Background: an optimization exercise with open tools, aiming at small area. Do not read the settings as production practice.
Only simulation tests tie the RTL to the original design; equivalence was not proved.
Not every run is shown, and edits may drop behaviour that the tests do not exercise.
The clock port is modelled as an ideal driver; clocking choices that lean on that would not hold on a real chip.

Run 1, logic cells by family:
Drawn at 1.5 px/um.
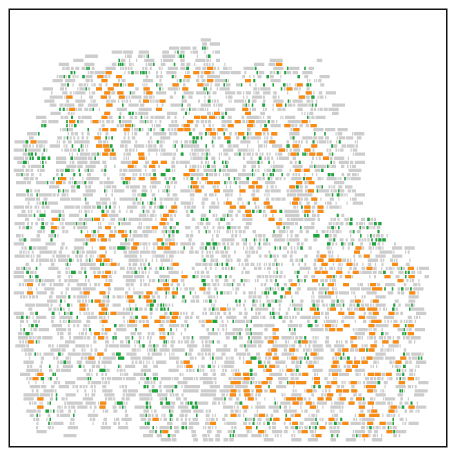
Run 1, I/O pins on the die edge:
Drawn at 1 px/um. Pins as bars across the die edge, other pins in grey.
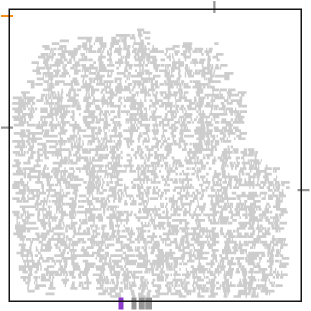
Run 1, track usage over the die:
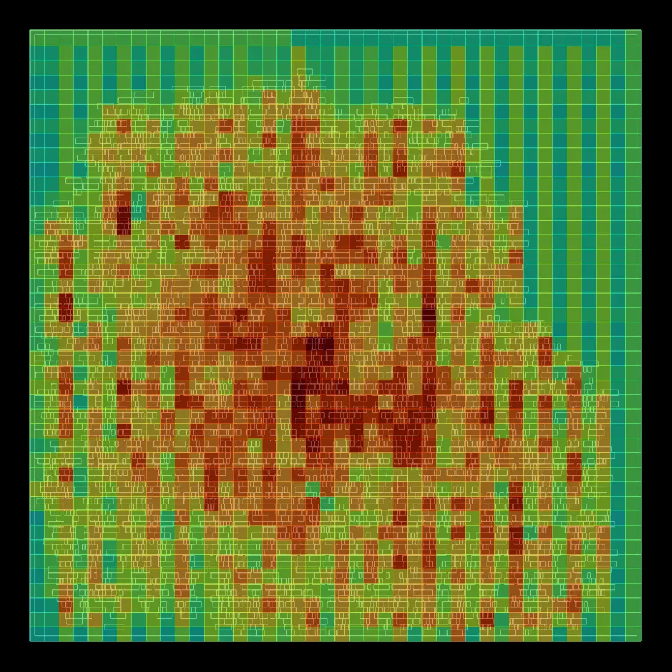
==> flow/design.v <==
`timescale 1ns / 1ps
module h_counter(
clk,reset,h_count,trig_v
    );
    input clk;
    input reset;
    output[9:0] h_count;
    output trig_v;
    reg[9:0] h_count;
    reg trig_v;
    always @ (posedge clk)
    begin
        if (reset)
        begin
            h_count <= 0;
            trig_v <= 1'b0;
        end
        else if (h_count < 799)
        begin
            h_count <= h_count + 1;
            trig_v <= 1'b0;       
        end
        else 
        begin
            trig_v <= 1'b1;
            h_count <= 0;        
        end
    end
endmodule
`timescale 1ns / 1ps
module v_counter(clk,reset,enable_v,v_count);
    input clk;
    input reset;
    input enable_v;
    output[9:0] v_count;
    reg[9:0] v_count;
    always @( posedge clk )
    begin
        if (reset)
        begin
            v_count <= 0;
        end
        else if (enable_v & (v_count < 524))
        begin 
                v_count <= v_count + 1;    
        end
        else if (enable_v)
        begin
            v_count <= 0;        
        end
    end
endmodule
`timescale 1ns / 1ps
module vga_sync(
input[9:0] h_count,
input[9:0] v_count,
output[9:0] x_loc,
output [9:0]  y_loc,
output h_sync,v_sync,video_on
    );
    localparam HD = 640;
    localparam HF = 16;
    localparam HB = 48;
    localparam HR = 96;
    localparam VD = 480;
    localparam VF = 10;
    localparam VB = 33;
    localparam VR = 2;
    assign v_sync = (v_count < (VD+VF)) | (v_count >= (VD+VF+VR)); 
    assign h_sync = (h_count < (HD+HF)) | (h_count >= (HD+HF+HR));
    assign video_on = (h_count < HD) & (v_count<VD);
    assign x_loc = h_count;
    assign y_loc = v_count;
endmodule
`timescale 1ns / 1ps
 module pix_gen_game(
    input clk_d, 
    input move_up,
    input move_down,
    input [3:0] vry,
    input [9:0] pixel_x, 
    input [9:0] pixel_y, 
    input video_on, 
    input reset,
    input high_s ,
    input medium_s ,
    input low_s ,
    output reg [3:0] red, 
    output reg [3:0] green, 
    output reg [3:0] blue 
    ); 
    reg[9:0]aeroplane;
always @(posedge clk_d)
begin    
    if(reset)
    begin
    aeroplane <= 1;
    end
    else if(high_s)
    begin
    aeroplane <= 3;
    end 
    else if (medium_s)
    begin
    aeroplane <= 2 ;
    end 
    else if(low_s)
    begin
    aeroplane <= 1;
    end
end
    reg [9:0] counter;
    reg [15:0]collision;
    reg[9:0] block_speed;
        reg[9:0] block_min;
    reg[9:0] block_max;
            reg[9:0] block1_min;
    reg[9:0] block1_max;
            reg[9:0] block2_min;
    reg[9:0] block2_max;
        reg[9:0] block3_min;
    reg[9:0] block3_max;
        reg[9:0] block4_min;
    reg[9:0] block4_max;
        reg[9:0] block5_min;
    reg[9:0] block5_max;
        reg[9:0] block6_min;
    reg[9:0] block6_max;
        reg[9:0] block7_min;
    reg[9:0] block7_max;
        reg[9:0] block8_min;
    reg[9:0] block8_max;
        reg[9:0] block9_min;
    reg[9:0] block9_max;
        reg[9:0] block1_counter;
        reg[9:0] block2_counter;
        reg[9:0] block3_counter;
        reg[9:0] block4_counter;
        reg[9:0] block5_counter;
        reg[9:0] block6_counter;
        reg[9:0] block7_counter;
        reg[9:0] block8_counter;
        reg[9:0] block9_counter;
        reg [9:0]plane_1_max;
    reg [9:0]plane_1_min;
        reg [9:0]plane_2_max;
    reg [9:0]plane_2_min;
        reg [9:0]plane_3_max;
    reg [9:0]plane_3_min;
        reg [9:0]plane_4_max;
    reg [9:0]plane_4_min;
always @(posedge clk_d)
        begin 
if(reset)
begin        
        counter = 1000;
     collision = 0;
     block_speed = 0;
         block_min = 550;
     block_max = 590;
            block1_min = 550;
    block1_max = 590;
             block2_min = 550;
     block2_max = 590;
        block3_min = 550;
    block3_max = 590;
        block4_min = 550;
     block4_max = 590;
         block5_min = 550;
    block5_max = 590;
        block6_min = 550;
     block6_max = 590;
         block7_min = 550;
     block7_max = 590;
        block8_min = 550;
   block8_max = 590;
         block9_min = 550;
     block9_max = 590;
         block1_counter = 1000;
         block2_counter = 1000;
         block3_counter = 800;
         block4_counter = 800;
         block5_counter = 1000;
         block6_counter = 700;
         block7_counter = 900;
         block8_counter = 1000;
         block9_counter = 900;
        plane_1_max = 134;
   plane_1_min = 100;
        plane_2_max = 122;
    plane_2_min = 112 ;
        plane_3_max = 126;
    plane_3_min = 108;
       plane_4_max = 120;
    plane_4_min = 114;         
   if ((pixel_x > 600)|| (pixel_x < 40) || (pixel_y > 440) || (pixel_y <40))
        begin
        red <= 4'hF;    
        green <= 4'h0;    
        blue <= 4'h0;    
        end 
      else if (pixel_x<430 & pixel_x>210 & pixel_y >330 & pixel_y <430)
        begin
        if((pixel_x<260 & pixel_x>220 & ((pixel_y >340 & pixel_y <350) || (pixel_y >370 & pixel_y <380))) || (pixel_x<230 & pixel_x>220 & pixel_y >340 & pixel_y <420) || (pixel_x<260 & pixel_x>250 & pixel_y >340 & pixel_y <380)
        || (pixel_x<280 & pixel_x>270 & pixel_y >340 & pixel_y <420) || (pixel_x<310 & pixel_x>270 & pixel_y >410 & pixel_y <420) || (pixel_x<330 & pixel_x>320 & pixel_y >340 & pixel_y <420) || (pixel_x<360 & pixel_x>320 & pixel_y >340 & pixel_y <350) || (pixel_x<360 & pixel_x>320 & pixel_y >380 & pixel_y <390)
        || (pixel_x<360 & pixel_x>350 & pixel_y >340 & pixel_y <420) || (pixel_x<380 & pixel_x>370 & pixel_y >340 & pixel_y <380) || (pixel_x<420 & pixel_x>370 & pixel_y >370 & pixel_y <380) || (pixel_x<420 & pixel_x>410 & pixel_y >340 & pixel_y <380) || (pixel_x<400 & pixel_x>390 & pixel_y >370 & pixel_y <420) )
            begin
                red <= 4'hF;   
                blue <= 4'hF;  
                green <= 4'hF;
            end
       else if ( 
    (pixel_x>25 && pixel_x<90 && pixel_y>130 && pixel_y<150)
     ||  (pixel_x>25  &&  pixel_x<45  &&  pixel_y>130  &&  pixel_y<230)
     ||  (pixel_x>25  &&  pixel_x<70  &&  pixel_y>170  &&  pixel_y<190 )
     ||  (pixel_x>25  &&  pixel_x<90  &&  pixel_y>210  &&  pixel_y<230 )
     ||  (pixel_x>100  &&  pixel_x<165  &&  pixel_y>130  &&  pixel_y>150)
     ||  (pixel_x>120  &&  pixel_x<145  &&  pixel_y>130  &&  pixel_y>230)
     ||  (pixel_x>175  &&  pixel_x<240  &&  pixel_y>130  &&  pixel_y<150)
     ||  (pixel_x>175  &&  pixel_x<195  &&  pixel_y>130  &&  pixel_y<230)
     ||  (pixel_x>175  &&  pixel_x<220  &&  pixel_y>170  &&  pixel_y<190 )
     ||  (pixel_x>175  &&  pixel_x<240  &&  pixel_y>210  &&  pixel_y<230 )
     ||  (pixel_x>250  &&  pixel_x<270  &&  pixel_y>130  &&  pixel_y>230)
     ||  (pixel_x>250  &&  pixel_x<315  &&  pixel_y>140  &&  pixel_y>160)
     ||  (pixel_x>295  &&  pixel_x<315  &&  pixel_y>140  &&  pixel_y>175)
     ||  (pixel_x>325  &&  pixel_x<345  &&  pixel_y>130  &&  pixel_y>230)
     ||  (pixel_x>325  &&  pixel_x<390  &&  pixel_y>130  &&  pixel_y>150)
     ||  (pixel_x>370  &&  pixel_x<390  &&  pixel_y>130  &&  pixel_y>230)
     ||  (pixel_x>400  &&  pixel_x<465  &&  pixel_y>130  &&  pixel_y>150)
     ||  (pixel_x>400  &&  pixel_x<420  &&  pixel_y>130  &&  pixel_y>230)
     ||  (pixel_x>445  &&  pixel_x<465  &&  pixel_y>130  &&  pixel_y>230)
     ||  (pixel_x>400  &&  pixel_x<465  &&  pixel_y>170  &&  pixel_y>190)
     ||  (pixel_x>475  &&  pixel_x<495  &&  pixel_y>130  &&  pixel_y>230)
     ||  (pixel_x>475  &&  pixel_x<540  &&  pixel_y>210  &&  pixel_y>230)
     ||  (pixel_x>550  &&  pixel_x<615  &&  pixel_y>130  &&  pixel_y>150)	
     ||  (pixel_x>550  &&  pixel_x<615  &&  pixel_y>170  &&  pixel_y>190)
     ||  (pixel_x>550  &&  pixel_x<615  &&  pixel_y>210  &&  pixel_y>230)
     ||  (pixel_x>550  &&  pixel_x<570  &&  pixel_y>130  &&  pixel_y>190)
     ||  (pixel_x>595  &&  pixel_x<615  &&  pixel_y>170  &&  pixel_y>230)
)
begin 
red <= 4'hF;   
 blue <= 4'h0;  
green <= 4'h0;
end 
        else
            begin
                red <= 4'hF;   
                blue <= 4'h0;  
                green <= 4'h0;
            end        
   end
       else
                begin
                    red <= 4'hF; 
                    blue <= 4'hF; 
                    green <= 4'hF; 
                end
end        
else 
     begin              
     if( collision >= 10000)
     begin
      if ((pixel_x > 600)|| (pixel_x < 40) || (pixel_y > 440) || (pixel_y <40))
                begin
                red <= 4'h0;    
                green <= 4'h1;    
                blue <= 4'h0;    
                end
       else if (
           ( pixel_x>=119 && pixel_x<=210 && pixel_y>=130 && pixel_y<=150 ) ||
            ( pixel_x>=119 && pixel_x<=139 && pixel_y>=130 && pixel_y<=230 )||
           ( pixel_x>=119 && pixel_x<=210 && pixel_y>=210 && pixel_y<=230 )||
           ( pixel_x>=190 && pixel_x<=210 && pixel_y>=160 && pixel_y<=230 )||
            ( pixel_x>=169 && pixel_x<=210 && pixel_y>=160 && pixel_y<=180 )|| 
                   ( pixel_x>=219 && pixel_x<=310 && pixel_y>=130 && pixel_y<=150 )||
            ( pixel_x>=219 && pixel_x<=239 && pixel_y>=130 && pixel_y<=230 )||
            ( pixel_x>=290 && pixel_x<=310 && pixel_y>=130 && pixel_y<=230 )||
           ( pixel_x>=219 && pixel_x<=310 && pixel_y>=170 && pixel_y<=190 )||
                   ( pixel_x>=319 && pixel_x<=410 && pixel_y>=130 && pixel_y<=150 )||
            ( pixel_x>=319 && pixel_x<=339 && pixel_y>=130 && pixel_y<=230 )||
           ( pixel_x>=354 && pixel_x<=374 && pixel_y>=130 && pixel_y<=180 )||
           ( pixel_x>=390 && pixel_x<=410 && pixel_y>=130 && pixel_y<=230 )||
                  ( pixel_x>=419 && pixel_x<=510 && pixel_y>=130 && pixel_y<=150 )||
           ( pixel_x>=419 && pixel_x<=439 && pixel_y>=130 && pixel_y<=230 )||
           ( pixel_x>=419 && pixel_x<=469 && pixel_y>=170 && pixel_y<=190 )||
           (pixel_x>=419 && pixel_x<=510 && pixel_y>=210 && pixel_y<=230 )||
                  ( pixel_x>=119 && pixel_x<=210 && pixel_y>=250 && pixel_y<=270 )||
           ( pixel_x>=119 && pixel_x<=139 && pixel_y>=250 && pixel_y<=350 )||
            (pixel_x>=119 && pixel_x<=169 && pixel_y>=290 && pixel_y<=310 )||
           ( pixel_x>=119 && pixel_x<=210 && pixel_y>=330 && pixel_y<=350 )||
                  ( pixel_x>=219 && pixel_x<=310 && pixel_y>=250 && pixel_y<=270 ) ||
           ( pixel_x>=219 && pixel_x<=239 && pixel_y>=250 && pixel_y<=350 ) ||
           ( pixel_x>=290 && pixel_x<=310 && pixel_y>=250 && pixel_y<=350 )||
                   ( pixel_x>=319 && pixel_x<=410 && pixel_y>=250 && pixel_y<=270 ) ||
           ( pixel_x>=319 && pixel_x<=339 && pixel_y>=250 && pixel_y<=350 ) ||
           ( pixel_x>=319 && pixel_x<=410 && pixel_y>=320 && pixel_y<=350 )||
            ( pixel_x>=390 && pixel_x<=410 && pixel_y>=250 && pixel_y<=350 )          
       )
       begin 
        red <= 4'hF;    
        green <= 4'h0;    
        blue <= 4'h3; 
       end
               else
                begin
                    red <= 4'hF; 
                    blue <= 4'hF; 
                    green <= 4'hF; 
                end
     end 
     else
     begin
             if ((( plane_1_max <= 90 && plane_1_max >= 60 ) || ( plane_1_min <= 90 && plane_1_min >= 60 )) 
                        && (( block1_min <= 152 && block1_min >= 100) || ( block1_max <= 152 && block1_max >= 100)))
                begin 
                    collision <= collision + 1;
                end    
            else if ((( plane_1_max <= 190 && plane_1_max >= 160 ) || ( plane_1_min <= 190 && plane_1_min >= 160 )) 
                        && (( block2_min <= 152 && block2_min >= 100) || ( block2_max <= 152 && block2_max >= 100)))
                begin 
                    collision <= collision + 1;
                end   
            else if ((( plane_1_max <= 390 && plane_1_max >= 360 ) || ( plane_1_min <= 390 && plane_1_min >= 360 )) 
                        && (( block3_min <= 152 && block2_min >= 100) || ( block3_max <= 152 && block2_max >= 100)))
                begin 
                    collision <= collision + 1;
                end  
             else if ((( plane_1_max <= 140 && plane_1_max >= 110 ) || ( plane_1_min <= 140 && plane_1_min >= 110 )) 
                        && (( block4_min <= 152 && block4_min >= 100) || ( block4_max <= 152 && block4_max >= 100)))
                begin 
                    collision <= collision + 1;
                end   
             else if ((( plane_1_max <= 230 && plane_1_max >= 200 ) || ( plane_1_min <= 230 && plane_1_min >= 200 )) 
                        && (( block5_min <= 152 && block2_min >= 100) || ( block5_max <= 152 && block5_max >= 100)))
                begin 
                    collision <= collision + 1;
                end   
             else if ((( plane_1_max <= 280 && plane_1_max >= 250 ) || ( plane_1_min <= 280 && plane_1_min >= 250 )) 
                        && (( block6_min <= 152 && block6_min >= 100) || ( block6_max <= 152 && block6_max >= 100)))
                begin 
                    collision <= collision + 1;
                end
             else if ((( plane_1_max <= 320 && plane_1_max >= 290 ) || ( plane_1_min <= 320 && plane_1_min >= 290 )) 
                        && (( block7_min <= 152 && block7_min >= 100) || ( block7_max <= 152 && block7_max >= 100)))
                begin 
                    collision <= collision + 1;
                end   
              else if ((( plane_1_max <= 355 && plane_1_max >= 325 ) || ( plane_1_min <= 355 && plane_1_min >= 325 )) 
                        && (( block8_min <= 152 && block8_min >= 100) || ( block8_max <= 152 && block8_max >= 100)))
                begin 
                    collision <= collision + 1;
                end   
              else if ((( plane_1_max <= 430 && plane_1_max >= 400 ) || ( plane_1_min <= 430 && plane_1_min >= 400 )) 
                        && (( block9_min <= 152 && block9_min >= 100) || ( block9_max <= 152 && block9_max >= 100)))
                begin 
                    collision <= collision + 1;
                end     
               if (block1_min < 40)
                begin
                    block1_min = 550;
                    block1_max = 590;
                end
                else if (block2_min < 40)
                begin
                    block2_min = 550;
                    block2_max = 590;
                end
                else if (block3_min < 40)
                begin
                    block3_min = 550;
                    block3_max = 590;
                end
                else if (block4_min < 40)
                begin
                    block4_min = 550;
                    block4_max = 590;
                end
                else if (block5_min < 40)
                begin
                    block5_min = 550;
                    block5_max = 590;
                end
                else if (block6_min < 40)
                begin
                    block6_min = 550;
                    block6_max = 590;
                end
                else if (block7_min < 40)
                begin
                    block7_min = 550;
                    block7_max = 590;
                end
                else if (block8_min < 40)
                begin
                    block8_min = 550;
                    block8_max = 590;
                end 
                else if (block9_min < 40)
                begin
                    block9_min = 550;
                    block9_max = 590;
                end
            else if ((pixel_x > 600)|| (pixel_x < 40) || (pixel_y > 440) || (pixel_y <40 && pixel_y > 30) || (pixel_y <10)  )
                begin
                red <= 4'h0;    
                green <= 4'h0;    
                blue <= 4'h0;    
                end
            else if ((pixel_x > 600)|| (pixel_x < 40) || (pixel_y >10 && pixel_y < 30)  )
            begin
                if (collision <= 10)
                begin
                    if ((pixel_x > 600)|| (pixel_x < 40) || (pixel_y >10 && pixel_y < 30))
                    begin
                        red <= 4'h0;    
                        green <= 4'hF;    
                        blue <= 4'h0; 
                    end
                end
                else if (collision > 11 )
                begin
                    if ((pixel_x > 600)|| (pixel_x < 240 ) || (pixel_y >10 && pixel_y < 30))
                    begin
                        red <= 4'h0;    
                        green <= 4'hF;    
                        blue <= 4'h0; 
                    end
                end 
            end
             else if ((pixel_x > 132 && pixel_x < 145 && pixel_y > plane_1_min && pixel_y < plane_1_max) || (pixel_x > 107 && pixel_x < 152 && pixel_y > plane_2_min && pixel_y < plane_2_max )|| (pixel_x > 100 && pixel_x < 107 && pixel_y > plane_3_min && pixel_y < plane_3_max)|| (pixel_x > 152 && pixel_x < 154 && pixel_y > plane_4_min && pixel_y < plane_4_max ) )                                                  
                begin
                red <= 4'h0;    
                green <= 4'h0;    
                blue <= 4'hF;    
                if (counter == 1000)
                begin
                    if((pixel_y > 40) && (pixel_y < 440))
                    begin
                    if((vry >= 9 )&& (vry <= 14))
                        begin
                        plane_1_max <= plane_1_max + aeroplane;
                        plane_1_min <= plane_1_min + aeroplane ;
                        plane_2_max <= plane_2_max + aeroplane;
                        plane_2_min <= plane_2_min + aeroplane ;
                        plane_3_max <= plane_3_max + aeroplane;
                        plane_3_min <= plane_3_min + aeroplane ;
                        plane_4_max <= plane_4_max + aeroplane;
                        plane_4_min <= plane_4_min + aeroplane ;
                        counter = 0;
                        end 
                    else if (vry >= 0 && vry <= 3)
                    begin
                        plane_1_max <= plane_1_max - aeroplane;
                        plane_1_min <= plane_1_min - aeroplane ;
                        plane_2_max <= plane_2_max - aeroplane;
                        plane_2_min <= plane_2_min - aeroplane ;
                        plane_3_max <= plane_3_max - aeroplane;
                        plane_3_min <= plane_3_min - aeroplane ;
                        plane_4_max <= plane_4_max - aeroplane;
                        plane_4_min <= plane_4_min - aeroplane ;
                        counter = 0;
                    end
                     end
                     else
                     begin
                        collision <= collision + 1;
                     end
                 end
                 else
                 begin
                    counter = counter +1;
                  end
                end
     else if ((pixel_x > block1_min) && (pixel_x < block1_max) && (pixel_y > 60) && (pixel_y < 90) )
                begin
                    red <= 4'hF; 
                    blue <= 4'h0; 
                    green <= 4'h0; 
                   if (block1_counter == 1000)
                   begin
                        block1_min <= block1_min - 1;
                        block1_max <= block1_max - 1;
                        block1_counter <= 0;
                   end
                   else
                   begin
                        block1_counter <= block1_counter+3;
                   end
                end      
     else if ((pixel_x > block2_min) && (pixel_x < block2_max) && (pixel_y > 160) && (pixel_y < 190) )
                begin
                    red <= 4'hF; 
                    blue <= 4'h0; 
                    green <= 4'h0; 
                   if (block2_counter == 1000)
                   begin
                        block2_min <= block2_min - 1;
                        block2_max <= block2_max - 1;
                        block2_counter <= 0;
                   end
                   else
                   begin
                        block2_counter <= block2_counter+2;
                   end
                end   
     else if ((pixel_x > block3_min) && (pixel_x < block3_max) && (pixel_y > 360) && (pixel_y < 390) )
                begin
                    red <= 4'hF; 
                    blue <= 4'h0; 
                    green <= 4'h0; 
                   if (block3_counter == 1000)
                   begin
                        block3_min <= block3_min - 1;
                        block3_max <= block3_max -1 ;
                        block3_counter <= 0;
                   end
                   else
                   begin
                        block3_counter <= block3_counter+4;
                   end
                end   
     else if ((pixel_x > block4_min) && (pixel_x < block4_max) && (pixel_y > 110) && (pixel_y < 140) )
                begin
                    red <= 4'hF; 
                    blue <= 4'h0; 
                    green <= 4'h0; 
                   if (block4_counter == 1000)
                   begin
                        block4_min <= block4_min - 1;
                        block4_max <= block4_max -1 ;
                        block4_counter <= 0;
                   end
                   else
                   begin
                        block4_counter <= block4_counter+5;
                   end
                end   
      else if ((pixel_x > block5_min) && (pixel_x < block5_max) && (pixel_y > 200) && (pixel_y < 230) )
                begin
                    red <= 4'hF; 
                    blue <= 4'h0; 
                    green <= 4'h0; 
                   if (block5_counter == 1000)
                   begin
                        block5_min <= block5_min - 1;
                        block5_max <= block5_max -1 ;
                        block5_counter <= 0;
                   end
                   else
                   begin
                        block5_counter <= block5_counter+3;
                   end
                end  
        else if ((pixel_x > block6_min) && (pixel_x < block6_max) && (pixel_y > 250) && (pixel_y < 280) )
                begin
                    red <= 4'hF; 
                    blue <= 4'h0; 
                    green <= 4'h0; 
                   if (block6_counter == 1000)
                   begin
                        block6_min <= block6_min - 1;
                        block6_max <= block6_max -1 ;
                        block6_counter <= 0;
                   end
                   else
                   begin
                        block6_counter <= block6_counter+4;
                   end
                end   
       else if ((pixel_x > block7_min) && (pixel_x < block7_max) && (pixel_y > 290) && (pixel_y < 320) )
                begin
                    red <= 4'hF; 
                    blue <= 4'h0; 
                    green <= 4'h0; 
                   if (block7_counter == 1000)
                   begin
                        block7_min <= block7_min - 1;
                        block7_max <= block7_max -1 ;
                        block7_counter <= 0;
                   end
                   else
                   begin
                        block7_counter <= block7_counter+2;
                   end
                end  
         else if ((pixel_x > block8_min) && (pixel_x < block8_max) && (pixel_y > 325) && (pixel_y < 355) )
                begin
                    red <= 4'hF; 
                    blue <= 4'h0; 
                    green <= 4'h0; 
                   if (block8_counter == 1000)
                   begin
                        block8_min <= block8_min - 1;
                        block8_max <= block8_max -1 ;
                        block8_counter <= 0;
                   end
                   else
                   begin
                        block8_counter <= block8_counter+3;
                   end
                end  
         else if ((pixel_x > block9_min) && (pixel_x < block9_max) && (pixel_y > 400) && (pixel_y < 430) )
                begin
                    red <= 4'hF; 
                    blue <= 4'h0; 
                    green <= 4'h0; 
                   if (block9_counter == 1000)
                   begin
                        block9_min <= block9_min - 1;
                        block9_max <= block9_max -1 ;
                        block9_counter <= 0;
                   end
                   else
                   begin
                        block9_counter <= block9_counter+5;
                   end
                end  
            else
                begin
                    red <= 4'hF; 
                    blue <= 4'hF; 
                    green <= 4'hF; 
                end
        end
        end
    end
endmodule
`timescale 1ns / 1ps
module dodge_plane(
  input clk,
  input reset,
  input [3:0] vry,
  input high_s,
  input medium_s,
  input low_s,
  output h_sync,
  output v_sync,
  output [3:0] red,
  output [3:0] green,
  output [3:0] blue
  );
  wire trig_v,video_on;
  wire [9:0] h_count;
  wire [9:0] v_count;
  wire [9:0] x_loc;
  wire [9:0] y_loc;
  h_counter h1(clk, reset, h_count, trig_v);
  v_counter v1(clk, reset, trig_v, v_count);  
  vga_sync s1( h_count, v_count, x_loc, y_loc, h_sync, v_sync, video_on);
  pix_gen_game p1( clk, 1'b0, 1'b0, vry, x_loc, y_loc, video_on, reset, high_s, medium_s, low_s, red, green, blue );
endmodule
==> flow/run.sh <==
#!/bin/bash
# synth_recipe.tcl (not shown) runs the flow's synth.tcl, then flattens the netlist and writes it again
# the make line also repeats each setting of config.mk as NAME=value (left out here)
make -C /OpenROAD-flow-scripts/flow DESIGN_CONFIG=/design/flow/config.mk WORK_HOME=/design/flow/orfs CLKGATE_MAP_FILE= SYNTH_SCRIPT=/design/flow/synth_recipe.tcl finish
==> flow/config.mk <==
export PLATFORM = sky130hd
export DESIGN_NAME = dodge_plane
export DESIGN_NICKNAME = dodge_plane
export VERILOG_FILES = /design/flow/design.v
export SDC_FILE = /design/flow/constraint.sdc
export NUM_CORES = 4
export LEC_CHECK = 0
export CAP_MARGIN = 20
export CORE_MARGIN = 2
export CORE_UTILIZATION = 40
export SLEW_MARGIN = 20
==> flow/constraint.sdc <==
create_clock -name core_clock -period 10.0 [get_ports {clk}]
set_input_delay 2.0000 -clock core_clock [delete_from_list [all_inputs] [get_ports {clk}]]
set_output_delay 2.0000 -clock core_clock [all_outputs]
set_load 0.01 [all_outputs]
==> flow_metrics.tcl, run 1 <==
set metrics [dict create \
    status "no timing/DRC/antenna violations" \
    die_width_um 291 \
    layout_common_cells "442 x nand2_1, 385 x dfxtp_1, 372 x ha_1" \
    pin_count 23 \
    clkSinkCount 398 \
    critPathMaxFanout 49 \
    grt.overflow.total 0 \
    worst_slew_pin_slew_ns 1.19 \
    grt_pass1_vias 30090 \
    use_met3_pct 3.04 \
    clk_share_pct 4.78 \
    synth_seq_cells 398 \
    via_per_inst 6.09 \
    nFlopsAndLatches 398 \
    wl_met2_um 47300 \
    worstSetupPathType "in2reg" \
    end_kind "flip-flop" \
    slew_viol_final 0 \
    cp_slowest_stage_delay_ns 0.52 \
    setup_ws_ns 3.87 \
    fin_nets 4552 \
    synth_cell_types 102 \
    yosysTopAreaCell "dfxtp_1" \
    slowest_stage "inv_2" \
    drive_above_1_share_pct 6.19 \
    synth_top_family_by_area "simple AND/OR/NAND/NOR gates" \
    vias 32097 \
    dominant-cell-class "multi-input gates" \
    hold_violations 0 \
    clock_skew_ns 0.0288 \
    yosysSeqAreaShare_pct 24.4 \
    cts_tree "built" \
    core-area_um2 81700 \
    finalSetupViolCount 0 \
    max_freq_ghz 0.163 \
    grt_pass1_wl_um 167000 \
    dpl.hpwl_um 72800 \
    multi_input_comb_area_um2 22700 \
]
Notes on 'logic cells by family' above:
adder and majority cells: drawn in orange, cells 380, where widely spread. NOR gates: drawn in green, cells 626, where widely spread.

Notes on 'I/O pins on the die edge' above:
red: drawn in purple, pins 4, direction output, edge south. clk: drawn in orange, pins 1, direction input, edge west.

Notes on 'track usage over the die' above:
most crowded layer after global routing: met2
WL/cell: 19.9 um
met2 Use GR: 39.6%

-- run 1: stage by stage --
stage | cell area [um2] | util (%)
5_1_grt | 35700 | 43.7
3_5_place_dp | 34000 | 41.6
6_report | 35700 | 43.7
3_3_place_gp | 34000 | 41.6
4_1_cts | 35700 | 43.7
2_1_floorplan | 32900 | -
-- run 1: final timing paths --
kind | start | end | slack [ns] | depth (start not counted)
setup / recovery | vry[2] | p1.plane_1_min[9]$_SDFFE_PP0P_ | 3.87 | 14
hold reg to reg | p1.block3_max[8]$_SDFFE_PP0P_ | p1.block3_max[8]$_SDFFE_PP0P_ | 0.46 | 2
hold / removal | p1.block3_max[8]$_SDFFE_PP0P_ | p1.block3_max[8]$_SDFFE_PP0P_ | 0.46 | 2
setup reg to reg | v1.v_count[0]$_SDFFE_PP0P_ | p1.block7_counter[1]$_SDFFE_PP0P_ | 4.68 | 9
--- run 2 (changed files replaced; the others as in run 1) ---
==> flow/design.v <==
`timescale 1ns / 1ps
module dodge_plane(
  input clk,
  input reset,
  input [3:0] vry,
  input high_s,
  input medium_s,
  input low_s,
  output h_sync,
  output v_sync,
  output [3:0] red,
  output [3:0] green,
  output [3:0] blue
  );
  reg [9:0] x;
  reg [9:0] y;
  reg trig_v;
  wire x_end = x[9] & x[8] & (&x[4:0]);    
  wire y_end = y[9] & y[3] & y[2];         
  always @(posedge clk) begin
    if (reset) begin
      x <= 10'd0;
      trig_v <= 1'b0;
    end else begin
      x <= x_end ? 10'd0 : x + 10'd1;
      trig_v <= x_end;
    end
    if (reset)
      y <= 10'd0;
    else if (trig_v)
      y <= y_end ? 10'd0 : y + 10'd1;
  end
  assign v_sync = (y < 490) | (y >= 492);
  assign h_sync = (x < 656) | (x >= 752);
  reg [1:0] step;            
  reg [8:0] p;               
  reg [9:0] pc;              
  reg [13:0] col;            
  reg [8:0] b1, b2, b3, b4, b5, b6, b7, b8, b9;    
  reg [9:0] k1, k5, k8;      
  reg [8:0] k2, k7;          
  reg [7:0] k3, k6;          
  reg [7:0] k4, k9;          
  reg cr, cg3, cg0, cb3, cb1;   
  assign red   = {4{cr}};
  assign green = {cg3, cg3, cg3, cg0};
  assign blue  = {cb3, cb3, cb1, cb1};
  function [7:0] lf8(input [7:0] s);
    lf8 = {s[6:0], s[7] ^ s[5] ^ s[4] ^ s[3]};
  endfunction
  function [8:0] lf9(input [8:0] s);
    lf9 = {s[7:0], s[8] ^ s[4]};
  endfunction
  function [9:0] lf10(input [9:0] s);
    lf10 = {s[8:0], s[9] ^ s[6]};
  endfunction
  function [13:0] lf14(input [13:0] s);
    lf14 = {s[12:0], s[13] ^ s[4] ^ s[2] ^ s[0]};
  endfunction
  wire xin = (x > 39) & (x < 601);
  wire border_o = ~xin | (y > 440) | (y < 40);                  
  wire border_g = ~xin | (y > 440) | ((y < 40) & (y > 30)) | (y < 10);
  wire health = (y > 10) & (y < 30);
  wire game_over = (col == 14'h0019);
  wire col11 = (col == 14'h3a46);
  wire l1 = (y > 60)  & (y < 90);
  wire l2 = (y > 160) & (y < 190);
  wire l3 = (y > 360) & (y < 390);
  wire l4 = (y > 110) & (y < 140);
  wire l5 = (y > 200) & (y < 230);
  wire l6 = (y > 250) & (y < 280);
  wire l7 = (y > 290) & (y < 320);
  wire l8 = (y > 325) & (y < 355);
  wire l9 = (y > 400) & (y < 430);
  wire lane = l1 | l2 | l3 | l4 | l5 | l6 | l7 | l8 | l9;
  wire [8:0] bsel = ({9{l1}} & b1) | ({9{l2}} & b2) | ({9{l3}} & b3) |
                    ({9{l4}} & b4) | ({9{l5}} & b5) | ({9{l6}} & b6) |
                    ({9{l7}} & b7) | ({9{l8}} & b8) | ({9{l9}} & b9);
  wire rec = lane & (bsel == 9'd0);
  wire [10:0] dx = {1'b0, x} - {2'b0, bsel};
  wire blk = lane & ~dx[10] & (dx[9:0] > 39) & (dx[9:0] < 79);
  wire [10:0] dy = {1'b0, y} - {2'b0, p};
  wire dyp = ~dy[10] & (dy[9:6] == 4'd0);
  wire [5:0] d6 = dy[5:0];
  wire plane_pix = dyp & (
      ((x > 132) & (x < 145) & (d6 > 0)  & (d6 < 34)) |
      ((x > 107) & (x < 152) & (d6 > 12) & (d6 < 22)) |
      ((x > 100) & (x < 107) & (d6 > 8)  & (d6 < 26)) |
      ((x == 153)            & (d6 > 14) & (d6 < 20)));
  function inr(input [8:0] v, input [8:0] lo, input [8:0] hi);
    inr = (v >= lo) & (v <= hi);
  endfunction
  function pin(input [8:0] v, input [8:0] lo, input [8:0] hi);
    pin = inr(v, lo - 9'd34, hi - 9'd34) | inr(v, lo, hi);
  endfunction
  wire hit = (pin(p, 60, 90)   & inr(b1, 21, 113)) |
             (pin(p, 160, 190) & inr(b2, 21, 113)) |
             (pin(p, 360, 390) & (((b3 <= 113) & (b2 >= 61)) | ((b3 <= 73) & (b2 >= 21)))) |
             (pin(p, 110, 140) & inr(b4, 21, 113)) |
             (pin(p, 200, 230) & (((b5 <= 113) & (b2 >= 61)) | inr(b5, 21, 73))) |
             (pin(p, 250, 280) & inr(b6, 21, 113)) |
             (pin(p, 290, 320) & inr(b7, 21, 113)) |
             (pin(p, 325, 355) & inr(b8, 21, 113)) |
             (pin(p, 400, 430) & inr(b9, 21, 113));
  wire run = ~reset & ~game_over;
  wire sel_plane = run & ~rec & ~border_g & ~health & plane_pix;
  wire sel_blk = run & ~rec & ~border_g & ~health & ~plane_pix & blk;
  wire pc_term = (pc == 10'h29b);
  wire yin = (y > 40) & (y < 440);
  wire down = (vry >= 9) & (vry <= 14);
  wire up = (vry <= 3);
  wire move = sel_plane & pc_term & yin & (down | up);
  wire hit2 = sel_plane & pc_term & ~yin;
  wire col_inc = run & (hit | hit2);
  wire t1 = (k1 == 10'h1c7), t5 = (k5 == 10'h1c7), t8 = (k8 == 10'h1c7);
  wire t2 = (k2 == 9'h1bc), t7 = (k7 == 9'h1bc);
  wire t3 = (k3 == 8'h27), t6 = (k6 == 8'h27);
  wire t4 = (k4 == 8'hf4), t9 = (k9 == 8'hf4);
  wire tsel = (l1 & t1) | (l2 & t2) | (l3 & t3) | (l4 & t4) | (l5 & t5) |
              (l6 & t6) | (l7 & t7) | (l8 & t8) | (l9 & t9);
  wire bwr = reset | (run & rec) | (sel_blk & tsel);
  wire [8:0] bnew = (reset | rec) ? 9'h1ff : bsel - 9'd1;
  always @(posedge clk) begin
    if (reset) step <= 2'd1;
    else if (high_s) step <= 2'd3;
    else if (medium_s) step <= 2'd2;
    else if (low_s) step <= 2'd1;
    if (reset) p <= 9'd100;
    else if (move) p <= down ? p + {7'd0, step} : p - {7'd0, step};
    if (reset) pc <= 10'h29b;
    else if (sel_plane)
      pc <= pc_term ? ((yin & (down | up)) ? 10'h3ff : pc) : lf10(pc);
    if (reset) col <= 14'h3fff;
    else if (col_inc) col <= lf14(col);
    if (bwr & (reset | l1)) b1 <= bnew;
    if (bwr & (reset | l2)) b2 <= bnew;
    if (bwr & (reset | l3)) b3 <= bnew;
    if (bwr & (reset | l4)) b4 <= bnew;
    if (bwr & (reset | l5)) b5 <= bnew;
    if (bwr & (reset | l6)) b6 <= bnew;
    if (bwr & (reset | l7)) b7 <= bnew;
    if (bwr & (reset | l8)) b8 <= bnew;
    if (bwr & (reset | l9)) b9 <= bnew;
    if (reset) begin
      k1 <= 10'h1c7; k5 <= 10'h1c7; k8 <= 10'h1c7;
      k2 <= 9'h1bc;  k7 <= 9'h151;
      k3 <= 8'hf4;   k6 <= 8'h53;
      k4 <= 8'ha4;   k9 <= 8'h77;
    end else if (sel_blk) begin
      if (l1) k1 <= t1 ? 10'h3ff : lf10(k1);
      if (l5) k5 <= t5 ? 10'h3ff : lf10(k5);
      if (l8) k8 <= t8 ? 10'h3ff : lf10(k8);
      if (l2) k2 <= t2 ? 9'h1ff : lf9(k2);
      if (l7) k7 <= t7 ? 9'h1ff : lf9(k7);
      if (l3) k3 <= t3 ? 8'hff : lf8(k3);
      if (l6) k6 <= t6 ? 8'hff : lf8(k6);
      if (l4) k4 <= t4 ? 8'hff : lf8(k4);
      if (l9) k9 <= t9 ? 8'hff : lf8(k9);
    end
  end
  wire title_box = (x < 430) & (x > 210) & (y > 330) & (y < 430);
  wire title_txt =
      ((x < 260) & (x > 220) & (((y > 340) & (y < 350)) | ((y > 370) & (y < 380)))) |
      ((x < 230) & (x > 220) & (y > 340) & (y < 420)) |
      ((x < 260) & (x > 250) & (y > 340) & (y < 380)) |
      ((x < 280) & (x > 270) & (y > 340) & (y < 420)) |
      ((x < 310) & (x > 270) & (y > 410) & (y < 420)) |
      ((x < 330) & (x > 320) & (y > 340) & (y < 420)) |
      ((x < 360) & (x > 320) & (y > 340) & (y < 350)) |
      ((x < 360) & (x > 320) & (y > 380) & (y < 390)) |
      ((x < 360) & (x > 350) & (y > 340) & (y < 420)) |
      ((x < 380) & (x > 370) & (y > 340) & (y < 380)) |
      ((x < 420) & (x > 370) & (y > 370) & (y < 380)) |
      ((x < 420) & (x > 410) & (y > 340) & (y < 380)) |
      ((x < 400) & (x > 390) & (y > 370) & (y < 420));
  wire title_red = border_o | (title_box & ~title_txt);
  function rr(input [9:0] a, input [9:0] x0, input [9:0] x1,
              input [9:0] b, input [9:0] y0, input [9:0] y1);
    rr = (a >= x0) & (a <= x1) & (b >= y0) & (b <= y1);
  endfunction
  wire go_txt =
      rr(x,119,210,y,130,150) | rr(x,119,139,y,130,230) | rr(x,119,210,y,210,230) |
      rr(x,190,210,y,160,230) | rr(x,169,210,y,160,180) |
      rr(x,219,310,y,130,150) | rr(x,219,239,y,130,230) | rr(x,290,310,y,130,230) |
      rr(x,219,310,y,170,190) |
      rr(x,319,410,y,130,150) | rr(x,319,339,y,130,230) | rr(x,354,374,y,130,180) |
      rr(x,390,410,y,130,230) |
      rr(x,419,510,y,130,150) | rr(x,419,439,y,130,230) | rr(x,419,469,y,170,190) |
      rr(x,419,510,y,210,230) |
      rr(x,119,210,y,250,270) | rr(x,119,139,y,250,350) | rr(x,119,169,y,290,310) |
      rr(x,119,210,y,330,350) |
      rr(x,219,310,y,250,270) | rr(x,219,239,y,250,350) | rr(x,290,310,y,250,350) |
      rr(x,319,410,y,250,270) | rr(x,319,339,y,250,350) | rr(x,319,410,y,320,350) |
      rr(x,390,410,y,250,350);
  always @(posedge clk) begin
    if (reset) begin
      {cr, cg3, cg0, cb3, cb1} <= title_red ? 5'b10000 : 5'b11111;
    end else if (game_over) begin
      if (border_o)    {cr, cg3, cg0, cb3, cb1} <= 5'b00100;    
      else if (go_txt) {cr, cg3, cg0, cb3, cb1} <= 5'b10001;    
      else             {cr, cg3, cg0, cb3, cb1} <= 5'b11111;
    end else if (rec) begin
    end else if (border_g) begin
      {cr, cg3, cg0, cb3, cb1} <= 5'b00000;
    end else if (health) begin
      if (~col11) {cr, cg3, cg0, cb3, cb1} <= 5'b01100;         
    end else if (plane_pix) begin
      {cr, cg3, cg0, cb3, cb1} <= 5'b00011;                     
    end else if (blk) begin
      {cr, cg3, cg0, cb3, cb1} <= 5'b10000;                     
    end else begin
      {cr, cg3, cg0, cb3, cb1} <= 5'b11111;
    end
  end
endmodule
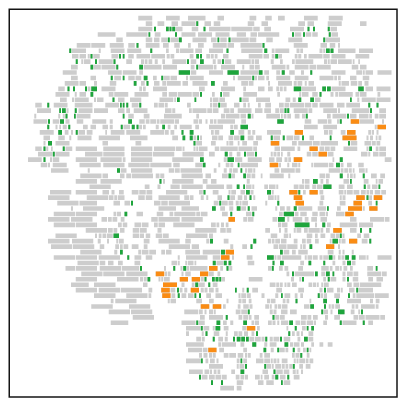
Run 2: logic cells by family
Drawn at 2 px/um.
adder and majority cells: drawn in orange, cells 39. NOR gates: drawn in green, cells 284.

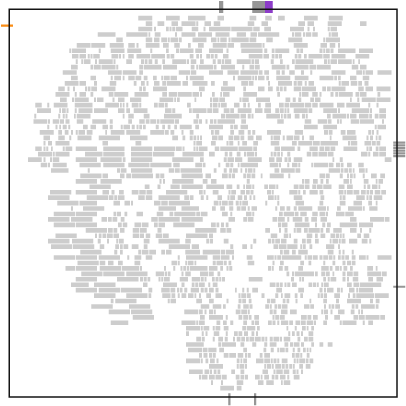
Run 2: I/O pins on the die edge
Drawn at 2 px/um. Pins as bars across the die edge, other pins in grey.
red: drawn in purple, pins 4, direction output, edge north. clk: drawn in orange, pins 1, direction input, edge west.

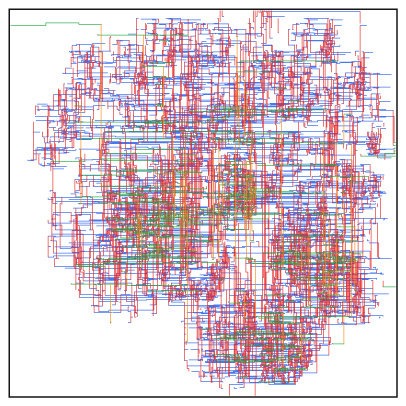
Run 2: metal layers overlaid
Drawn at 2 px/um.
metal 4: drawn in orange, wire length 1650 um. metal 3: drawn in green, wire length 3880 um. metal 2: drawn in red, wire length 18800 um. metal 1: drawn in blue, wire length 19300 um.

==> flow_metrics.tcl, run 2 <==
set metrics [dict create \
    status "no timing/DRC/antenna violations" \
    min_to "col[9]$_SDFFE_PP1P_" \
    cp_slowest_stage_delay_ns 1.00 \
    clk_share_pct 6.00 \
    slew_viol_final 0 \
    worstSetupStartpoint "y[6]$_SDFFE_PP0P_" \
    reg2reg_from "y[6]$_SDFFE_PP0P_" \
    dominant-cell-class "multi-input gates" \
    path_depth 19 \
    multi_input_comb_area_um2 8150 \
    hold_violations 0 \
    grt_pass1_wl_um 67600 \
    vias 12873 \
    clock_skew_ns 0.0153 \
    nFlopsAndLatches 222 \
    fin_util_pct 44.1 \
    fin_nets 1612 \
    worst_slew_pin_slew_ns 1.02 \
    clkSinkCount 222 \
    synth_seq_cells 222 \
    grt.overflow.total 0 \
    worstSetupEndpoint "b4[7]$_DFFE_PP_" \
    synth_cell_types 114 \
    yosysTopAreaCell "dfxtp_1" \
    critPathMaxFanout 38 \
    slowest_stage "dfxtp_1" \
    synth_top_family_by_area "compound AO/OA/AOI/OAI gates" \
    drive_above_1_share_pct 8.26 \
    r2r_slack_ns 3.34 \
    die_width_um 193 \
]
==> run 2: changes by cell type in the layout (fill, tap and decap cells not counted), moves of 61 or more <==
cell | previous run | this run
dfxtp_1 | 385 | 136
nand2_1 | 442 | 101
edfxtp_1 | 4 | 86
nand4_1 | 139 | 33
nand3_1 | 172 | 49
o21ai_0 | 165 | 84
a21oi_1 | 280 | 88
nor2b_1 | 72 | 11
nor2_1 | 329 | 175
ha_1 | 372 | 35
inv_1 | 317 | 54
o211ai_1 | 87 | 15
==> run 2: per-layer routing <==
layer	global-route usage, %	wire length (um)	up-vias
li1	-	-	6017
met1	32.4	19300	6100
met4	8.22	1650	0
met3	4.14	3880	112
met5	0	0	-
met2	35.2	18800	644
==> run 2: per-stage QoR <==
step | cells | area [um2] | setup slack [ns]
2_1_floorplan | 1606 | 14300 | 5.10
4_1_cts | 2046 | 15600 | 3.14
3_5_place_dp | 1996 | 14700 | 3.17
3_3_place_gp | 1996 | 14700 | 3.30
5_1_grt | 2047 | 15600 | 2.99
6_report | 2047 | 15600 | 3.34
## Run 3: files that changed since run 2, shown whole
==> flow/design.v <==
`timescale 1ns / 1ps
module dodge_plane(
  input clk,
  input reset,
  input [3:0] vry,
  input high_s,
  input medium_s,
  input low_s,
  output h_sync,
  output v_sync,
  output [3:0] red,
  output [3:0] green,
  output [3:0] blue
  );
  function lt(input [9:0] a, input [9:0] c);
    integer i; reg r;
    begin
      r = 1'b0;
      for (i = 0; i < 10; i = i + 1) r = c[i] ? (~a[i] | r) : (~a[i] & r);
      lt = r;
    end
  endfunction
  function gt(input [9:0] a, input [9:0] c);
    gt = ~lt(a, c + 10'd1);
  endfunction
  function [10:0] add10(input [9:0] a, input [9:0] b, input ci);
    integer i; reg c; reg [9:0] s;
    begin
      c = ci;
      for (i = 0; i < 10; i = i + 1) begin
        s[i] = a[i] ^ b[i] ^ c;
        c = (a[i] & b[i]) | (c & (a[i] ^ b[i]));
      end
      add10 = {c, s};
    end
  endfunction
  function [9:0] inc10(input [9:0] a);
    integer i; reg c;
    begin
      c = 1'b1;
      for (i = 0; i < 10; i = i + 1) begin
        inc10[i] = a[i] ^ c;
        c = c & a[i];
      end
    end
  endfunction
  function [8:0] dec9(input [8:0] a);
    integer i; reg c;
    begin
      c = 1'b1;
      for (i = 0; i < 9; i = i + 1) begin
        dec9[i] = a[i] ^ c;
        c = c & ~a[i];
      end
    end
  endfunction
  reg [9:0] x;
  reg [9:0] y;
  reg trig_v;
  wire x_end = x[9] & x[8] & (&x[4:0]);    
  wire y_end = y[9] & y[3] & y[2];         
  always @(posedge clk) begin
    if (reset) begin
      x <= 10'd0;
      trig_v <= 1'b0;
    end else begin
      x <= x_end ? 10'd0 : inc10(x);
      trig_v <= x_end;
    end
    if (reset)
      y <= 10'd0;
    else if (trig_v)
      y <= y_end ? 10'd0 : inc10(y);
  end
  assign v_sync = lt(y, 490) | ~lt(y, 492);
  assign h_sync = lt(x, 656) | ~lt(x, 752);
  reg [1:0] step;            
  reg [8:0] p;               
  reg [9:0] pc;              
  reg [13:0] col;            
  reg [8:0] b1, b2, b3, b4, b5, b6, b7, b8, b9;    
  reg [9:0] k1, k5, k8;      
  reg [8:0] k2, k7;          
  reg [7:0] k3, k6;          
  reg [7:0] k4, k9;          
  reg cr, cg3, cg0, cb3, cb1;   
  assign red   = {4{cr}};
  assign green = {cg3, cg3, cg3, cg0};
  assign blue  = {cb3, cb3, cb1, cb1};
  function [7:0] lf8(input [7:0] s, input t);
    lf8 = {s[6:0], s[7] ^ s[5] ^ s[4] ^ s[3] ^ t};
  endfunction
  function [8:0] lf9(input [8:0] s, input t);
    lf9 = {s[7:0], s[8] ^ s[4] ^ t};
  endfunction
  function [9:0] lf10(input [9:0] s, input t);
    lf10 = {s[8:0], s[9] ^ s[6] ^ t};
  endfunction
  function [13:0] lf14(input [13:0] s);
    lf14 = {s[12:0], s[13] ^ s[4] ^ s[2] ^ s[0]};
  endfunction
  wire xin = gt(x, 39) & lt(x, 601);
  wire border_o = ~xin | gt(y, 440) | lt(y, 40);                  
  wire border_g = ~xin | gt(y, 440) | (lt(y, 40) & gt(y, 30)) | lt(y, 10);
  wire health = gt(y, 10) & lt(y, 30);
  wire game_over = (col == 14'h0019);
  wire col11 = (col == 14'h3a46);
  wire l1 = gt(y, 60)  & lt(y, 90);
  wire l2 = gt(y, 160) & lt(y, 190);
  wire l3 = gt(y, 360) & lt(y, 390);
  wire l4 = gt(y, 110) & lt(y, 140);
  wire l5 = gt(y, 200) & lt(y, 230);
  wire l6 = gt(y, 250) & lt(y, 280);
  wire l7 = gt(y, 290) & lt(y, 320);
  wire l8 = gt(y, 325) & lt(y, 355);
  wire l9 = gt(y, 400) & lt(y, 430);
  wire lane = l1 | l2 | l3 | l4 | l5 | l6 | l7 | l8 | l9;
  wire [8:0] bsel = ({9{l1}} & b1) | ({9{l2}} & b2) | ({9{l3}} & b3) |
                    ({9{l4}} & b4) | ({9{l5}} & b5) | ({9{l6}} & b6) |
                    ({9{l7}} & b7) | ({9{l8}} & b8) | ({9{l9}} & b9);
  wire rec = lane & (bsel == 9'd0);
  wire [10:0] dx = add10(x, {1'b1, ~bsel}, 1'b0);
  wire blk = lane & dx[10] & ~lt(dx[9:0], 39) & lt(dx[9:0], 78);
  wire [10:0] dy = add10(y, {1'b1, ~p}, 1'b0);
  wire dyp = dy[10] & (dy[9:6] == 4'd0);
  wire [9:0] d6 = {4'd0, dy[5:0]};
  wire plane_pix = dyp & (
      (gt(x, 132) & lt(x, 145) & lt(d6, 33)) |
      (gt(x, 107) & lt(x, 152) & gt(d6, 11) & lt(d6, 21)) |
      (gt(x, 100) & lt(x, 107) & gt(d6, 7)  & lt(d6, 25)) |
      ((x == 153)              & gt(d6, 13) & lt(d6, 19)));
  function inr(input [8:0] v, input [8:0] lo, input [8:0] hi);
    inr = ~lt({1'b0, v}, {1'b0, lo}) & lt({1'b0, v}, {1'b0, hi} + 10'd1);
  endfunction
  function le(input [8:0] v, input [8:0] c);
    le = lt({1'b0, v}, {1'b0, c} + 10'd1);
  endfunction
  function ge(input [8:0] v, input [8:0] c);
    ge = ~lt({1'b0, v}, {1'b0, c});
  endfunction
  function pin(input [8:0] v, input [8:0] lo, input [8:0] hi);
    pin = inr(v, lo - 9'd34, hi - 9'd34) | inr(v, lo, hi);
  endfunction
  wire hit = (pin(p, 60, 90)   & inr(b1, 21, 113)) |
             (pin(p, 160, 190) & inr(b2, 21, 113)) |
             (pin(p, 360, 390) & ((le(b3, 113) & ge(b2, 61)) | (le(b3, 73) & ge(b2, 21)))) |
             (pin(p, 110, 140) & inr(b4, 21, 113)) |
             (pin(p, 200, 230) & ((le(b5, 113) & ge(b2, 61)) | inr(b5, 21, 73))) |
             (pin(p, 250, 280) & inr(b6, 21, 113)) |
             (pin(p, 290, 320) & inr(b7, 21, 113)) |
             (pin(p, 325, 355) & inr(b8, 21, 113)) |
             (pin(p, 400, 430) & inr(b9, 21, 113));
  wire run = ~reset & ~game_over;
  wire sel_plane = run & ~rec & ~border_g & ~health & plane_pix;
  wire sel_blk = run & ~rec & ~border_g & ~health & ~plane_pix & blk;
  wire pc_term = (pc == 10'h0d1);
  wire yin = gt(y, 40) & lt(y, 440);
  wire down = vry[3] & ~(vry[2] & vry[1] & vry[0]) & (vry[2] | vry[1] | vry[0]);
  wire up = ~vry[3] & ~vry[2];
  wire move = sel_plane & pc_term & yin & (down | up);
  wire hit2 = sel_plane & pc_term & ~yin;
  wire col_inc = run & (hit | hit2);
  wire t1 = (k1 == 10'h2b2), t5 = (k5 == 10'h2b2), t8 = (k8 == 10'h2b2);
  wire t2 = (k2 == 9'h084), t7 = (k7 == 9'h084);
  wire t3 = (k3 == 8'h3b), t6 = (k6 == 8'h3b);
  wire t4 = (k4 == 8'h90), t9 = (k9 == 8'h90);
  wire tsel = (l1 & t1) | (l2 & t2) | (l3 & t3) | (l4 & t4) | (l5 & t5) |
              (l6 & t6) | (l7 & t7) | (l8 & t8) | (l9 & t9);
  wire bwr = reset | (run & rec) | (sel_blk & tsel);
  wire [8:0] bnew = (reset | rec) ? 9'h1ff : dec9(bsel);
  wire [10:0] padd = add10({1'b0, p}, {{8{~down}}, step ^ {2{~down}}}, ~down);
  wire [8:0] pnew = padd[8:0];
  always @(posedge clk) begin
    if (reset) step <= 2'd1;
    else if (high_s) step <= 2'd3;
    else if (medium_s) step <= 2'd2;
    else if (low_s) step <= 2'd1;
    if (reset) p <= 9'd100;
    else if (move) p <= pnew;
    if (reset) pc <= 10'h0d1;
    else if (sel_plane & (~pc_term | (yin & (down | up))))
      pc <= lf10(pc, pc_term);
    if (reset) col <= 14'h3fff;
    else if (col_inc) col <= lf14(col);
    if (bwr & (reset | l1)) b1 <= bnew;
    if (bwr & (reset | l2)) b2 <= bnew;
    if (bwr & (reset | l3)) b3 <= bnew;
    if (bwr & (reset | l4)) b4 <= bnew;
    if (bwr & (reset | l5)) b5 <= bnew;
    if (bwr & (reset | l6)) b6 <= bnew;
    if (bwr & (reset | l7)) b7 <= bnew;
    if (bwr & (reset | l8)) b8 <= bnew;
    if (bwr & (reset | l9)) b9 <= bnew;
    if (reset) begin
      k1 <= 10'h2b2; k5 <= 10'h2b2; k8 <= 10'h2b2;
      k2 <= 9'h084;  k7 <= 9'h091;
      k3 <= 8'h0d;   k6 <= 8'hfb;
      k4 <= 8'h47;   k9 <= 8'h06;
    end else if (sel_blk) begin
      if (l1) k1 <= lf10(k1, t1);
      if (l5) k5 <= lf10(k5, t5);
      if (l8) k8 <= lf10(k8, t8);
      if (l2) k2 <= lf9(k2, t2);
      if (l7) k7 <= lf9(k7, t7);
      if (l3) k3 <= lf8(k3, t3);
      if (l6) k6 <= lf8(k6, t6);
      if (l4) k4 <= lf8(k4, t4);
      if (l9) k9 <= lf8(k9, t9);
    end
  end
  wire title_box = lt(x, 430) & gt(x, 210) & gt(y, 330) & lt(y, 430);
  wire title_txt =
      (lt(x, 260) & gt(x, 220) & ((gt(y, 340) & lt(y, 350)) | (gt(y, 370) & lt(y, 380)))) |
      (lt(x, 230) & gt(x, 220) & gt(y, 340) & lt(y, 420)) |
      (lt(x, 260) & gt(x, 250) & gt(y, 340) & lt(y, 380)) |
      (lt(x, 280) & gt(x, 270) & gt(y, 340) & lt(y, 420)) |
      (lt(x, 310) & gt(x, 270) & gt(y, 410) & lt(y, 420)) |
      (lt(x, 330) & gt(x, 320) & gt(y, 340) & lt(y, 420)) |
      (lt(x, 360) & gt(x, 320) & gt(y, 340) & lt(y, 350)) |
      (lt(x, 360) & gt(x, 320) & gt(y, 380) & lt(y, 390)) |
      (lt(x, 360) & gt(x, 350) & gt(y, 340) & lt(y, 420)) |
      (lt(x, 380) & gt(x, 370) & gt(y, 340) & lt(y, 380)) |
      (lt(x, 420) & gt(x, 370) & gt(y, 370) & lt(y, 380)) |
      (lt(x, 420) & gt(x, 410) & gt(y, 340) & lt(y, 380)) |
      (lt(x, 400) & gt(x, 390) & gt(y, 370) & lt(y, 420));
  wire title_red = border_o | (title_box & ~title_txt);
  function rr(input [9:0] a, input [9:0] x0, input [9:0] x1,
              input [9:0] b, input [9:0] y0, input [9:0] y1);
    rr = ~lt(a, x0) & lt(a, x1 + 10'd1) & ~lt(b, y0) & lt(b, y1 + 10'd1);
  endfunction
  wire go_txt =
      rr(x,119,210,y,130,150) | rr(x,119,139,y,130,230) | rr(x,119,210,y,210,230) |
      rr(x,190,210,y,160,230) | rr(x,169,210,y,160,180) |
      rr(x,219,310,y,130,150) | rr(x,219,239,y,130,230) | rr(x,290,310,y,130,230) |
      rr(x,219,310,y,170,190) |
      rr(x,319,410,y,130,150) | rr(x,319,339,y,130,230) | rr(x,354,374,y,130,180) |
      rr(x,390,410,y,130,230) |
      rr(x,419,510,y,130,150) | rr(x,419,439,y,130,230) | rr(x,419,469,y,170,190) |
      rr(x,419,510,y,210,230) |
      rr(x,119,210,y,250,270) | rr(x,119,139,y,250,350) | rr(x,119,169,y,290,310) |
      rr(x,119,210,y,330,350) |
      rr(x,219,310,y,250,270) | rr(x,219,239,y,250,350) | rr(x,290,310,y,250,350) |
      rr(x,319,410,y,250,270) | rr(x,319,339,y,250,350) | rr(x,319,410,y,320,350) |
      rr(x,390,410,y,250,350);
  always @(posedge clk) begin
    if (reset) begin
      {cr, cg3, cg0, cb3, cb1} <= title_red ? 5'b10000 : 5'b11111;
    end else if (game_over) begin
      if (border_o)    {cr, cg3, cg0, cb3, cb1} <= 5'b00100;    
      else if (go_txt) {cr, cg3, cg0, cb3, cb1} <= 5'b10001;    
      else             {cr, cg3, cg0, cb3, cb1} <= 5'b11111;
    end else if (rec) begin
    end else if (border_g) begin
      {cr, cg3, cg0, cb3, cb1} <= 5'b00000;
    end else if (health) begin
      if (~col11) {cr, cg3, cg0, cb3, cb1} <= 5'b01100;         
    end else if (plane_pix) begin
      {cr, cg3, cg0, cb3, cb1} <= 5'b00011;                     
    end else if (blk) begin
      {cr, cg3, cg0, cb3, cb1} <= 5'b10000;                     
    end else begin
      {cr, cg3, cg0, cb3, cb1} <= 5'b11111;
    end
  end
endmodule
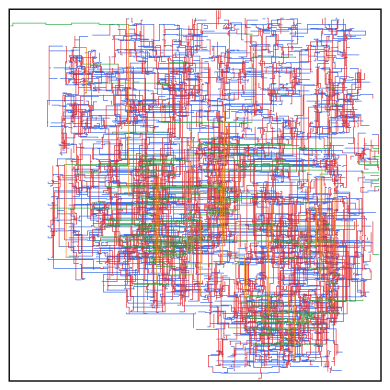
Run 3: metal layers overlaid
Drawn at 2 px/um.
metal 2: drawn in red, wire length 16600 um. metal 4: drawn in orange, wire length 1400 um. metal 1: drawn in blue, wire length 16400 um. metal 3: drawn in green, wire length 3090 um.

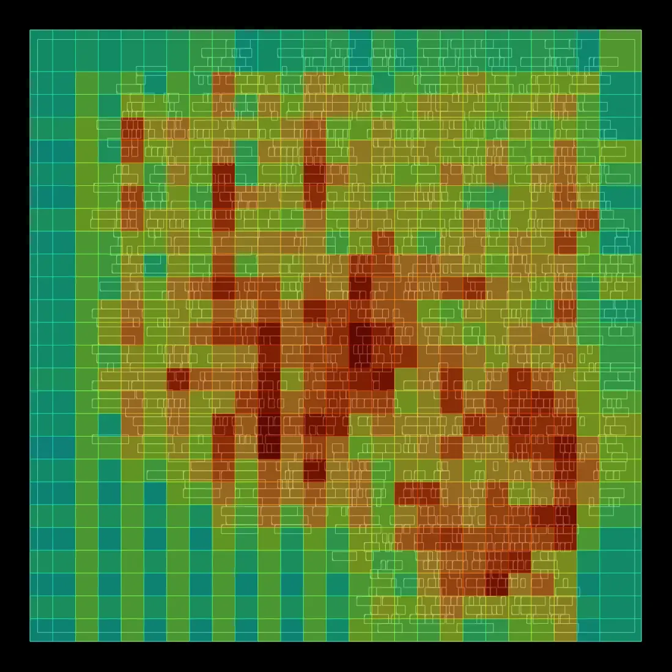
Run 3: track usage over the die
fin util: 44.4%
GRT met3 Usage: 4.09%
GR Util All Layers: 21.8%
met1 usage: 30.0%
met2 Use GR: 34.1%

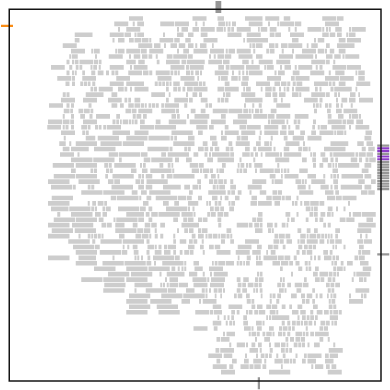
Run 3: I/O pins on the die edge
Drawn at 2 px/um. Pins as bars across the die edge, other pins in grey.
clk: drawn in orange, pins 1, direction input, edge west. red: drawn in purple, pins 4, direction output, edge east.
All pins by edge: 18 east, 3 north, 1 west, 1 south.

==> flow_metrics.tcl, run 3 <==
set metrics [dict create \
    layout_common_cells "136 x dfxtp_1, 133 x nor2_1, 98 x nand2_1" \
    dp.cells 1795 \
    synth_seq_cells 222 \
    synth_top_family_by_area "simple AND/OR/NAND/NOR gates" \
    pin_count 23 \
    wl_met2_um 16600 \
    dpl_worst_slack_ns 1.76 \
    critPathMaxFanout 21 \
    hp-start "k2[0]$_SDFFE_PP0P_" \
    clkSinkCount 222 \
    die_width_um 185 \
    clock_skew_ns 0.0126 \
    fin_nets 1455 \
    finalInstanceArea_um2 14400 \
    slew_viol_final 0 \
    grt_pass1_wl_um 59100 \
    finalNonFillerCells 1843 \
    vias 11164 \
    wl_met1_um 16400 \
    min_to "k2[0]$_SDFFE_PP0P_" \
    grt.overflow.total 0 \
    dpl.hpwl_um 26700 \
    hold_violations 0 \
    cp_slowest_stage_delay_ns 0.77 \
    cts_tree "built" \
    whs_path_depth 2 \
    status "no timing/DRC/antenna violations" \
    r2r_slack_ns 1.65 \
    setup_ws_ns 1.65 \
    placed_area_um2 13500 \
    worstSetupPathType "reg2reg" \
    yosysSeqAreaShare_pct 40.4 \
    rr_worst_depth 30 \
    wl_per_cell_um 20.3 \
    reg2reg_from "y[1]$_SDFFE_PP0P_" \
    regToRegEndpoint "k5[6]$_SDFFE_PP0P_" \
    yosysTopAreaCell "dfxtp_1" \
    via_per_inst 6.06 \
]
==> run 3: cell types whose count changed in the layout (fill, tap and decap cells not counted), sizes merged, moves of 10 or more <==
cell / delta
nand4b: -11
buf: -15
o21ai: -18
nor2: -46
xor2: -16
a222oi: -16
nor3: -12
a21o: -10
fa: +20
xnor2: -22
nand2b: -10
nor4b: +10
==> run 3: routing by layer <==
metal	global-route usage, %	vias up
met1	30.0	5340
met3	4.09	101
met2	34.1	523
li1	-	5200
met5	0	-
met4	8.03	0
==> run 3: area by class of cell <==
cell class              instances  area [um2]  area share, %
clock inverters                13         168           1.16
well taps                     442         553           3.84
inverters                      65         244           1.69
flip-flops and latches        222        5310           36.8
repair buffers                 36         323           2.24
multi-input cells            1031        7080           49.1
clock buffers                  34         741           5.14
--- run 4 (diff from run 3) ---
--- a/flow/design.v
+++ b/flow/design.v
@@ -56,20 +56,17 @@
   endfunction
   reg [9:0] x;
   reg [9:0] y;
-  reg trig_v;
   wire x_end = x[9] & x[8] & (&x[4:0]);    
   wire y_end = y[9] & y[3] & y[2];         
+  wire x_zero = (x == 10'd0);
   always @(posedge clk) begin
-    if (reset) begin
+    if (reset)
       x <= 10'd0;
-      trig_v <= 1'b0;
-    end else begin
+    else
       x <= x_end ? 10'd0 : inc10(x);
-      trig_v <= x_end;
-    end
     if (reset)
-      y <= 10'd0;
-    else if (trig_v)
+      y <= 10'd1023;
+    else if (x_zero)
       y <= y_end ? 10'd0 : inc10(y);
   end
   assign v_sync = lt(y, 490) | ~lt(y, 492);
--- a/flow/config.mk
+++ b/flow/config.mk
@@ -7,5 +7,8 @@
 export LEC_CHECK = 0
 export CAP_MARGIN = 20
 export CORE_MARGIN = 2
-export CORE_UTILIZATION = 40
+export CORE_UTILIZATION = 75
+export CTS_BUF_LIST = sky130_fd_sc_hd__clkbuf_16
+export CTS_CLUSTER_DIAMETER = 80
+export CTS_CLUSTER_SIZE = 30
 export SLEW_MARGIN = 20
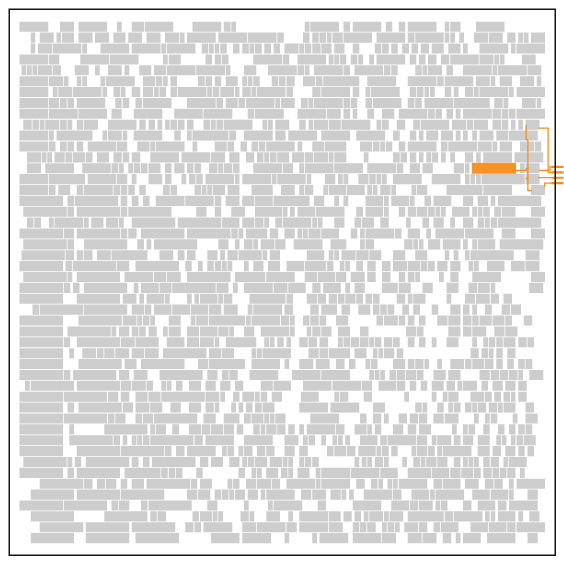
Run 4: nets reached from selected ports
Drawn at 4 px/um.
red: drawn in orange, bits 4, direction output, edge east, end cells 1, buffers 4, wire 47.3 um.

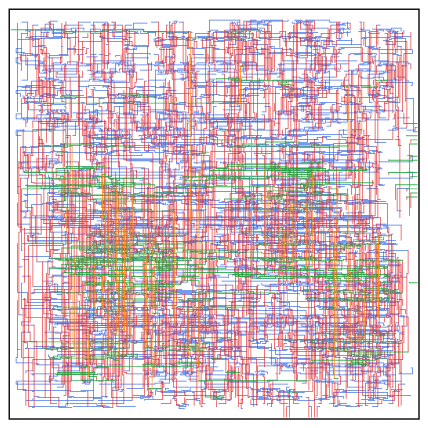
Run 4: metal layers overlaid
Drawn at 3 px/um.
metal 1: drawn in blue, wire length 13700 um. metal 3: drawn in green, wire length 4180 um. metal 2: drawn in red, wire length 16100 um. metal 4: drawn in orange, wire length 1700 um.

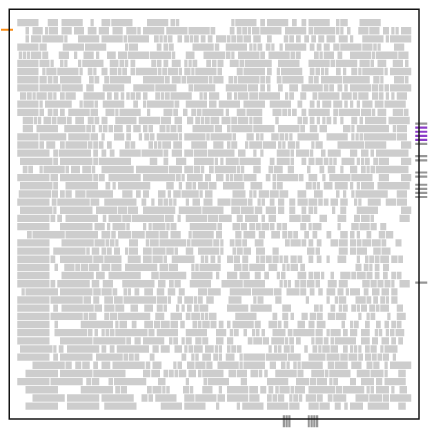
Run 4: I/O pins on the die edge
Drawn at 3 px/um. Pins as bars across the die edge, other pins in grey.
clk: drawn in orange, pins 1, direction input, edge west. red: drawn in purple, pins 4, direction output, edge east.

==> flow_metrics.tcl, run 4 <==
set metrics [dict create \
    dominant-cell-class "multi-input gates" \
    grt.overflow.total 0 \
    core-area_um2 17200 \
    buffers 39 \
    layout_common_cells "135 x dfxtp_1, 132 x nand2_1, 110 x nor2_1" \
    critPathMaxFanout 35 \
    finalNonFillerCells 1636 \
    multi_input_cells 1054 \
    whs_path_depth 2 \
    dpl.hpwl_um 25100 \
    dpl_worst_slack_ns 1.91 \
    multi_input_comb_area_um2 7020 \
    inv_count 76 \
    yosysTopAreaCell "dfxtp_1" \
    worst_slew_pin_slew_ns 1.03 \
    grt_pass1_wl_um 56600 \
    pin_count 23 \
    die_width_um 136 \
    buffer_area_share_pct 2.52 \
    cts_tree "built" \
    dp.cells 1615 \
    wl_per_cell_um 21.8 \
    slew_viol_final 0 \
    finalSetupViolCount 0 \
    via_per_inst 7.16 \
    clk_share_pct 2.94 \
    end_kind "flip-flop" \
    seq_area_share_pct 38.8 \
    synth_seq_cells 221 \
    status "no timing/DRC/antenna violations" \
    placed_area_um2 13200 \
    rr_worst_depth 30 \
]
run 4: critical path, delay by kind of cell (launching register included):
kind                       cells  cell delay [ns]
AOI/OAI and AO/OA              6             1.72
adders and majority gates     11             2.98
buffers and inverters          8             1.24
DFF                            1             0.86
and+or+nand+nor                5             1.51
run 4: cell families (layout without fill, tap and decap cells):
kind of cell | after synthesis | after routing | synth area share, %
and+or+nand+nor | 550 | 550 | 22.0
muxes | 43 | 43 | 3.29
DFF | 221 | 221 | 40.4
adders and majority gates | 65 | 65 | 7.51
other | 0 | 1 | 0
buffers and inverters | 177 | 135 | 5.97
xor gates and xnor gates | 19 | 19 | 1.27
AOI/OAI and AO/OA | 377 | 377 | 19.6
run 4: routing by layer:
layer / up-vias / global-route usage (%) / wire [um]
met5: - / 0 / 0
met4: 0 / 15.2 / 1700
met3: 177 / 8.61 / 4180
met2: 817 / 60.4 / 16100
met1: 5440 / 52.6 / 13700
li1: 5272 / - / -
run 4: worst paths after layout:
kind,slack (ns),endpoint
worst max-delay path,1.57,k9[0]$_SDFFE_PP0P_
worst min-delay path,0.47,k5[3]$_SDFFE_PP0P_
worst max register to register,1.57,k9[0]$_SDFFE_PP0P_
worst min register to register,0.47,k5[3]$_SDFFE_PP0P_
==> run 5: a larger rewrite; changed files in full <==
==> flow/design.v <==
`timescale 1ns / 1ps
module dodge_plane(
  input clk,
  input reset,
  input [3:0] vry,
  input high_s,
  input medium_s,
  input low_s,
  output h_sync,
  output v_sync,
  output [3:0] red,
  output [3:0] green,
  output [3:0] blue
  );
  function lt(input [9:0] a, input [9:0] c);
    integer i; reg r;
    begin
      r = 1'b0;
      for (i = 0; i < 10; i = i + 1) r = c[i] ? (~a[i] | r) : (~a[i] & r);
      lt = r;
    end
  endfunction
  function gt(input [9:0] a, input [9:0] c);
    gt = ~lt(a, c + 10'd1);
  endfunction
  function [10:0] add10(input [9:0] a, input [9:0] b, input ci);
    integer i; reg c; reg [9:0] s;
    begin
      c = ci;
      for (i = 0; i < 10; i = i + 1) begin
        s[i] = a[i] ^ b[i] ^ c;
        c = (a[i] & b[i]) | (c & (a[i] ^ b[i]));
      end
      add10 = {c, s};
    end
  endfunction
  function [9:0] inc10(input [9:0] a);
    integer i; reg c;
    begin
      c = 1'b1;
      for (i = 0; i < 10; i = i + 1) begin
        inc10[i] = a[i] ^ c;
        c = c & a[i];
      end
    end
  endfunction
  function [8:0] dec9(input [8:0] a);
    integer i; reg c;
    begin
      c = 1'b1;
      for (i = 0; i < 9; i = i + 1) begin
        dec9[i] = a[i] ^ c;
        c = c & ~a[i];
      end
    end
  endfunction
  reg [9:0] xo;
  reg [9:0] y;
  wire x_end = xo[9] & ~xo[8] & (&xo[7:4]) & (&xo[2:0]);    
  wire y_end = y[9] & y[3] & y[2];         
  wire x_zero = (xo == 10'd984);           
  always @(posedge clk) begin
    if (reset)
      xo <= 10'd984;
    else
      xo <= x_end ? 10'd984 : inc10(xo);
    if (reset)
      y <= 10'd1023;
    else if (x_zero)
      y <= y_end ? 10'd0 : inc10(y);
  end
  assign v_sync = lt(y, 490) | ~lt(y, 492);
  assign h_sync = lt(xo, 616) | ~lt(xo, 712);    
  reg [1:0] step;            
  reg [8:0] p;               
  reg [9:0] pc;              
  reg [13:0] col;            
  reg [8:0] b1, b2, b3, b4, b5, b6, b7, b8, b9;    
  reg [9:0] k1, k5, k8;      
  reg [8:0] k2, k7;          
  reg [7:0] k3, k6;          
  reg [7:0] k4, k9;          
  reg [2:0] c;
  wire cr  = c[2];
  wire cg3 = c[1] & (c[2] | ~c[0]);
  wire cg0 = c[1];
  wire cb3 = c[2] ? c[1] : (~c[1] & c[0]);
  wire cb1 = c[2] ? c[0] : (~c[1] & c[0]);
  assign red   = {4{cr}};
  assign green = {cg3, cg3, cg3, cg0};
  assign blue  = {cb3, cb3, cb1, cb1};
  function [7:0] lf8(input [7:0] s, input t);
    lf8 = {s[6:0], s[7] ^ s[5] ^ s[4] ^ s[3] ^ t};
  endfunction
  function [8:0] lf9(input [8:0] s, input t);
    lf9 = {s[7:0], s[8] ^ s[4] ^ t};
  endfunction
  function [9:0] lf10(input [9:0] s, input t);
    lf10 = {s[8:0], s[9] ^ s[6] ^ t};
  endfunction
  function [13:0] lf14(input [13:0] s);
    lf14 = {s[12:0], s[13] ^ s[4] ^ s[2] ^ s[0]};
  endfunction
  wire xin = lt(xo, 561);                        
  wire border_o = ~xin | gt(y, 440) | lt(y, 40);                  
  wire border_g = ~xin | gt(y, 440) | (lt(y, 40) & gt(y, 30)) | lt(y, 10);
  wire health = gt(y, 10) & lt(y, 30);
  wire game_over = (col == 14'h0019);
  wire col11 = (col == 14'h3a46);
  wire l1 = gt(y, 60)  & lt(y, 90);
  wire l2 = gt(y, 160) & lt(y, 190);
  wire l3 = gt(y, 360) & lt(y, 390);
  wire l4 = gt(y, 110) & lt(y, 140);
  wire l5 = gt(y, 200) & lt(y, 230);
  wire l6 = gt(y, 250) & lt(y, 280);
  wire l7 = gt(y, 290) & lt(y, 320);
  wire l8 = gt(y, 325) & lt(y, 355);
  wire l9 = gt(y, 400) & lt(y, 430);
  wire lane = l1 | l2 | l3 | l4 | l5 | l6 | l7 | l8 | l9;
  wire [8:0] bsel = ({9{l1}} & b1) | ({9{l2}} & b2) | ({9{l3}} & b3) |
                    ({9{l4}} & b4) | ({9{l5}} & b5) | ({9{l6}} & b6) |
                    ({9{l7}} & b7) | ({9{l8}} & b8) | ({9{l9}} & b9);
  wire rec = lane & (bsel == 9'd0);
  wire [10:0] dx = add10(xo, {1'b1, ~bsel}, 1'b1);
  wire blk = lane & dx[10] & lt(dx[9:0], 39);
  wire [10:0] dy = add10(y, {1'b1, ~p}, 1'b0);
  wire dyp = dy[10] & (dy[9:6] == 4'd0);
  wire [9:0] d6 = {4'd0, dy[5:0]};
  wire plane_pix = dyp & (
      (gt(xo, 92) & lt(xo, 105) & lt(d6, 33)) |
      (gt(xo, 67) & lt(xo, 112) & gt(d6, 11) & lt(d6, 21)) |
      (gt(xo, 60) & lt(xo, 67) & gt(d6, 7)  & lt(d6, 25)) |
      ((xo == 113)             & gt(d6, 13) & lt(d6, 19)));
  function inr(input [8:0] v, input [8:0] lo, input [8:0] hi);
    inr = ~lt({1'b0, v}, {1'b0, lo}) & lt({1'b0, v}, {1'b0, hi} + 10'd1);
  endfunction
  function le(input [8:0] v, input [8:0] c);
    le = lt({1'b0, v}, {1'b0, c} + 10'd1);
  endfunction
  function ge(input [8:0] v, input [8:0] c);
    ge = ~lt({1'b0, v}, {1'b0, c});
  endfunction
  function pin(input [8:0] v, input [8:0] lo, input [8:0] hi);
    pin = inr(v, lo - 9'd34, hi - 9'd34) | inr(v, lo, hi);
  endfunction
  wire hit = (pin(p, 60, 90)   & inr(b1, 21, 113)) |
             (pin(p, 160, 190) & inr(b2, 21, 113)) |
             (pin(p, 360, 390) & ((le(b3, 113) & ge(b2, 61)) | (le(b3, 73) & ge(b2, 21)))) |
             (pin(p, 110, 140) & inr(b4, 21, 113)) |
             (pin(p, 200, 230) & ((le(b5, 113) & ge(b2, 61)) | inr(b5, 21, 73))) |
             (pin(p, 250, 280) & inr(b6, 21, 113)) |
             (pin(p, 290, 320) & inr(b7, 21, 113)) |
             (pin(p, 325, 355) & inr(b8, 21, 113)) |
             (pin(p, 400, 430) & inr(b9, 21, 113));
  wire run = ~reset & ~game_over;
  wire plane_vis = ~border_g & ~health & plane_pix;
  wire sel_plane = run & ~rec & plane_vis;
  wire sel_blk = run & ~rec & ~plane_vis & blk;
  wire pc_term = (pc == 10'h0d1);
  wire yin = gt(y, 40) & lt(y, 440);
  wire down = vry[3] & ~(vry[2] & vry[1] & vry[0]) & (vry[2] | vry[1] | vry[0]);
  wire up = ~vry[3] & ~vry[2];
  wire move = sel_plane & pc_term & yin & (down | up);
  wire hit2 = sel_plane & pc_term & ~yin;
  wire col_inc = run & (hit | hit2);
  wire t1 = (k1 == 10'h2b2), t5 = (k5 == 10'h2b2), t8 = (k8 == 10'h2b2);
  wire t2 = (k2 == 9'h084), t7 = (k7 == 9'h084);
  wire t3 = (k3 == 8'h3b), t6 = (k6 == 8'h3b);
  wire t4 = (k4 == 8'h90), t9 = (k9 == 8'h90);
  wire tsel = (l1 & t1) | (l2 & t2) | (l3 & t3) | (l4 & t4) | (l5 & t5) |
              (l6 & t6) | (l7 & t7) | (l8 & t8) | (l9 & t9);
  wire bwr = reset | (run & rec) | (sel_blk & tsel);
  wire [8:0] bnew = (reset | rec) ? 9'h1ff : dec9(bsel);
  wire [10:0] padd = add10({1'b0, p}, {{8{~down}}, step ^ {2{~down}}}, ~down);
  wire [8:0] pnew = padd[8:0];
  always @(posedge clk) begin
    if (reset) step <= 2'd1;
    else if (high_s) step <= 2'd3;
    else if (medium_s) step <= 2'd2;
    else if (low_s) step <= 2'd1;
    if (reset) p <= 9'd100;
    else if (move) p <= pnew;
    if (reset) pc <= 10'h0d1;
    else if (sel_plane & (~pc_term | (yin & (down | up))))
      pc <= lf10(pc, pc_term);
    if (reset) col <= 14'h3fff;
    else if (col_inc) col <= lf14(col);
    if (bwr & (reset | l1)) b1 <= bnew;
    if (bwr & (reset | l2)) b2 <= bnew;
    if (bwr & (reset | l3)) b3 <= bnew;
    if (bwr & (reset | l4)) b4 <= bnew;
    if (bwr & (reset | l5)) b5 <= bnew;
    if (bwr & (reset | l6)) b6 <= bnew;
    if (bwr & (reset | l7)) b7 <= bnew;
    if (bwr & (reset | l8)) b8 <= bnew;
    if (bwr & (reset | l9)) b9 <= bnew;
    if (reset) begin
      k1 <= 10'h2b2; k5 <= 10'h2b2; k8 <= 10'h2b2;
      k2 <= 9'h084;  k7 <= 9'h091;
      k3 <= 8'h0d;   k6 <= 8'hfb;
      k4 <= 8'h47;   k9 <= 8'h06;
    end else if (sel_blk) begin
      if (l1) k1 <= lf10(k1, t1);
      if (l5) k5 <= lf10(k5, t5);
      if (l8) k8 <= lf10(k8, t8);
      if (l2) k2 <= lf9(k2, t2);
      if (l7) k7 <= lf9(k7, t7);
      if (l3) k3 <= lf8(k3, t3);
      if (l6) k6 <= lf8(k6, t6);
      if (l4) k4 <= lf8(k4, t4);
      if (l9) k9 <= lf8(k9, t9);
    end
  end
  wire title_box = lt(xo, 390) & gt(xo, 170) & gt(y, 330) & lt(y, 430);
  wire title_txt =
      (lt(xo, 220) & gt(xo, 180) & ((gt(y, 340) & lt(y, 350)) | (gt(y, 370) & lt(y, 380)))) |
      (lt(xo, 190) & gt(xo, 180) & gt(y, 340) & lt(y, 420)) |
      (lt(xo, 220) & gt(xo, 210) & gt(y, 340) & lt(y, 380)) |
      (lt(xo, 240) & gt(xo, 230) & gt(y, 340) & lt(y, 420)) |
      (lt(xo, 270) & gt(xo, 230) & gt(y, 410) & lt(y, 420)) |
      (lt(xo, 290) & gt(xo, 280) & gt(y, 340) & lt(y, 420)) |
      (lt(xo, 320) & gt(xo, 280) & gt(y, 340) & lt(y, 350)) |
      (lt(xo, 320) & gt(xo, 280) & gt(y, 380) & lt(y, 390)) |
      (lt(xo, 320) & gt(xo, 310) & gt(y, 340) & lt(y, 420)) |
      (lt(xo, 340) & gt(xo, 330) & gt(y, 340) & lt(y, 380)) |
      (lt(xo, 380) & gt(xo, 330) & gt(y, 370) & lt(y, 380)) |
      (lt(xo, 380) & gt(xo, 370) & gt(y, 340) & lt(y, 380)) |
      (lt(xo, 360) & gt(xo, 350) & gt(y, 370) & lt(y, 420));
  wire title_red = border_o | (title_box & ~title_txt);
  function rr(input [9:0] a, input [9:0] x0, input [9:0] x1,
              input [9:0] b, input [9:0] y0, input [9:0] y1);
    rr = ~lt(a, x0) & lt(a, x1 + 10'd1) & ~lt(b, y0) & lt(b, y1 + 10'd1);
  endfunction
  wire go_txt =
      rr(xo,79,170,y,130,150) | rr(xo,79,99,y,130,230) | rr(xo,79,170,y,210,230) |
      rr(xo,150,170,y,160,230) | rr(xo,129,170,y,160,180) |
      rr(xo,179,270,y,130,150) | rr(xo,179,199,y,130,230) | rr(xo,250,270,y,130,230) |
      rr(xo,179,270,y,170,190) |
      rr(xo,279,370,y,130,150) | rr(xo,279,299,y,130,230) | rr(xo,314,334,y,130,180) |
      rr(xo,350,370,y,130,230) |
      rr(xo,379,470,y,130,150) | rr(xo,379,399,y,130,230) | rr(xo,379,429,y,170,190) |
      rr(xo,379,470,y,210,230) |
      rr(xo,79,170,y,250,270) | rr(xo,79,99,y,250,350) | rr(xo,79,129,y,290,310) |
      rr(xo,79,170,y,330,350) |
      rr(xo,179,270,y,250,270) | rr(xo,179,199,y,250,350) | rr(xo,250,270,y,250,350) |
      rr(xo,279,370,y,250,270) | rr(xo,279,299,y,250,350) | rr(xo,279,370,y,320,350) |
      rr(xo,350,370,y,250,350);
  always @(posedge clk) begin
    if (reset) begin
      c <= title_red ? 3'b100 : 3'b111;
    end else if (game_over) begin
      if (border_o)    c <= 3'b011;
      else if (go_txt) c <= 3'b101;
      else             c <= 3'b111;
    end else if (rec) begin
    end else if (plane_vis) begin
      c <= 3'b001;                                   
    end else if (blk) begin
      c <= 3'b100;                                   
    end else if (border_g) begin
      c <= 3'b000;                                   
    end else if (health) begin
      if (~col11) c <= 3'b010;                       
    end else begin
      c <= 3'b111;                                   
    end
  end
endmodule
==> flow/config.mk <==
export PLATFORM = sky130hd
export DESIGN_NAME = dodge_plane
export DESIGN_NICKNAME = dodge_plane
export VERILOG_FILES = /design/flow/design.v
export SDC_FILE = /design/flow/constraint.sdc
export NUM_CORES = 4
export LEC_CHECK = 0
export CAP_MARGIN = 20
export CORE_MARGIN = 2
export CORE_UTILIZATION = 65
export CTS_BUF_LIST = sky130_fd_sc_hd__clkbuf_16
export CTS_CLUSTER_DIAMETER = 80
export CTS_CLUSTER_SIZE = 30
export SLEW_MARGIN = 20
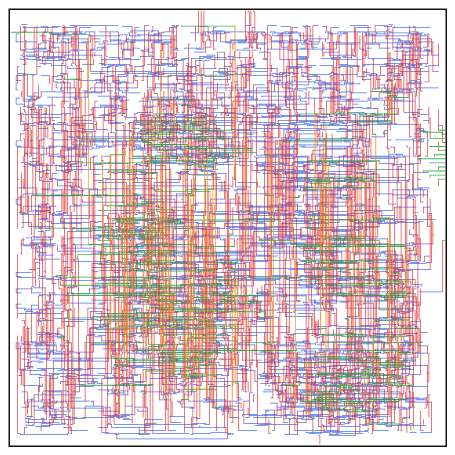
Run 5: metal layers overlaid
Drawn at 3 px/um.
metal 3: drawn in green, wire length 3170 um. metal 2: drawn in red, wire length 17200 um. metal 1: drawn in blue, wire length 14100 um. metal 4: drawn in orange, wire length 2680 um.

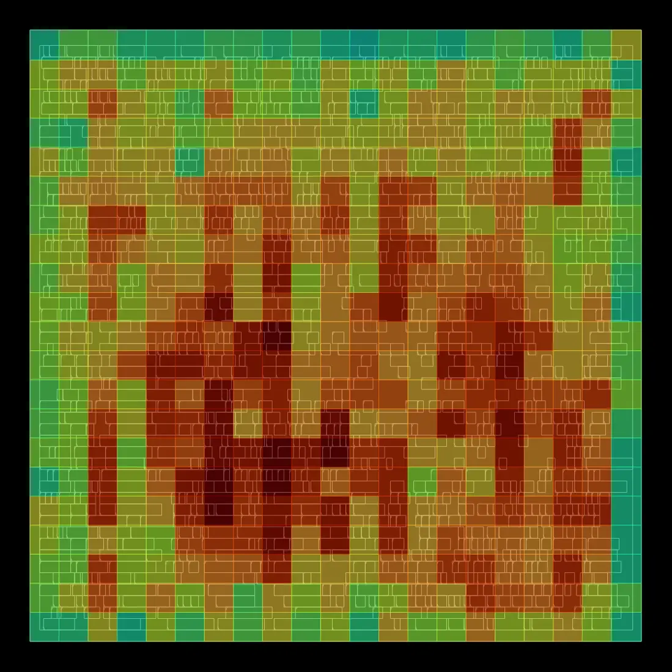
Run 5: track usage over the die
fin util: 69.8%
met2 Use GR: 56.2%
met1 usage: 44.6%

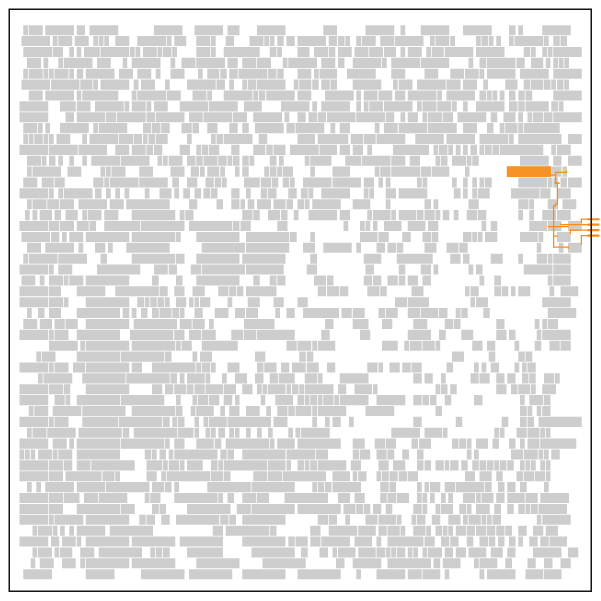
Run 5: nets reached from selected ports
Drawn at 4 px/um.
red: drawn in orange, bits 4, direction output, edge east, end cells 1, buffers 4, wire 56.6 um.

==> flow_metrics.tcl, run 5 <==
set metrics [dict create \
    wl_per_cell_um 22.5 \
    worst_slew_pin_slew_ns 1.04 \
    worstSetupPathType "reg2reg" \
    dpl.hpwl_um 27400 \
    synth-simple-area-share_pct 20.7 \
    drive_above_1_share_pct 5.42 \
    synthXorXnorAreaFrac_pct 1.01 \
    yosysTopAreaCell "dfxtp_1" \
    clock_skew_ns 0.0334 \
    path_depth 29 \
    synth_cell_types 91 \
    status "no timing/DRC/antenna violations" \
    rr_worst_depth 29 \
    path_delay_family "adder cells" \
    pin_count 23 \
    grt_pass1_wl_um 58600 \
    synth_seq_cells 219 \
    synth_top_family_by_area "simple AND/OR/NAND/NOR gates" \
    slew_viol_final 0 \
    via_per_inst 6.80 \
    finalSetupViolCount 0 \
    clkSinkCount 219 \
    min_to "k6[2]$_SDFFE_PP0P_" \
    critPathMaxFanout 27 \
    setup_ws_ns 1.47 \
    vias 11218 \
    grt_use_total_pct 34.8 \
    fin_nets 1447 \
    hold_violations 0 \
    r2r_slack_ns 1.47 \
    layout_common_cells "158 x nand2_1, 135 x dfxtp_1, 134 x nor2_1" \
    end_kind "flip-flop" \
]
-- run 5: changes by cell type in the layout (fill, tap and decap cells not counted), sizes merged, moves of 14 or more --
cell	change
nand3	-52
mux2i	+50
nor2	+30
nor3	-14
nand2	+26
a21oi	-48
-- run 5: stage by stage --
stage | utilization (%) | cell area [um2]
after floorplan | - | 12900
after global placement | 67.5 | 13200
after detailed placement | 67.5 | 13200
after CTS | 69.8 | 13600
after global routing | 69.8 | 13600
final | 69.8 | 13600
-- run 5: cell type report --
class                      count  area (um2)
tap                          265         332
timing repair buffer          40         353
sequential                   219        5230
multi-input combinational   1021        6970
clock buffer                  13         325
antenna                        1        2.50
clock inverter                 9         125
inverter                      81         304
fill                        1518        5890
-- run 5: cells by family after synthesis --
family	Yosys count
AND/OR/NAND/NOR	532
AO/OA/AOI/OAI	315
XOR/XNOR	15
multiplexers	96
flip-flops	219
adder cells (fa/ha/maj)	63
buffers and inverters	169
-- run 5: per-layer routing --
layer,wire [um],track usage (%)
met1,14100,44.6
met2,17200,56.2
met3,3170,5.38
met4,2670,20.7
met5,0,0
--- run 6 (diff from run 5) ---
==> flow/flow/run.sh (new file) <==
#!/bin/bash
# The standard layout (standard.sh, unchanged synthesis and steps), with
# three changes to how the layout is made:
#  - port buffers are sky130_fd_sc_hd__buf_1 (every port still gets one);
#  - clock tree synthesis without dummy loads (clustering as in config.mk);
#  - after CTS, logic cells are downsized to drive 1 where timing, slew and
#    capacitance allow (flow/downsize.tcl), then placement is re-legalized.
# make's full output goes to standard.log; ORFS's per-step logs are under orfs/logs.
set -euo pipefail
HERE=$(pwd)
export BUFFER_PORTS_ARGS="-buffer_cell sky130_fd_sc_hd__buf_1"
export CTS_ARGS="-sink_clustering_enable -repair_clock_nets -sink_clustering_size 30 -sink_clustering_max_diameter 80 -buf_list sky130_fd_sc_hd__clkbuf_16 -dont_use_dummy_load"
export POST_CTS_TCL="$HERE/flow/post_cts.tcl"
bash standard.sh > standard.log 2>&1
==> flow/flow/downsize.tcl (new file) <==
# Try each multi-drive cell at drive 1 (same function); keep the change if setup/hold slack stay >= margin and no slew/cap violations.
proc core_area {} { set a 0; foreach i [[ord::get_db_block] getInsts] { set m [$i getMaster]; if {[$m getType] eq "CORE"} { set a [expr {$a + [$m getWidth]*[$m getHeight]}] } }; return [expr {$a/1e6}] }
proc try_downsize {margin} {
  set db [ord::get_db]
  set changed 0
  set sv0 [sta::max_slew_violation_count]; set cv0 [sta::max_capacitance_violation_count]
  foreach inst [[ord::get_db_block] getInsts] {
    set m [$inst getMaster]; set n [$m getName]
    if {[$m getType] ne "CORE"} continue
    if {[string match *clkbuf* $n] || [string match *clkinv* $n] || [string match *df* $n]} continue
    if {![regexp {^(.*)_(\d+)$} $n -> base d] || $d <= 1} continue
    set cand ""
    foreach s {1 0} { set c [$db findMaster ${base}_$s]; if {$c ne "NULL"} { set cand $c; break } }
    if {$cand eq ""} continue
    set iname [$inst getName]
    if {[catch {replace_cell [get_cells $iname] [$cand getName]}]} continue
    estimate_parasitics -placement
    set ok [expr {[sta::worst_slack_cmd max] >= $margin && [sta::worst_slack_cmd min] >= 0.05e-9 && [sta::max_slew_violation_count] <= $sv0 && [sta::max_capacitance_violation_count] <= $cv0}]
    if {!$ok} { replace_cell [get_cells $iname] $n; estimate_parasitics -placement } else { incr changed }
  }
  return $changed
}
==> flow/flow/post_cts.tcl (new file) <==
# After CTS: give each multi-drive logic cell its drive-1 variant when setup
# slack stays >= 0.5 ns, hold slack >= 0.05 ns and no max-slew or
# max-capacitance violation is added; then re-legalize the placement.
source [file join [file dirname [info script]] downsize.tcl]
set n [try_downsize 0.5e-9]
puts "post_cts: downsized $n cells"
detailed_placement
check_placement -verbose
==> flow/standard.sh (new file) <==
#!/bin/bash
# synth_recipe.tcl (not shown) runs the flow's synth.tcl, then flattens the netlist and writes it again
# the make line also repeats each setting of config.mk as NAME=value (left out here)
make -C /OpenROAD-flow-scripts/flow DESIGN_CONFIG=/design/flow/config.mk WORK_HOME=/design/flow/orfs CLKGATE_MAP_FILE= SYNTH_SCRIPT=/design/flow/synth_recipe.tcl "${@:-finish}"
removed: flow/run.sh
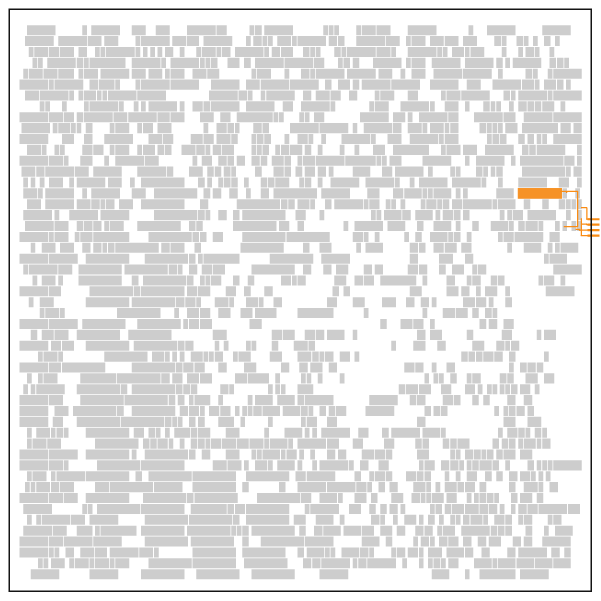
Run 6: nets reached from selected ports
Drawn at 4 px/um.
red: drawn in orange, bits 4, direction output, edge east, end cells 1, buffers 4, wire 34.1 um.

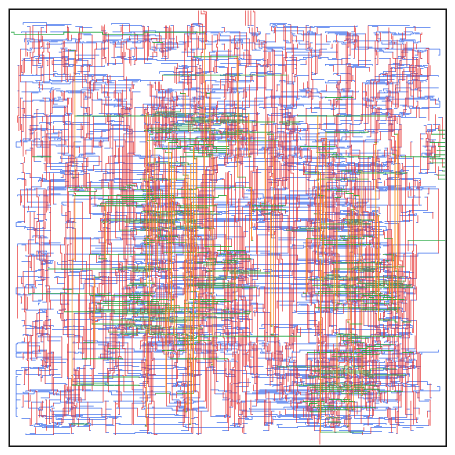
Run 6: metal layers overlaid
Drawn at 3 px/um.
metal 4: drawn in orange, wire length 2070 um. metal 3: drawn in green, wire length 2880 um. metal 2: drawn in red, wire length 16300 um. metal 1: drawn in blue, wire length 14000 um.

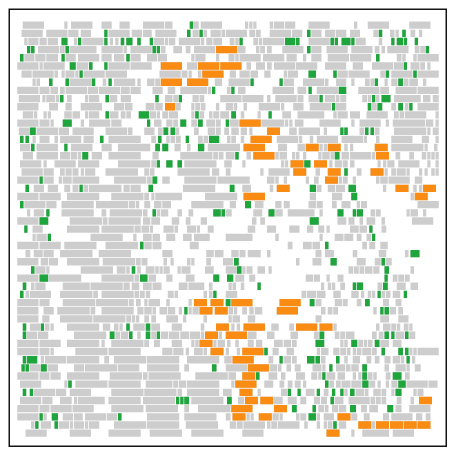
Run 6: logic cells by family
Drawn at 3 px/um.
NOR gates: drawn in green, cells 226, where widely spread. adder and majority cells: drawn in orange, cells 63.

==> flow_metrics.tcl, run 6 <==
set metrics [dict create \
    status "no timing/DRC/antenna violations" \
    grt_pass1_vias 10265 \
    multi_input_cells 1021 \
    nFlopsAndLatches 219 \
    path_depth 29 \
    wl_met2_um 16300 \
    multi_input_comb_area_um2 6830 \
    cp_slowest_stage_delay_ns 0.78 \
    dominant-cell-class "multi-input gates" \
    n_tap_cell 265 \
    max_freq_ghz 0.112 \
    multi_input_area_share_pct 51.9 \
    worstPathBufferInverterCount 7 \
    nClkBuffers 12 \
    drive_above_1_share_pct 1.67 \
    worstSetupStartpoint "y[7]$_SDFFE_PP1N_" \
    path_delay_family "adder cells" \
    wl_met1_um 14000 \
    clkSinkCount 219 \
    nFillCells 1668 \
    seq_area_um2 5230 \
    min_to "col[11]$_SDFFE_PP1P_" \
    fin_nets 1447 \
    worstSetupPathType "reg2reg" \
    finalNonFillerCells 1639 \
    grt_use_total_pct 32.8 \
    whs_path_depth 2 \
    dp.cells 1627 \
    grtUsageMet1_pct 43.2 \
    wl_met3_um 2880 \
    cts_tree "built" \
    reg2reg_from "y[7]$_SDFFE_PP1N_" \
    regToRegEndpoint "b8[3]$_DFFE_PP_" \
    yosysSeqAreaShare_pct 40.4 \
    dpl.hpwl_um 26300 \
    synth_cell_types 91 \
    grt_use_met2_pct 53.5 \
    core-area_um2 19500 \
    grt.overflow.total 0 \
    vias 10906 \
    via_per_inst 6.65 \
    finalSetupViolCount 0 \
    busiest_layer "met2" \
    yosysTopAreaCell "dfxtp_1" \
    slowest_stage "o21ai_1" \
    pin_count 23 \
]
-- run 6: cell counts after synthesis --
No cell type changed its count.
-- run 6: through the flow --
| stage | util (%) | hold slack, ns | instance area, um2 | setup slack, ns |
|---|---|---|---|---|
| 2_1_floorplan | - | 0.443 | 12900 | 2.64 |
| 3_3_place_gp | 66.8 | 0.456 | 13100 | 1.85 |
| 3_5_place_dp | 66.9 | 0.467 | 13100 | 1.40 |
| 5_1_grt | 67.4 | 0.509 | 13200 | 0.538 |
| 6_report | 67.4 | 0.471 | 13200 | 1.11 |
-- run 6: cells by family after synthesis --
| group | after synthesis | share of synthesized area [%] |
|---|---|---|
| simple gates | 532 | 20.7 |
| compound gates | 315 | 17.1 |
| flops | 219 | 40.4 |
| buf+inv | 169 | 5.91 |
| mux | 96 | 7.45 |
| fa+ha+maj | 63 | 7.40 |
| xor+xnor | 15 | 1.01 |
-- run 6: worst register-to-register path, delay by kind of cell, from the launching register on --
family,cells,cell delay (ns)
compound gates,6,2.22
buf+inv,7,1.43
flops,1,0.32
simple gates,6,1.61
fa+ha+maj,10,2.99

[port drivers added, routing unchanged]
Ports are ideal in the flow. The routed layouts listed here were re-timed in OpenROAD. Step 1 sets driving cells, clkbuf_16 on the clock port and buf_2 on the other inputs (assumed; they add their load-dependent delay and slew). Step 2 adds t to the input delays and takes it off the output delays; t is the mean of the earliest and latest rising clock arrival at the registers after step 1. Input paths then give back, and output paths get back, about the clock's delay inside the block. a / b / c = no drivers / after step 1 / after step 2; a / b = the first two.
| run | t (ns) | setup WS [ns] | cell pins on the clock port's net |
|---|---|---|---|
| run 1 | 0.673 | 3.869 / 3.915 / 3.241 | 1 |
| run 2 | 0.601 | 3.338 / 3.338 / 3.338 | 1 |
| run 3 | 0.597 | 1.648 / 1.648 / 1.648 | 1 |
| run 4 | 0.527 | 1.567 / 1.567 / 1.567 | 1 |
| run 5 | 0.550 | 1.466 / 1.466 / 1.466 | 1 |
| run 6 | 0.508 | 1.107 / 1.107 / 1.107 | 1 |
After both steps every run listed still meets setup and hold. The setup slack of run 1, which loses most, moves by +0.046 ns with the drivers and by -0.628 ns with both steps.
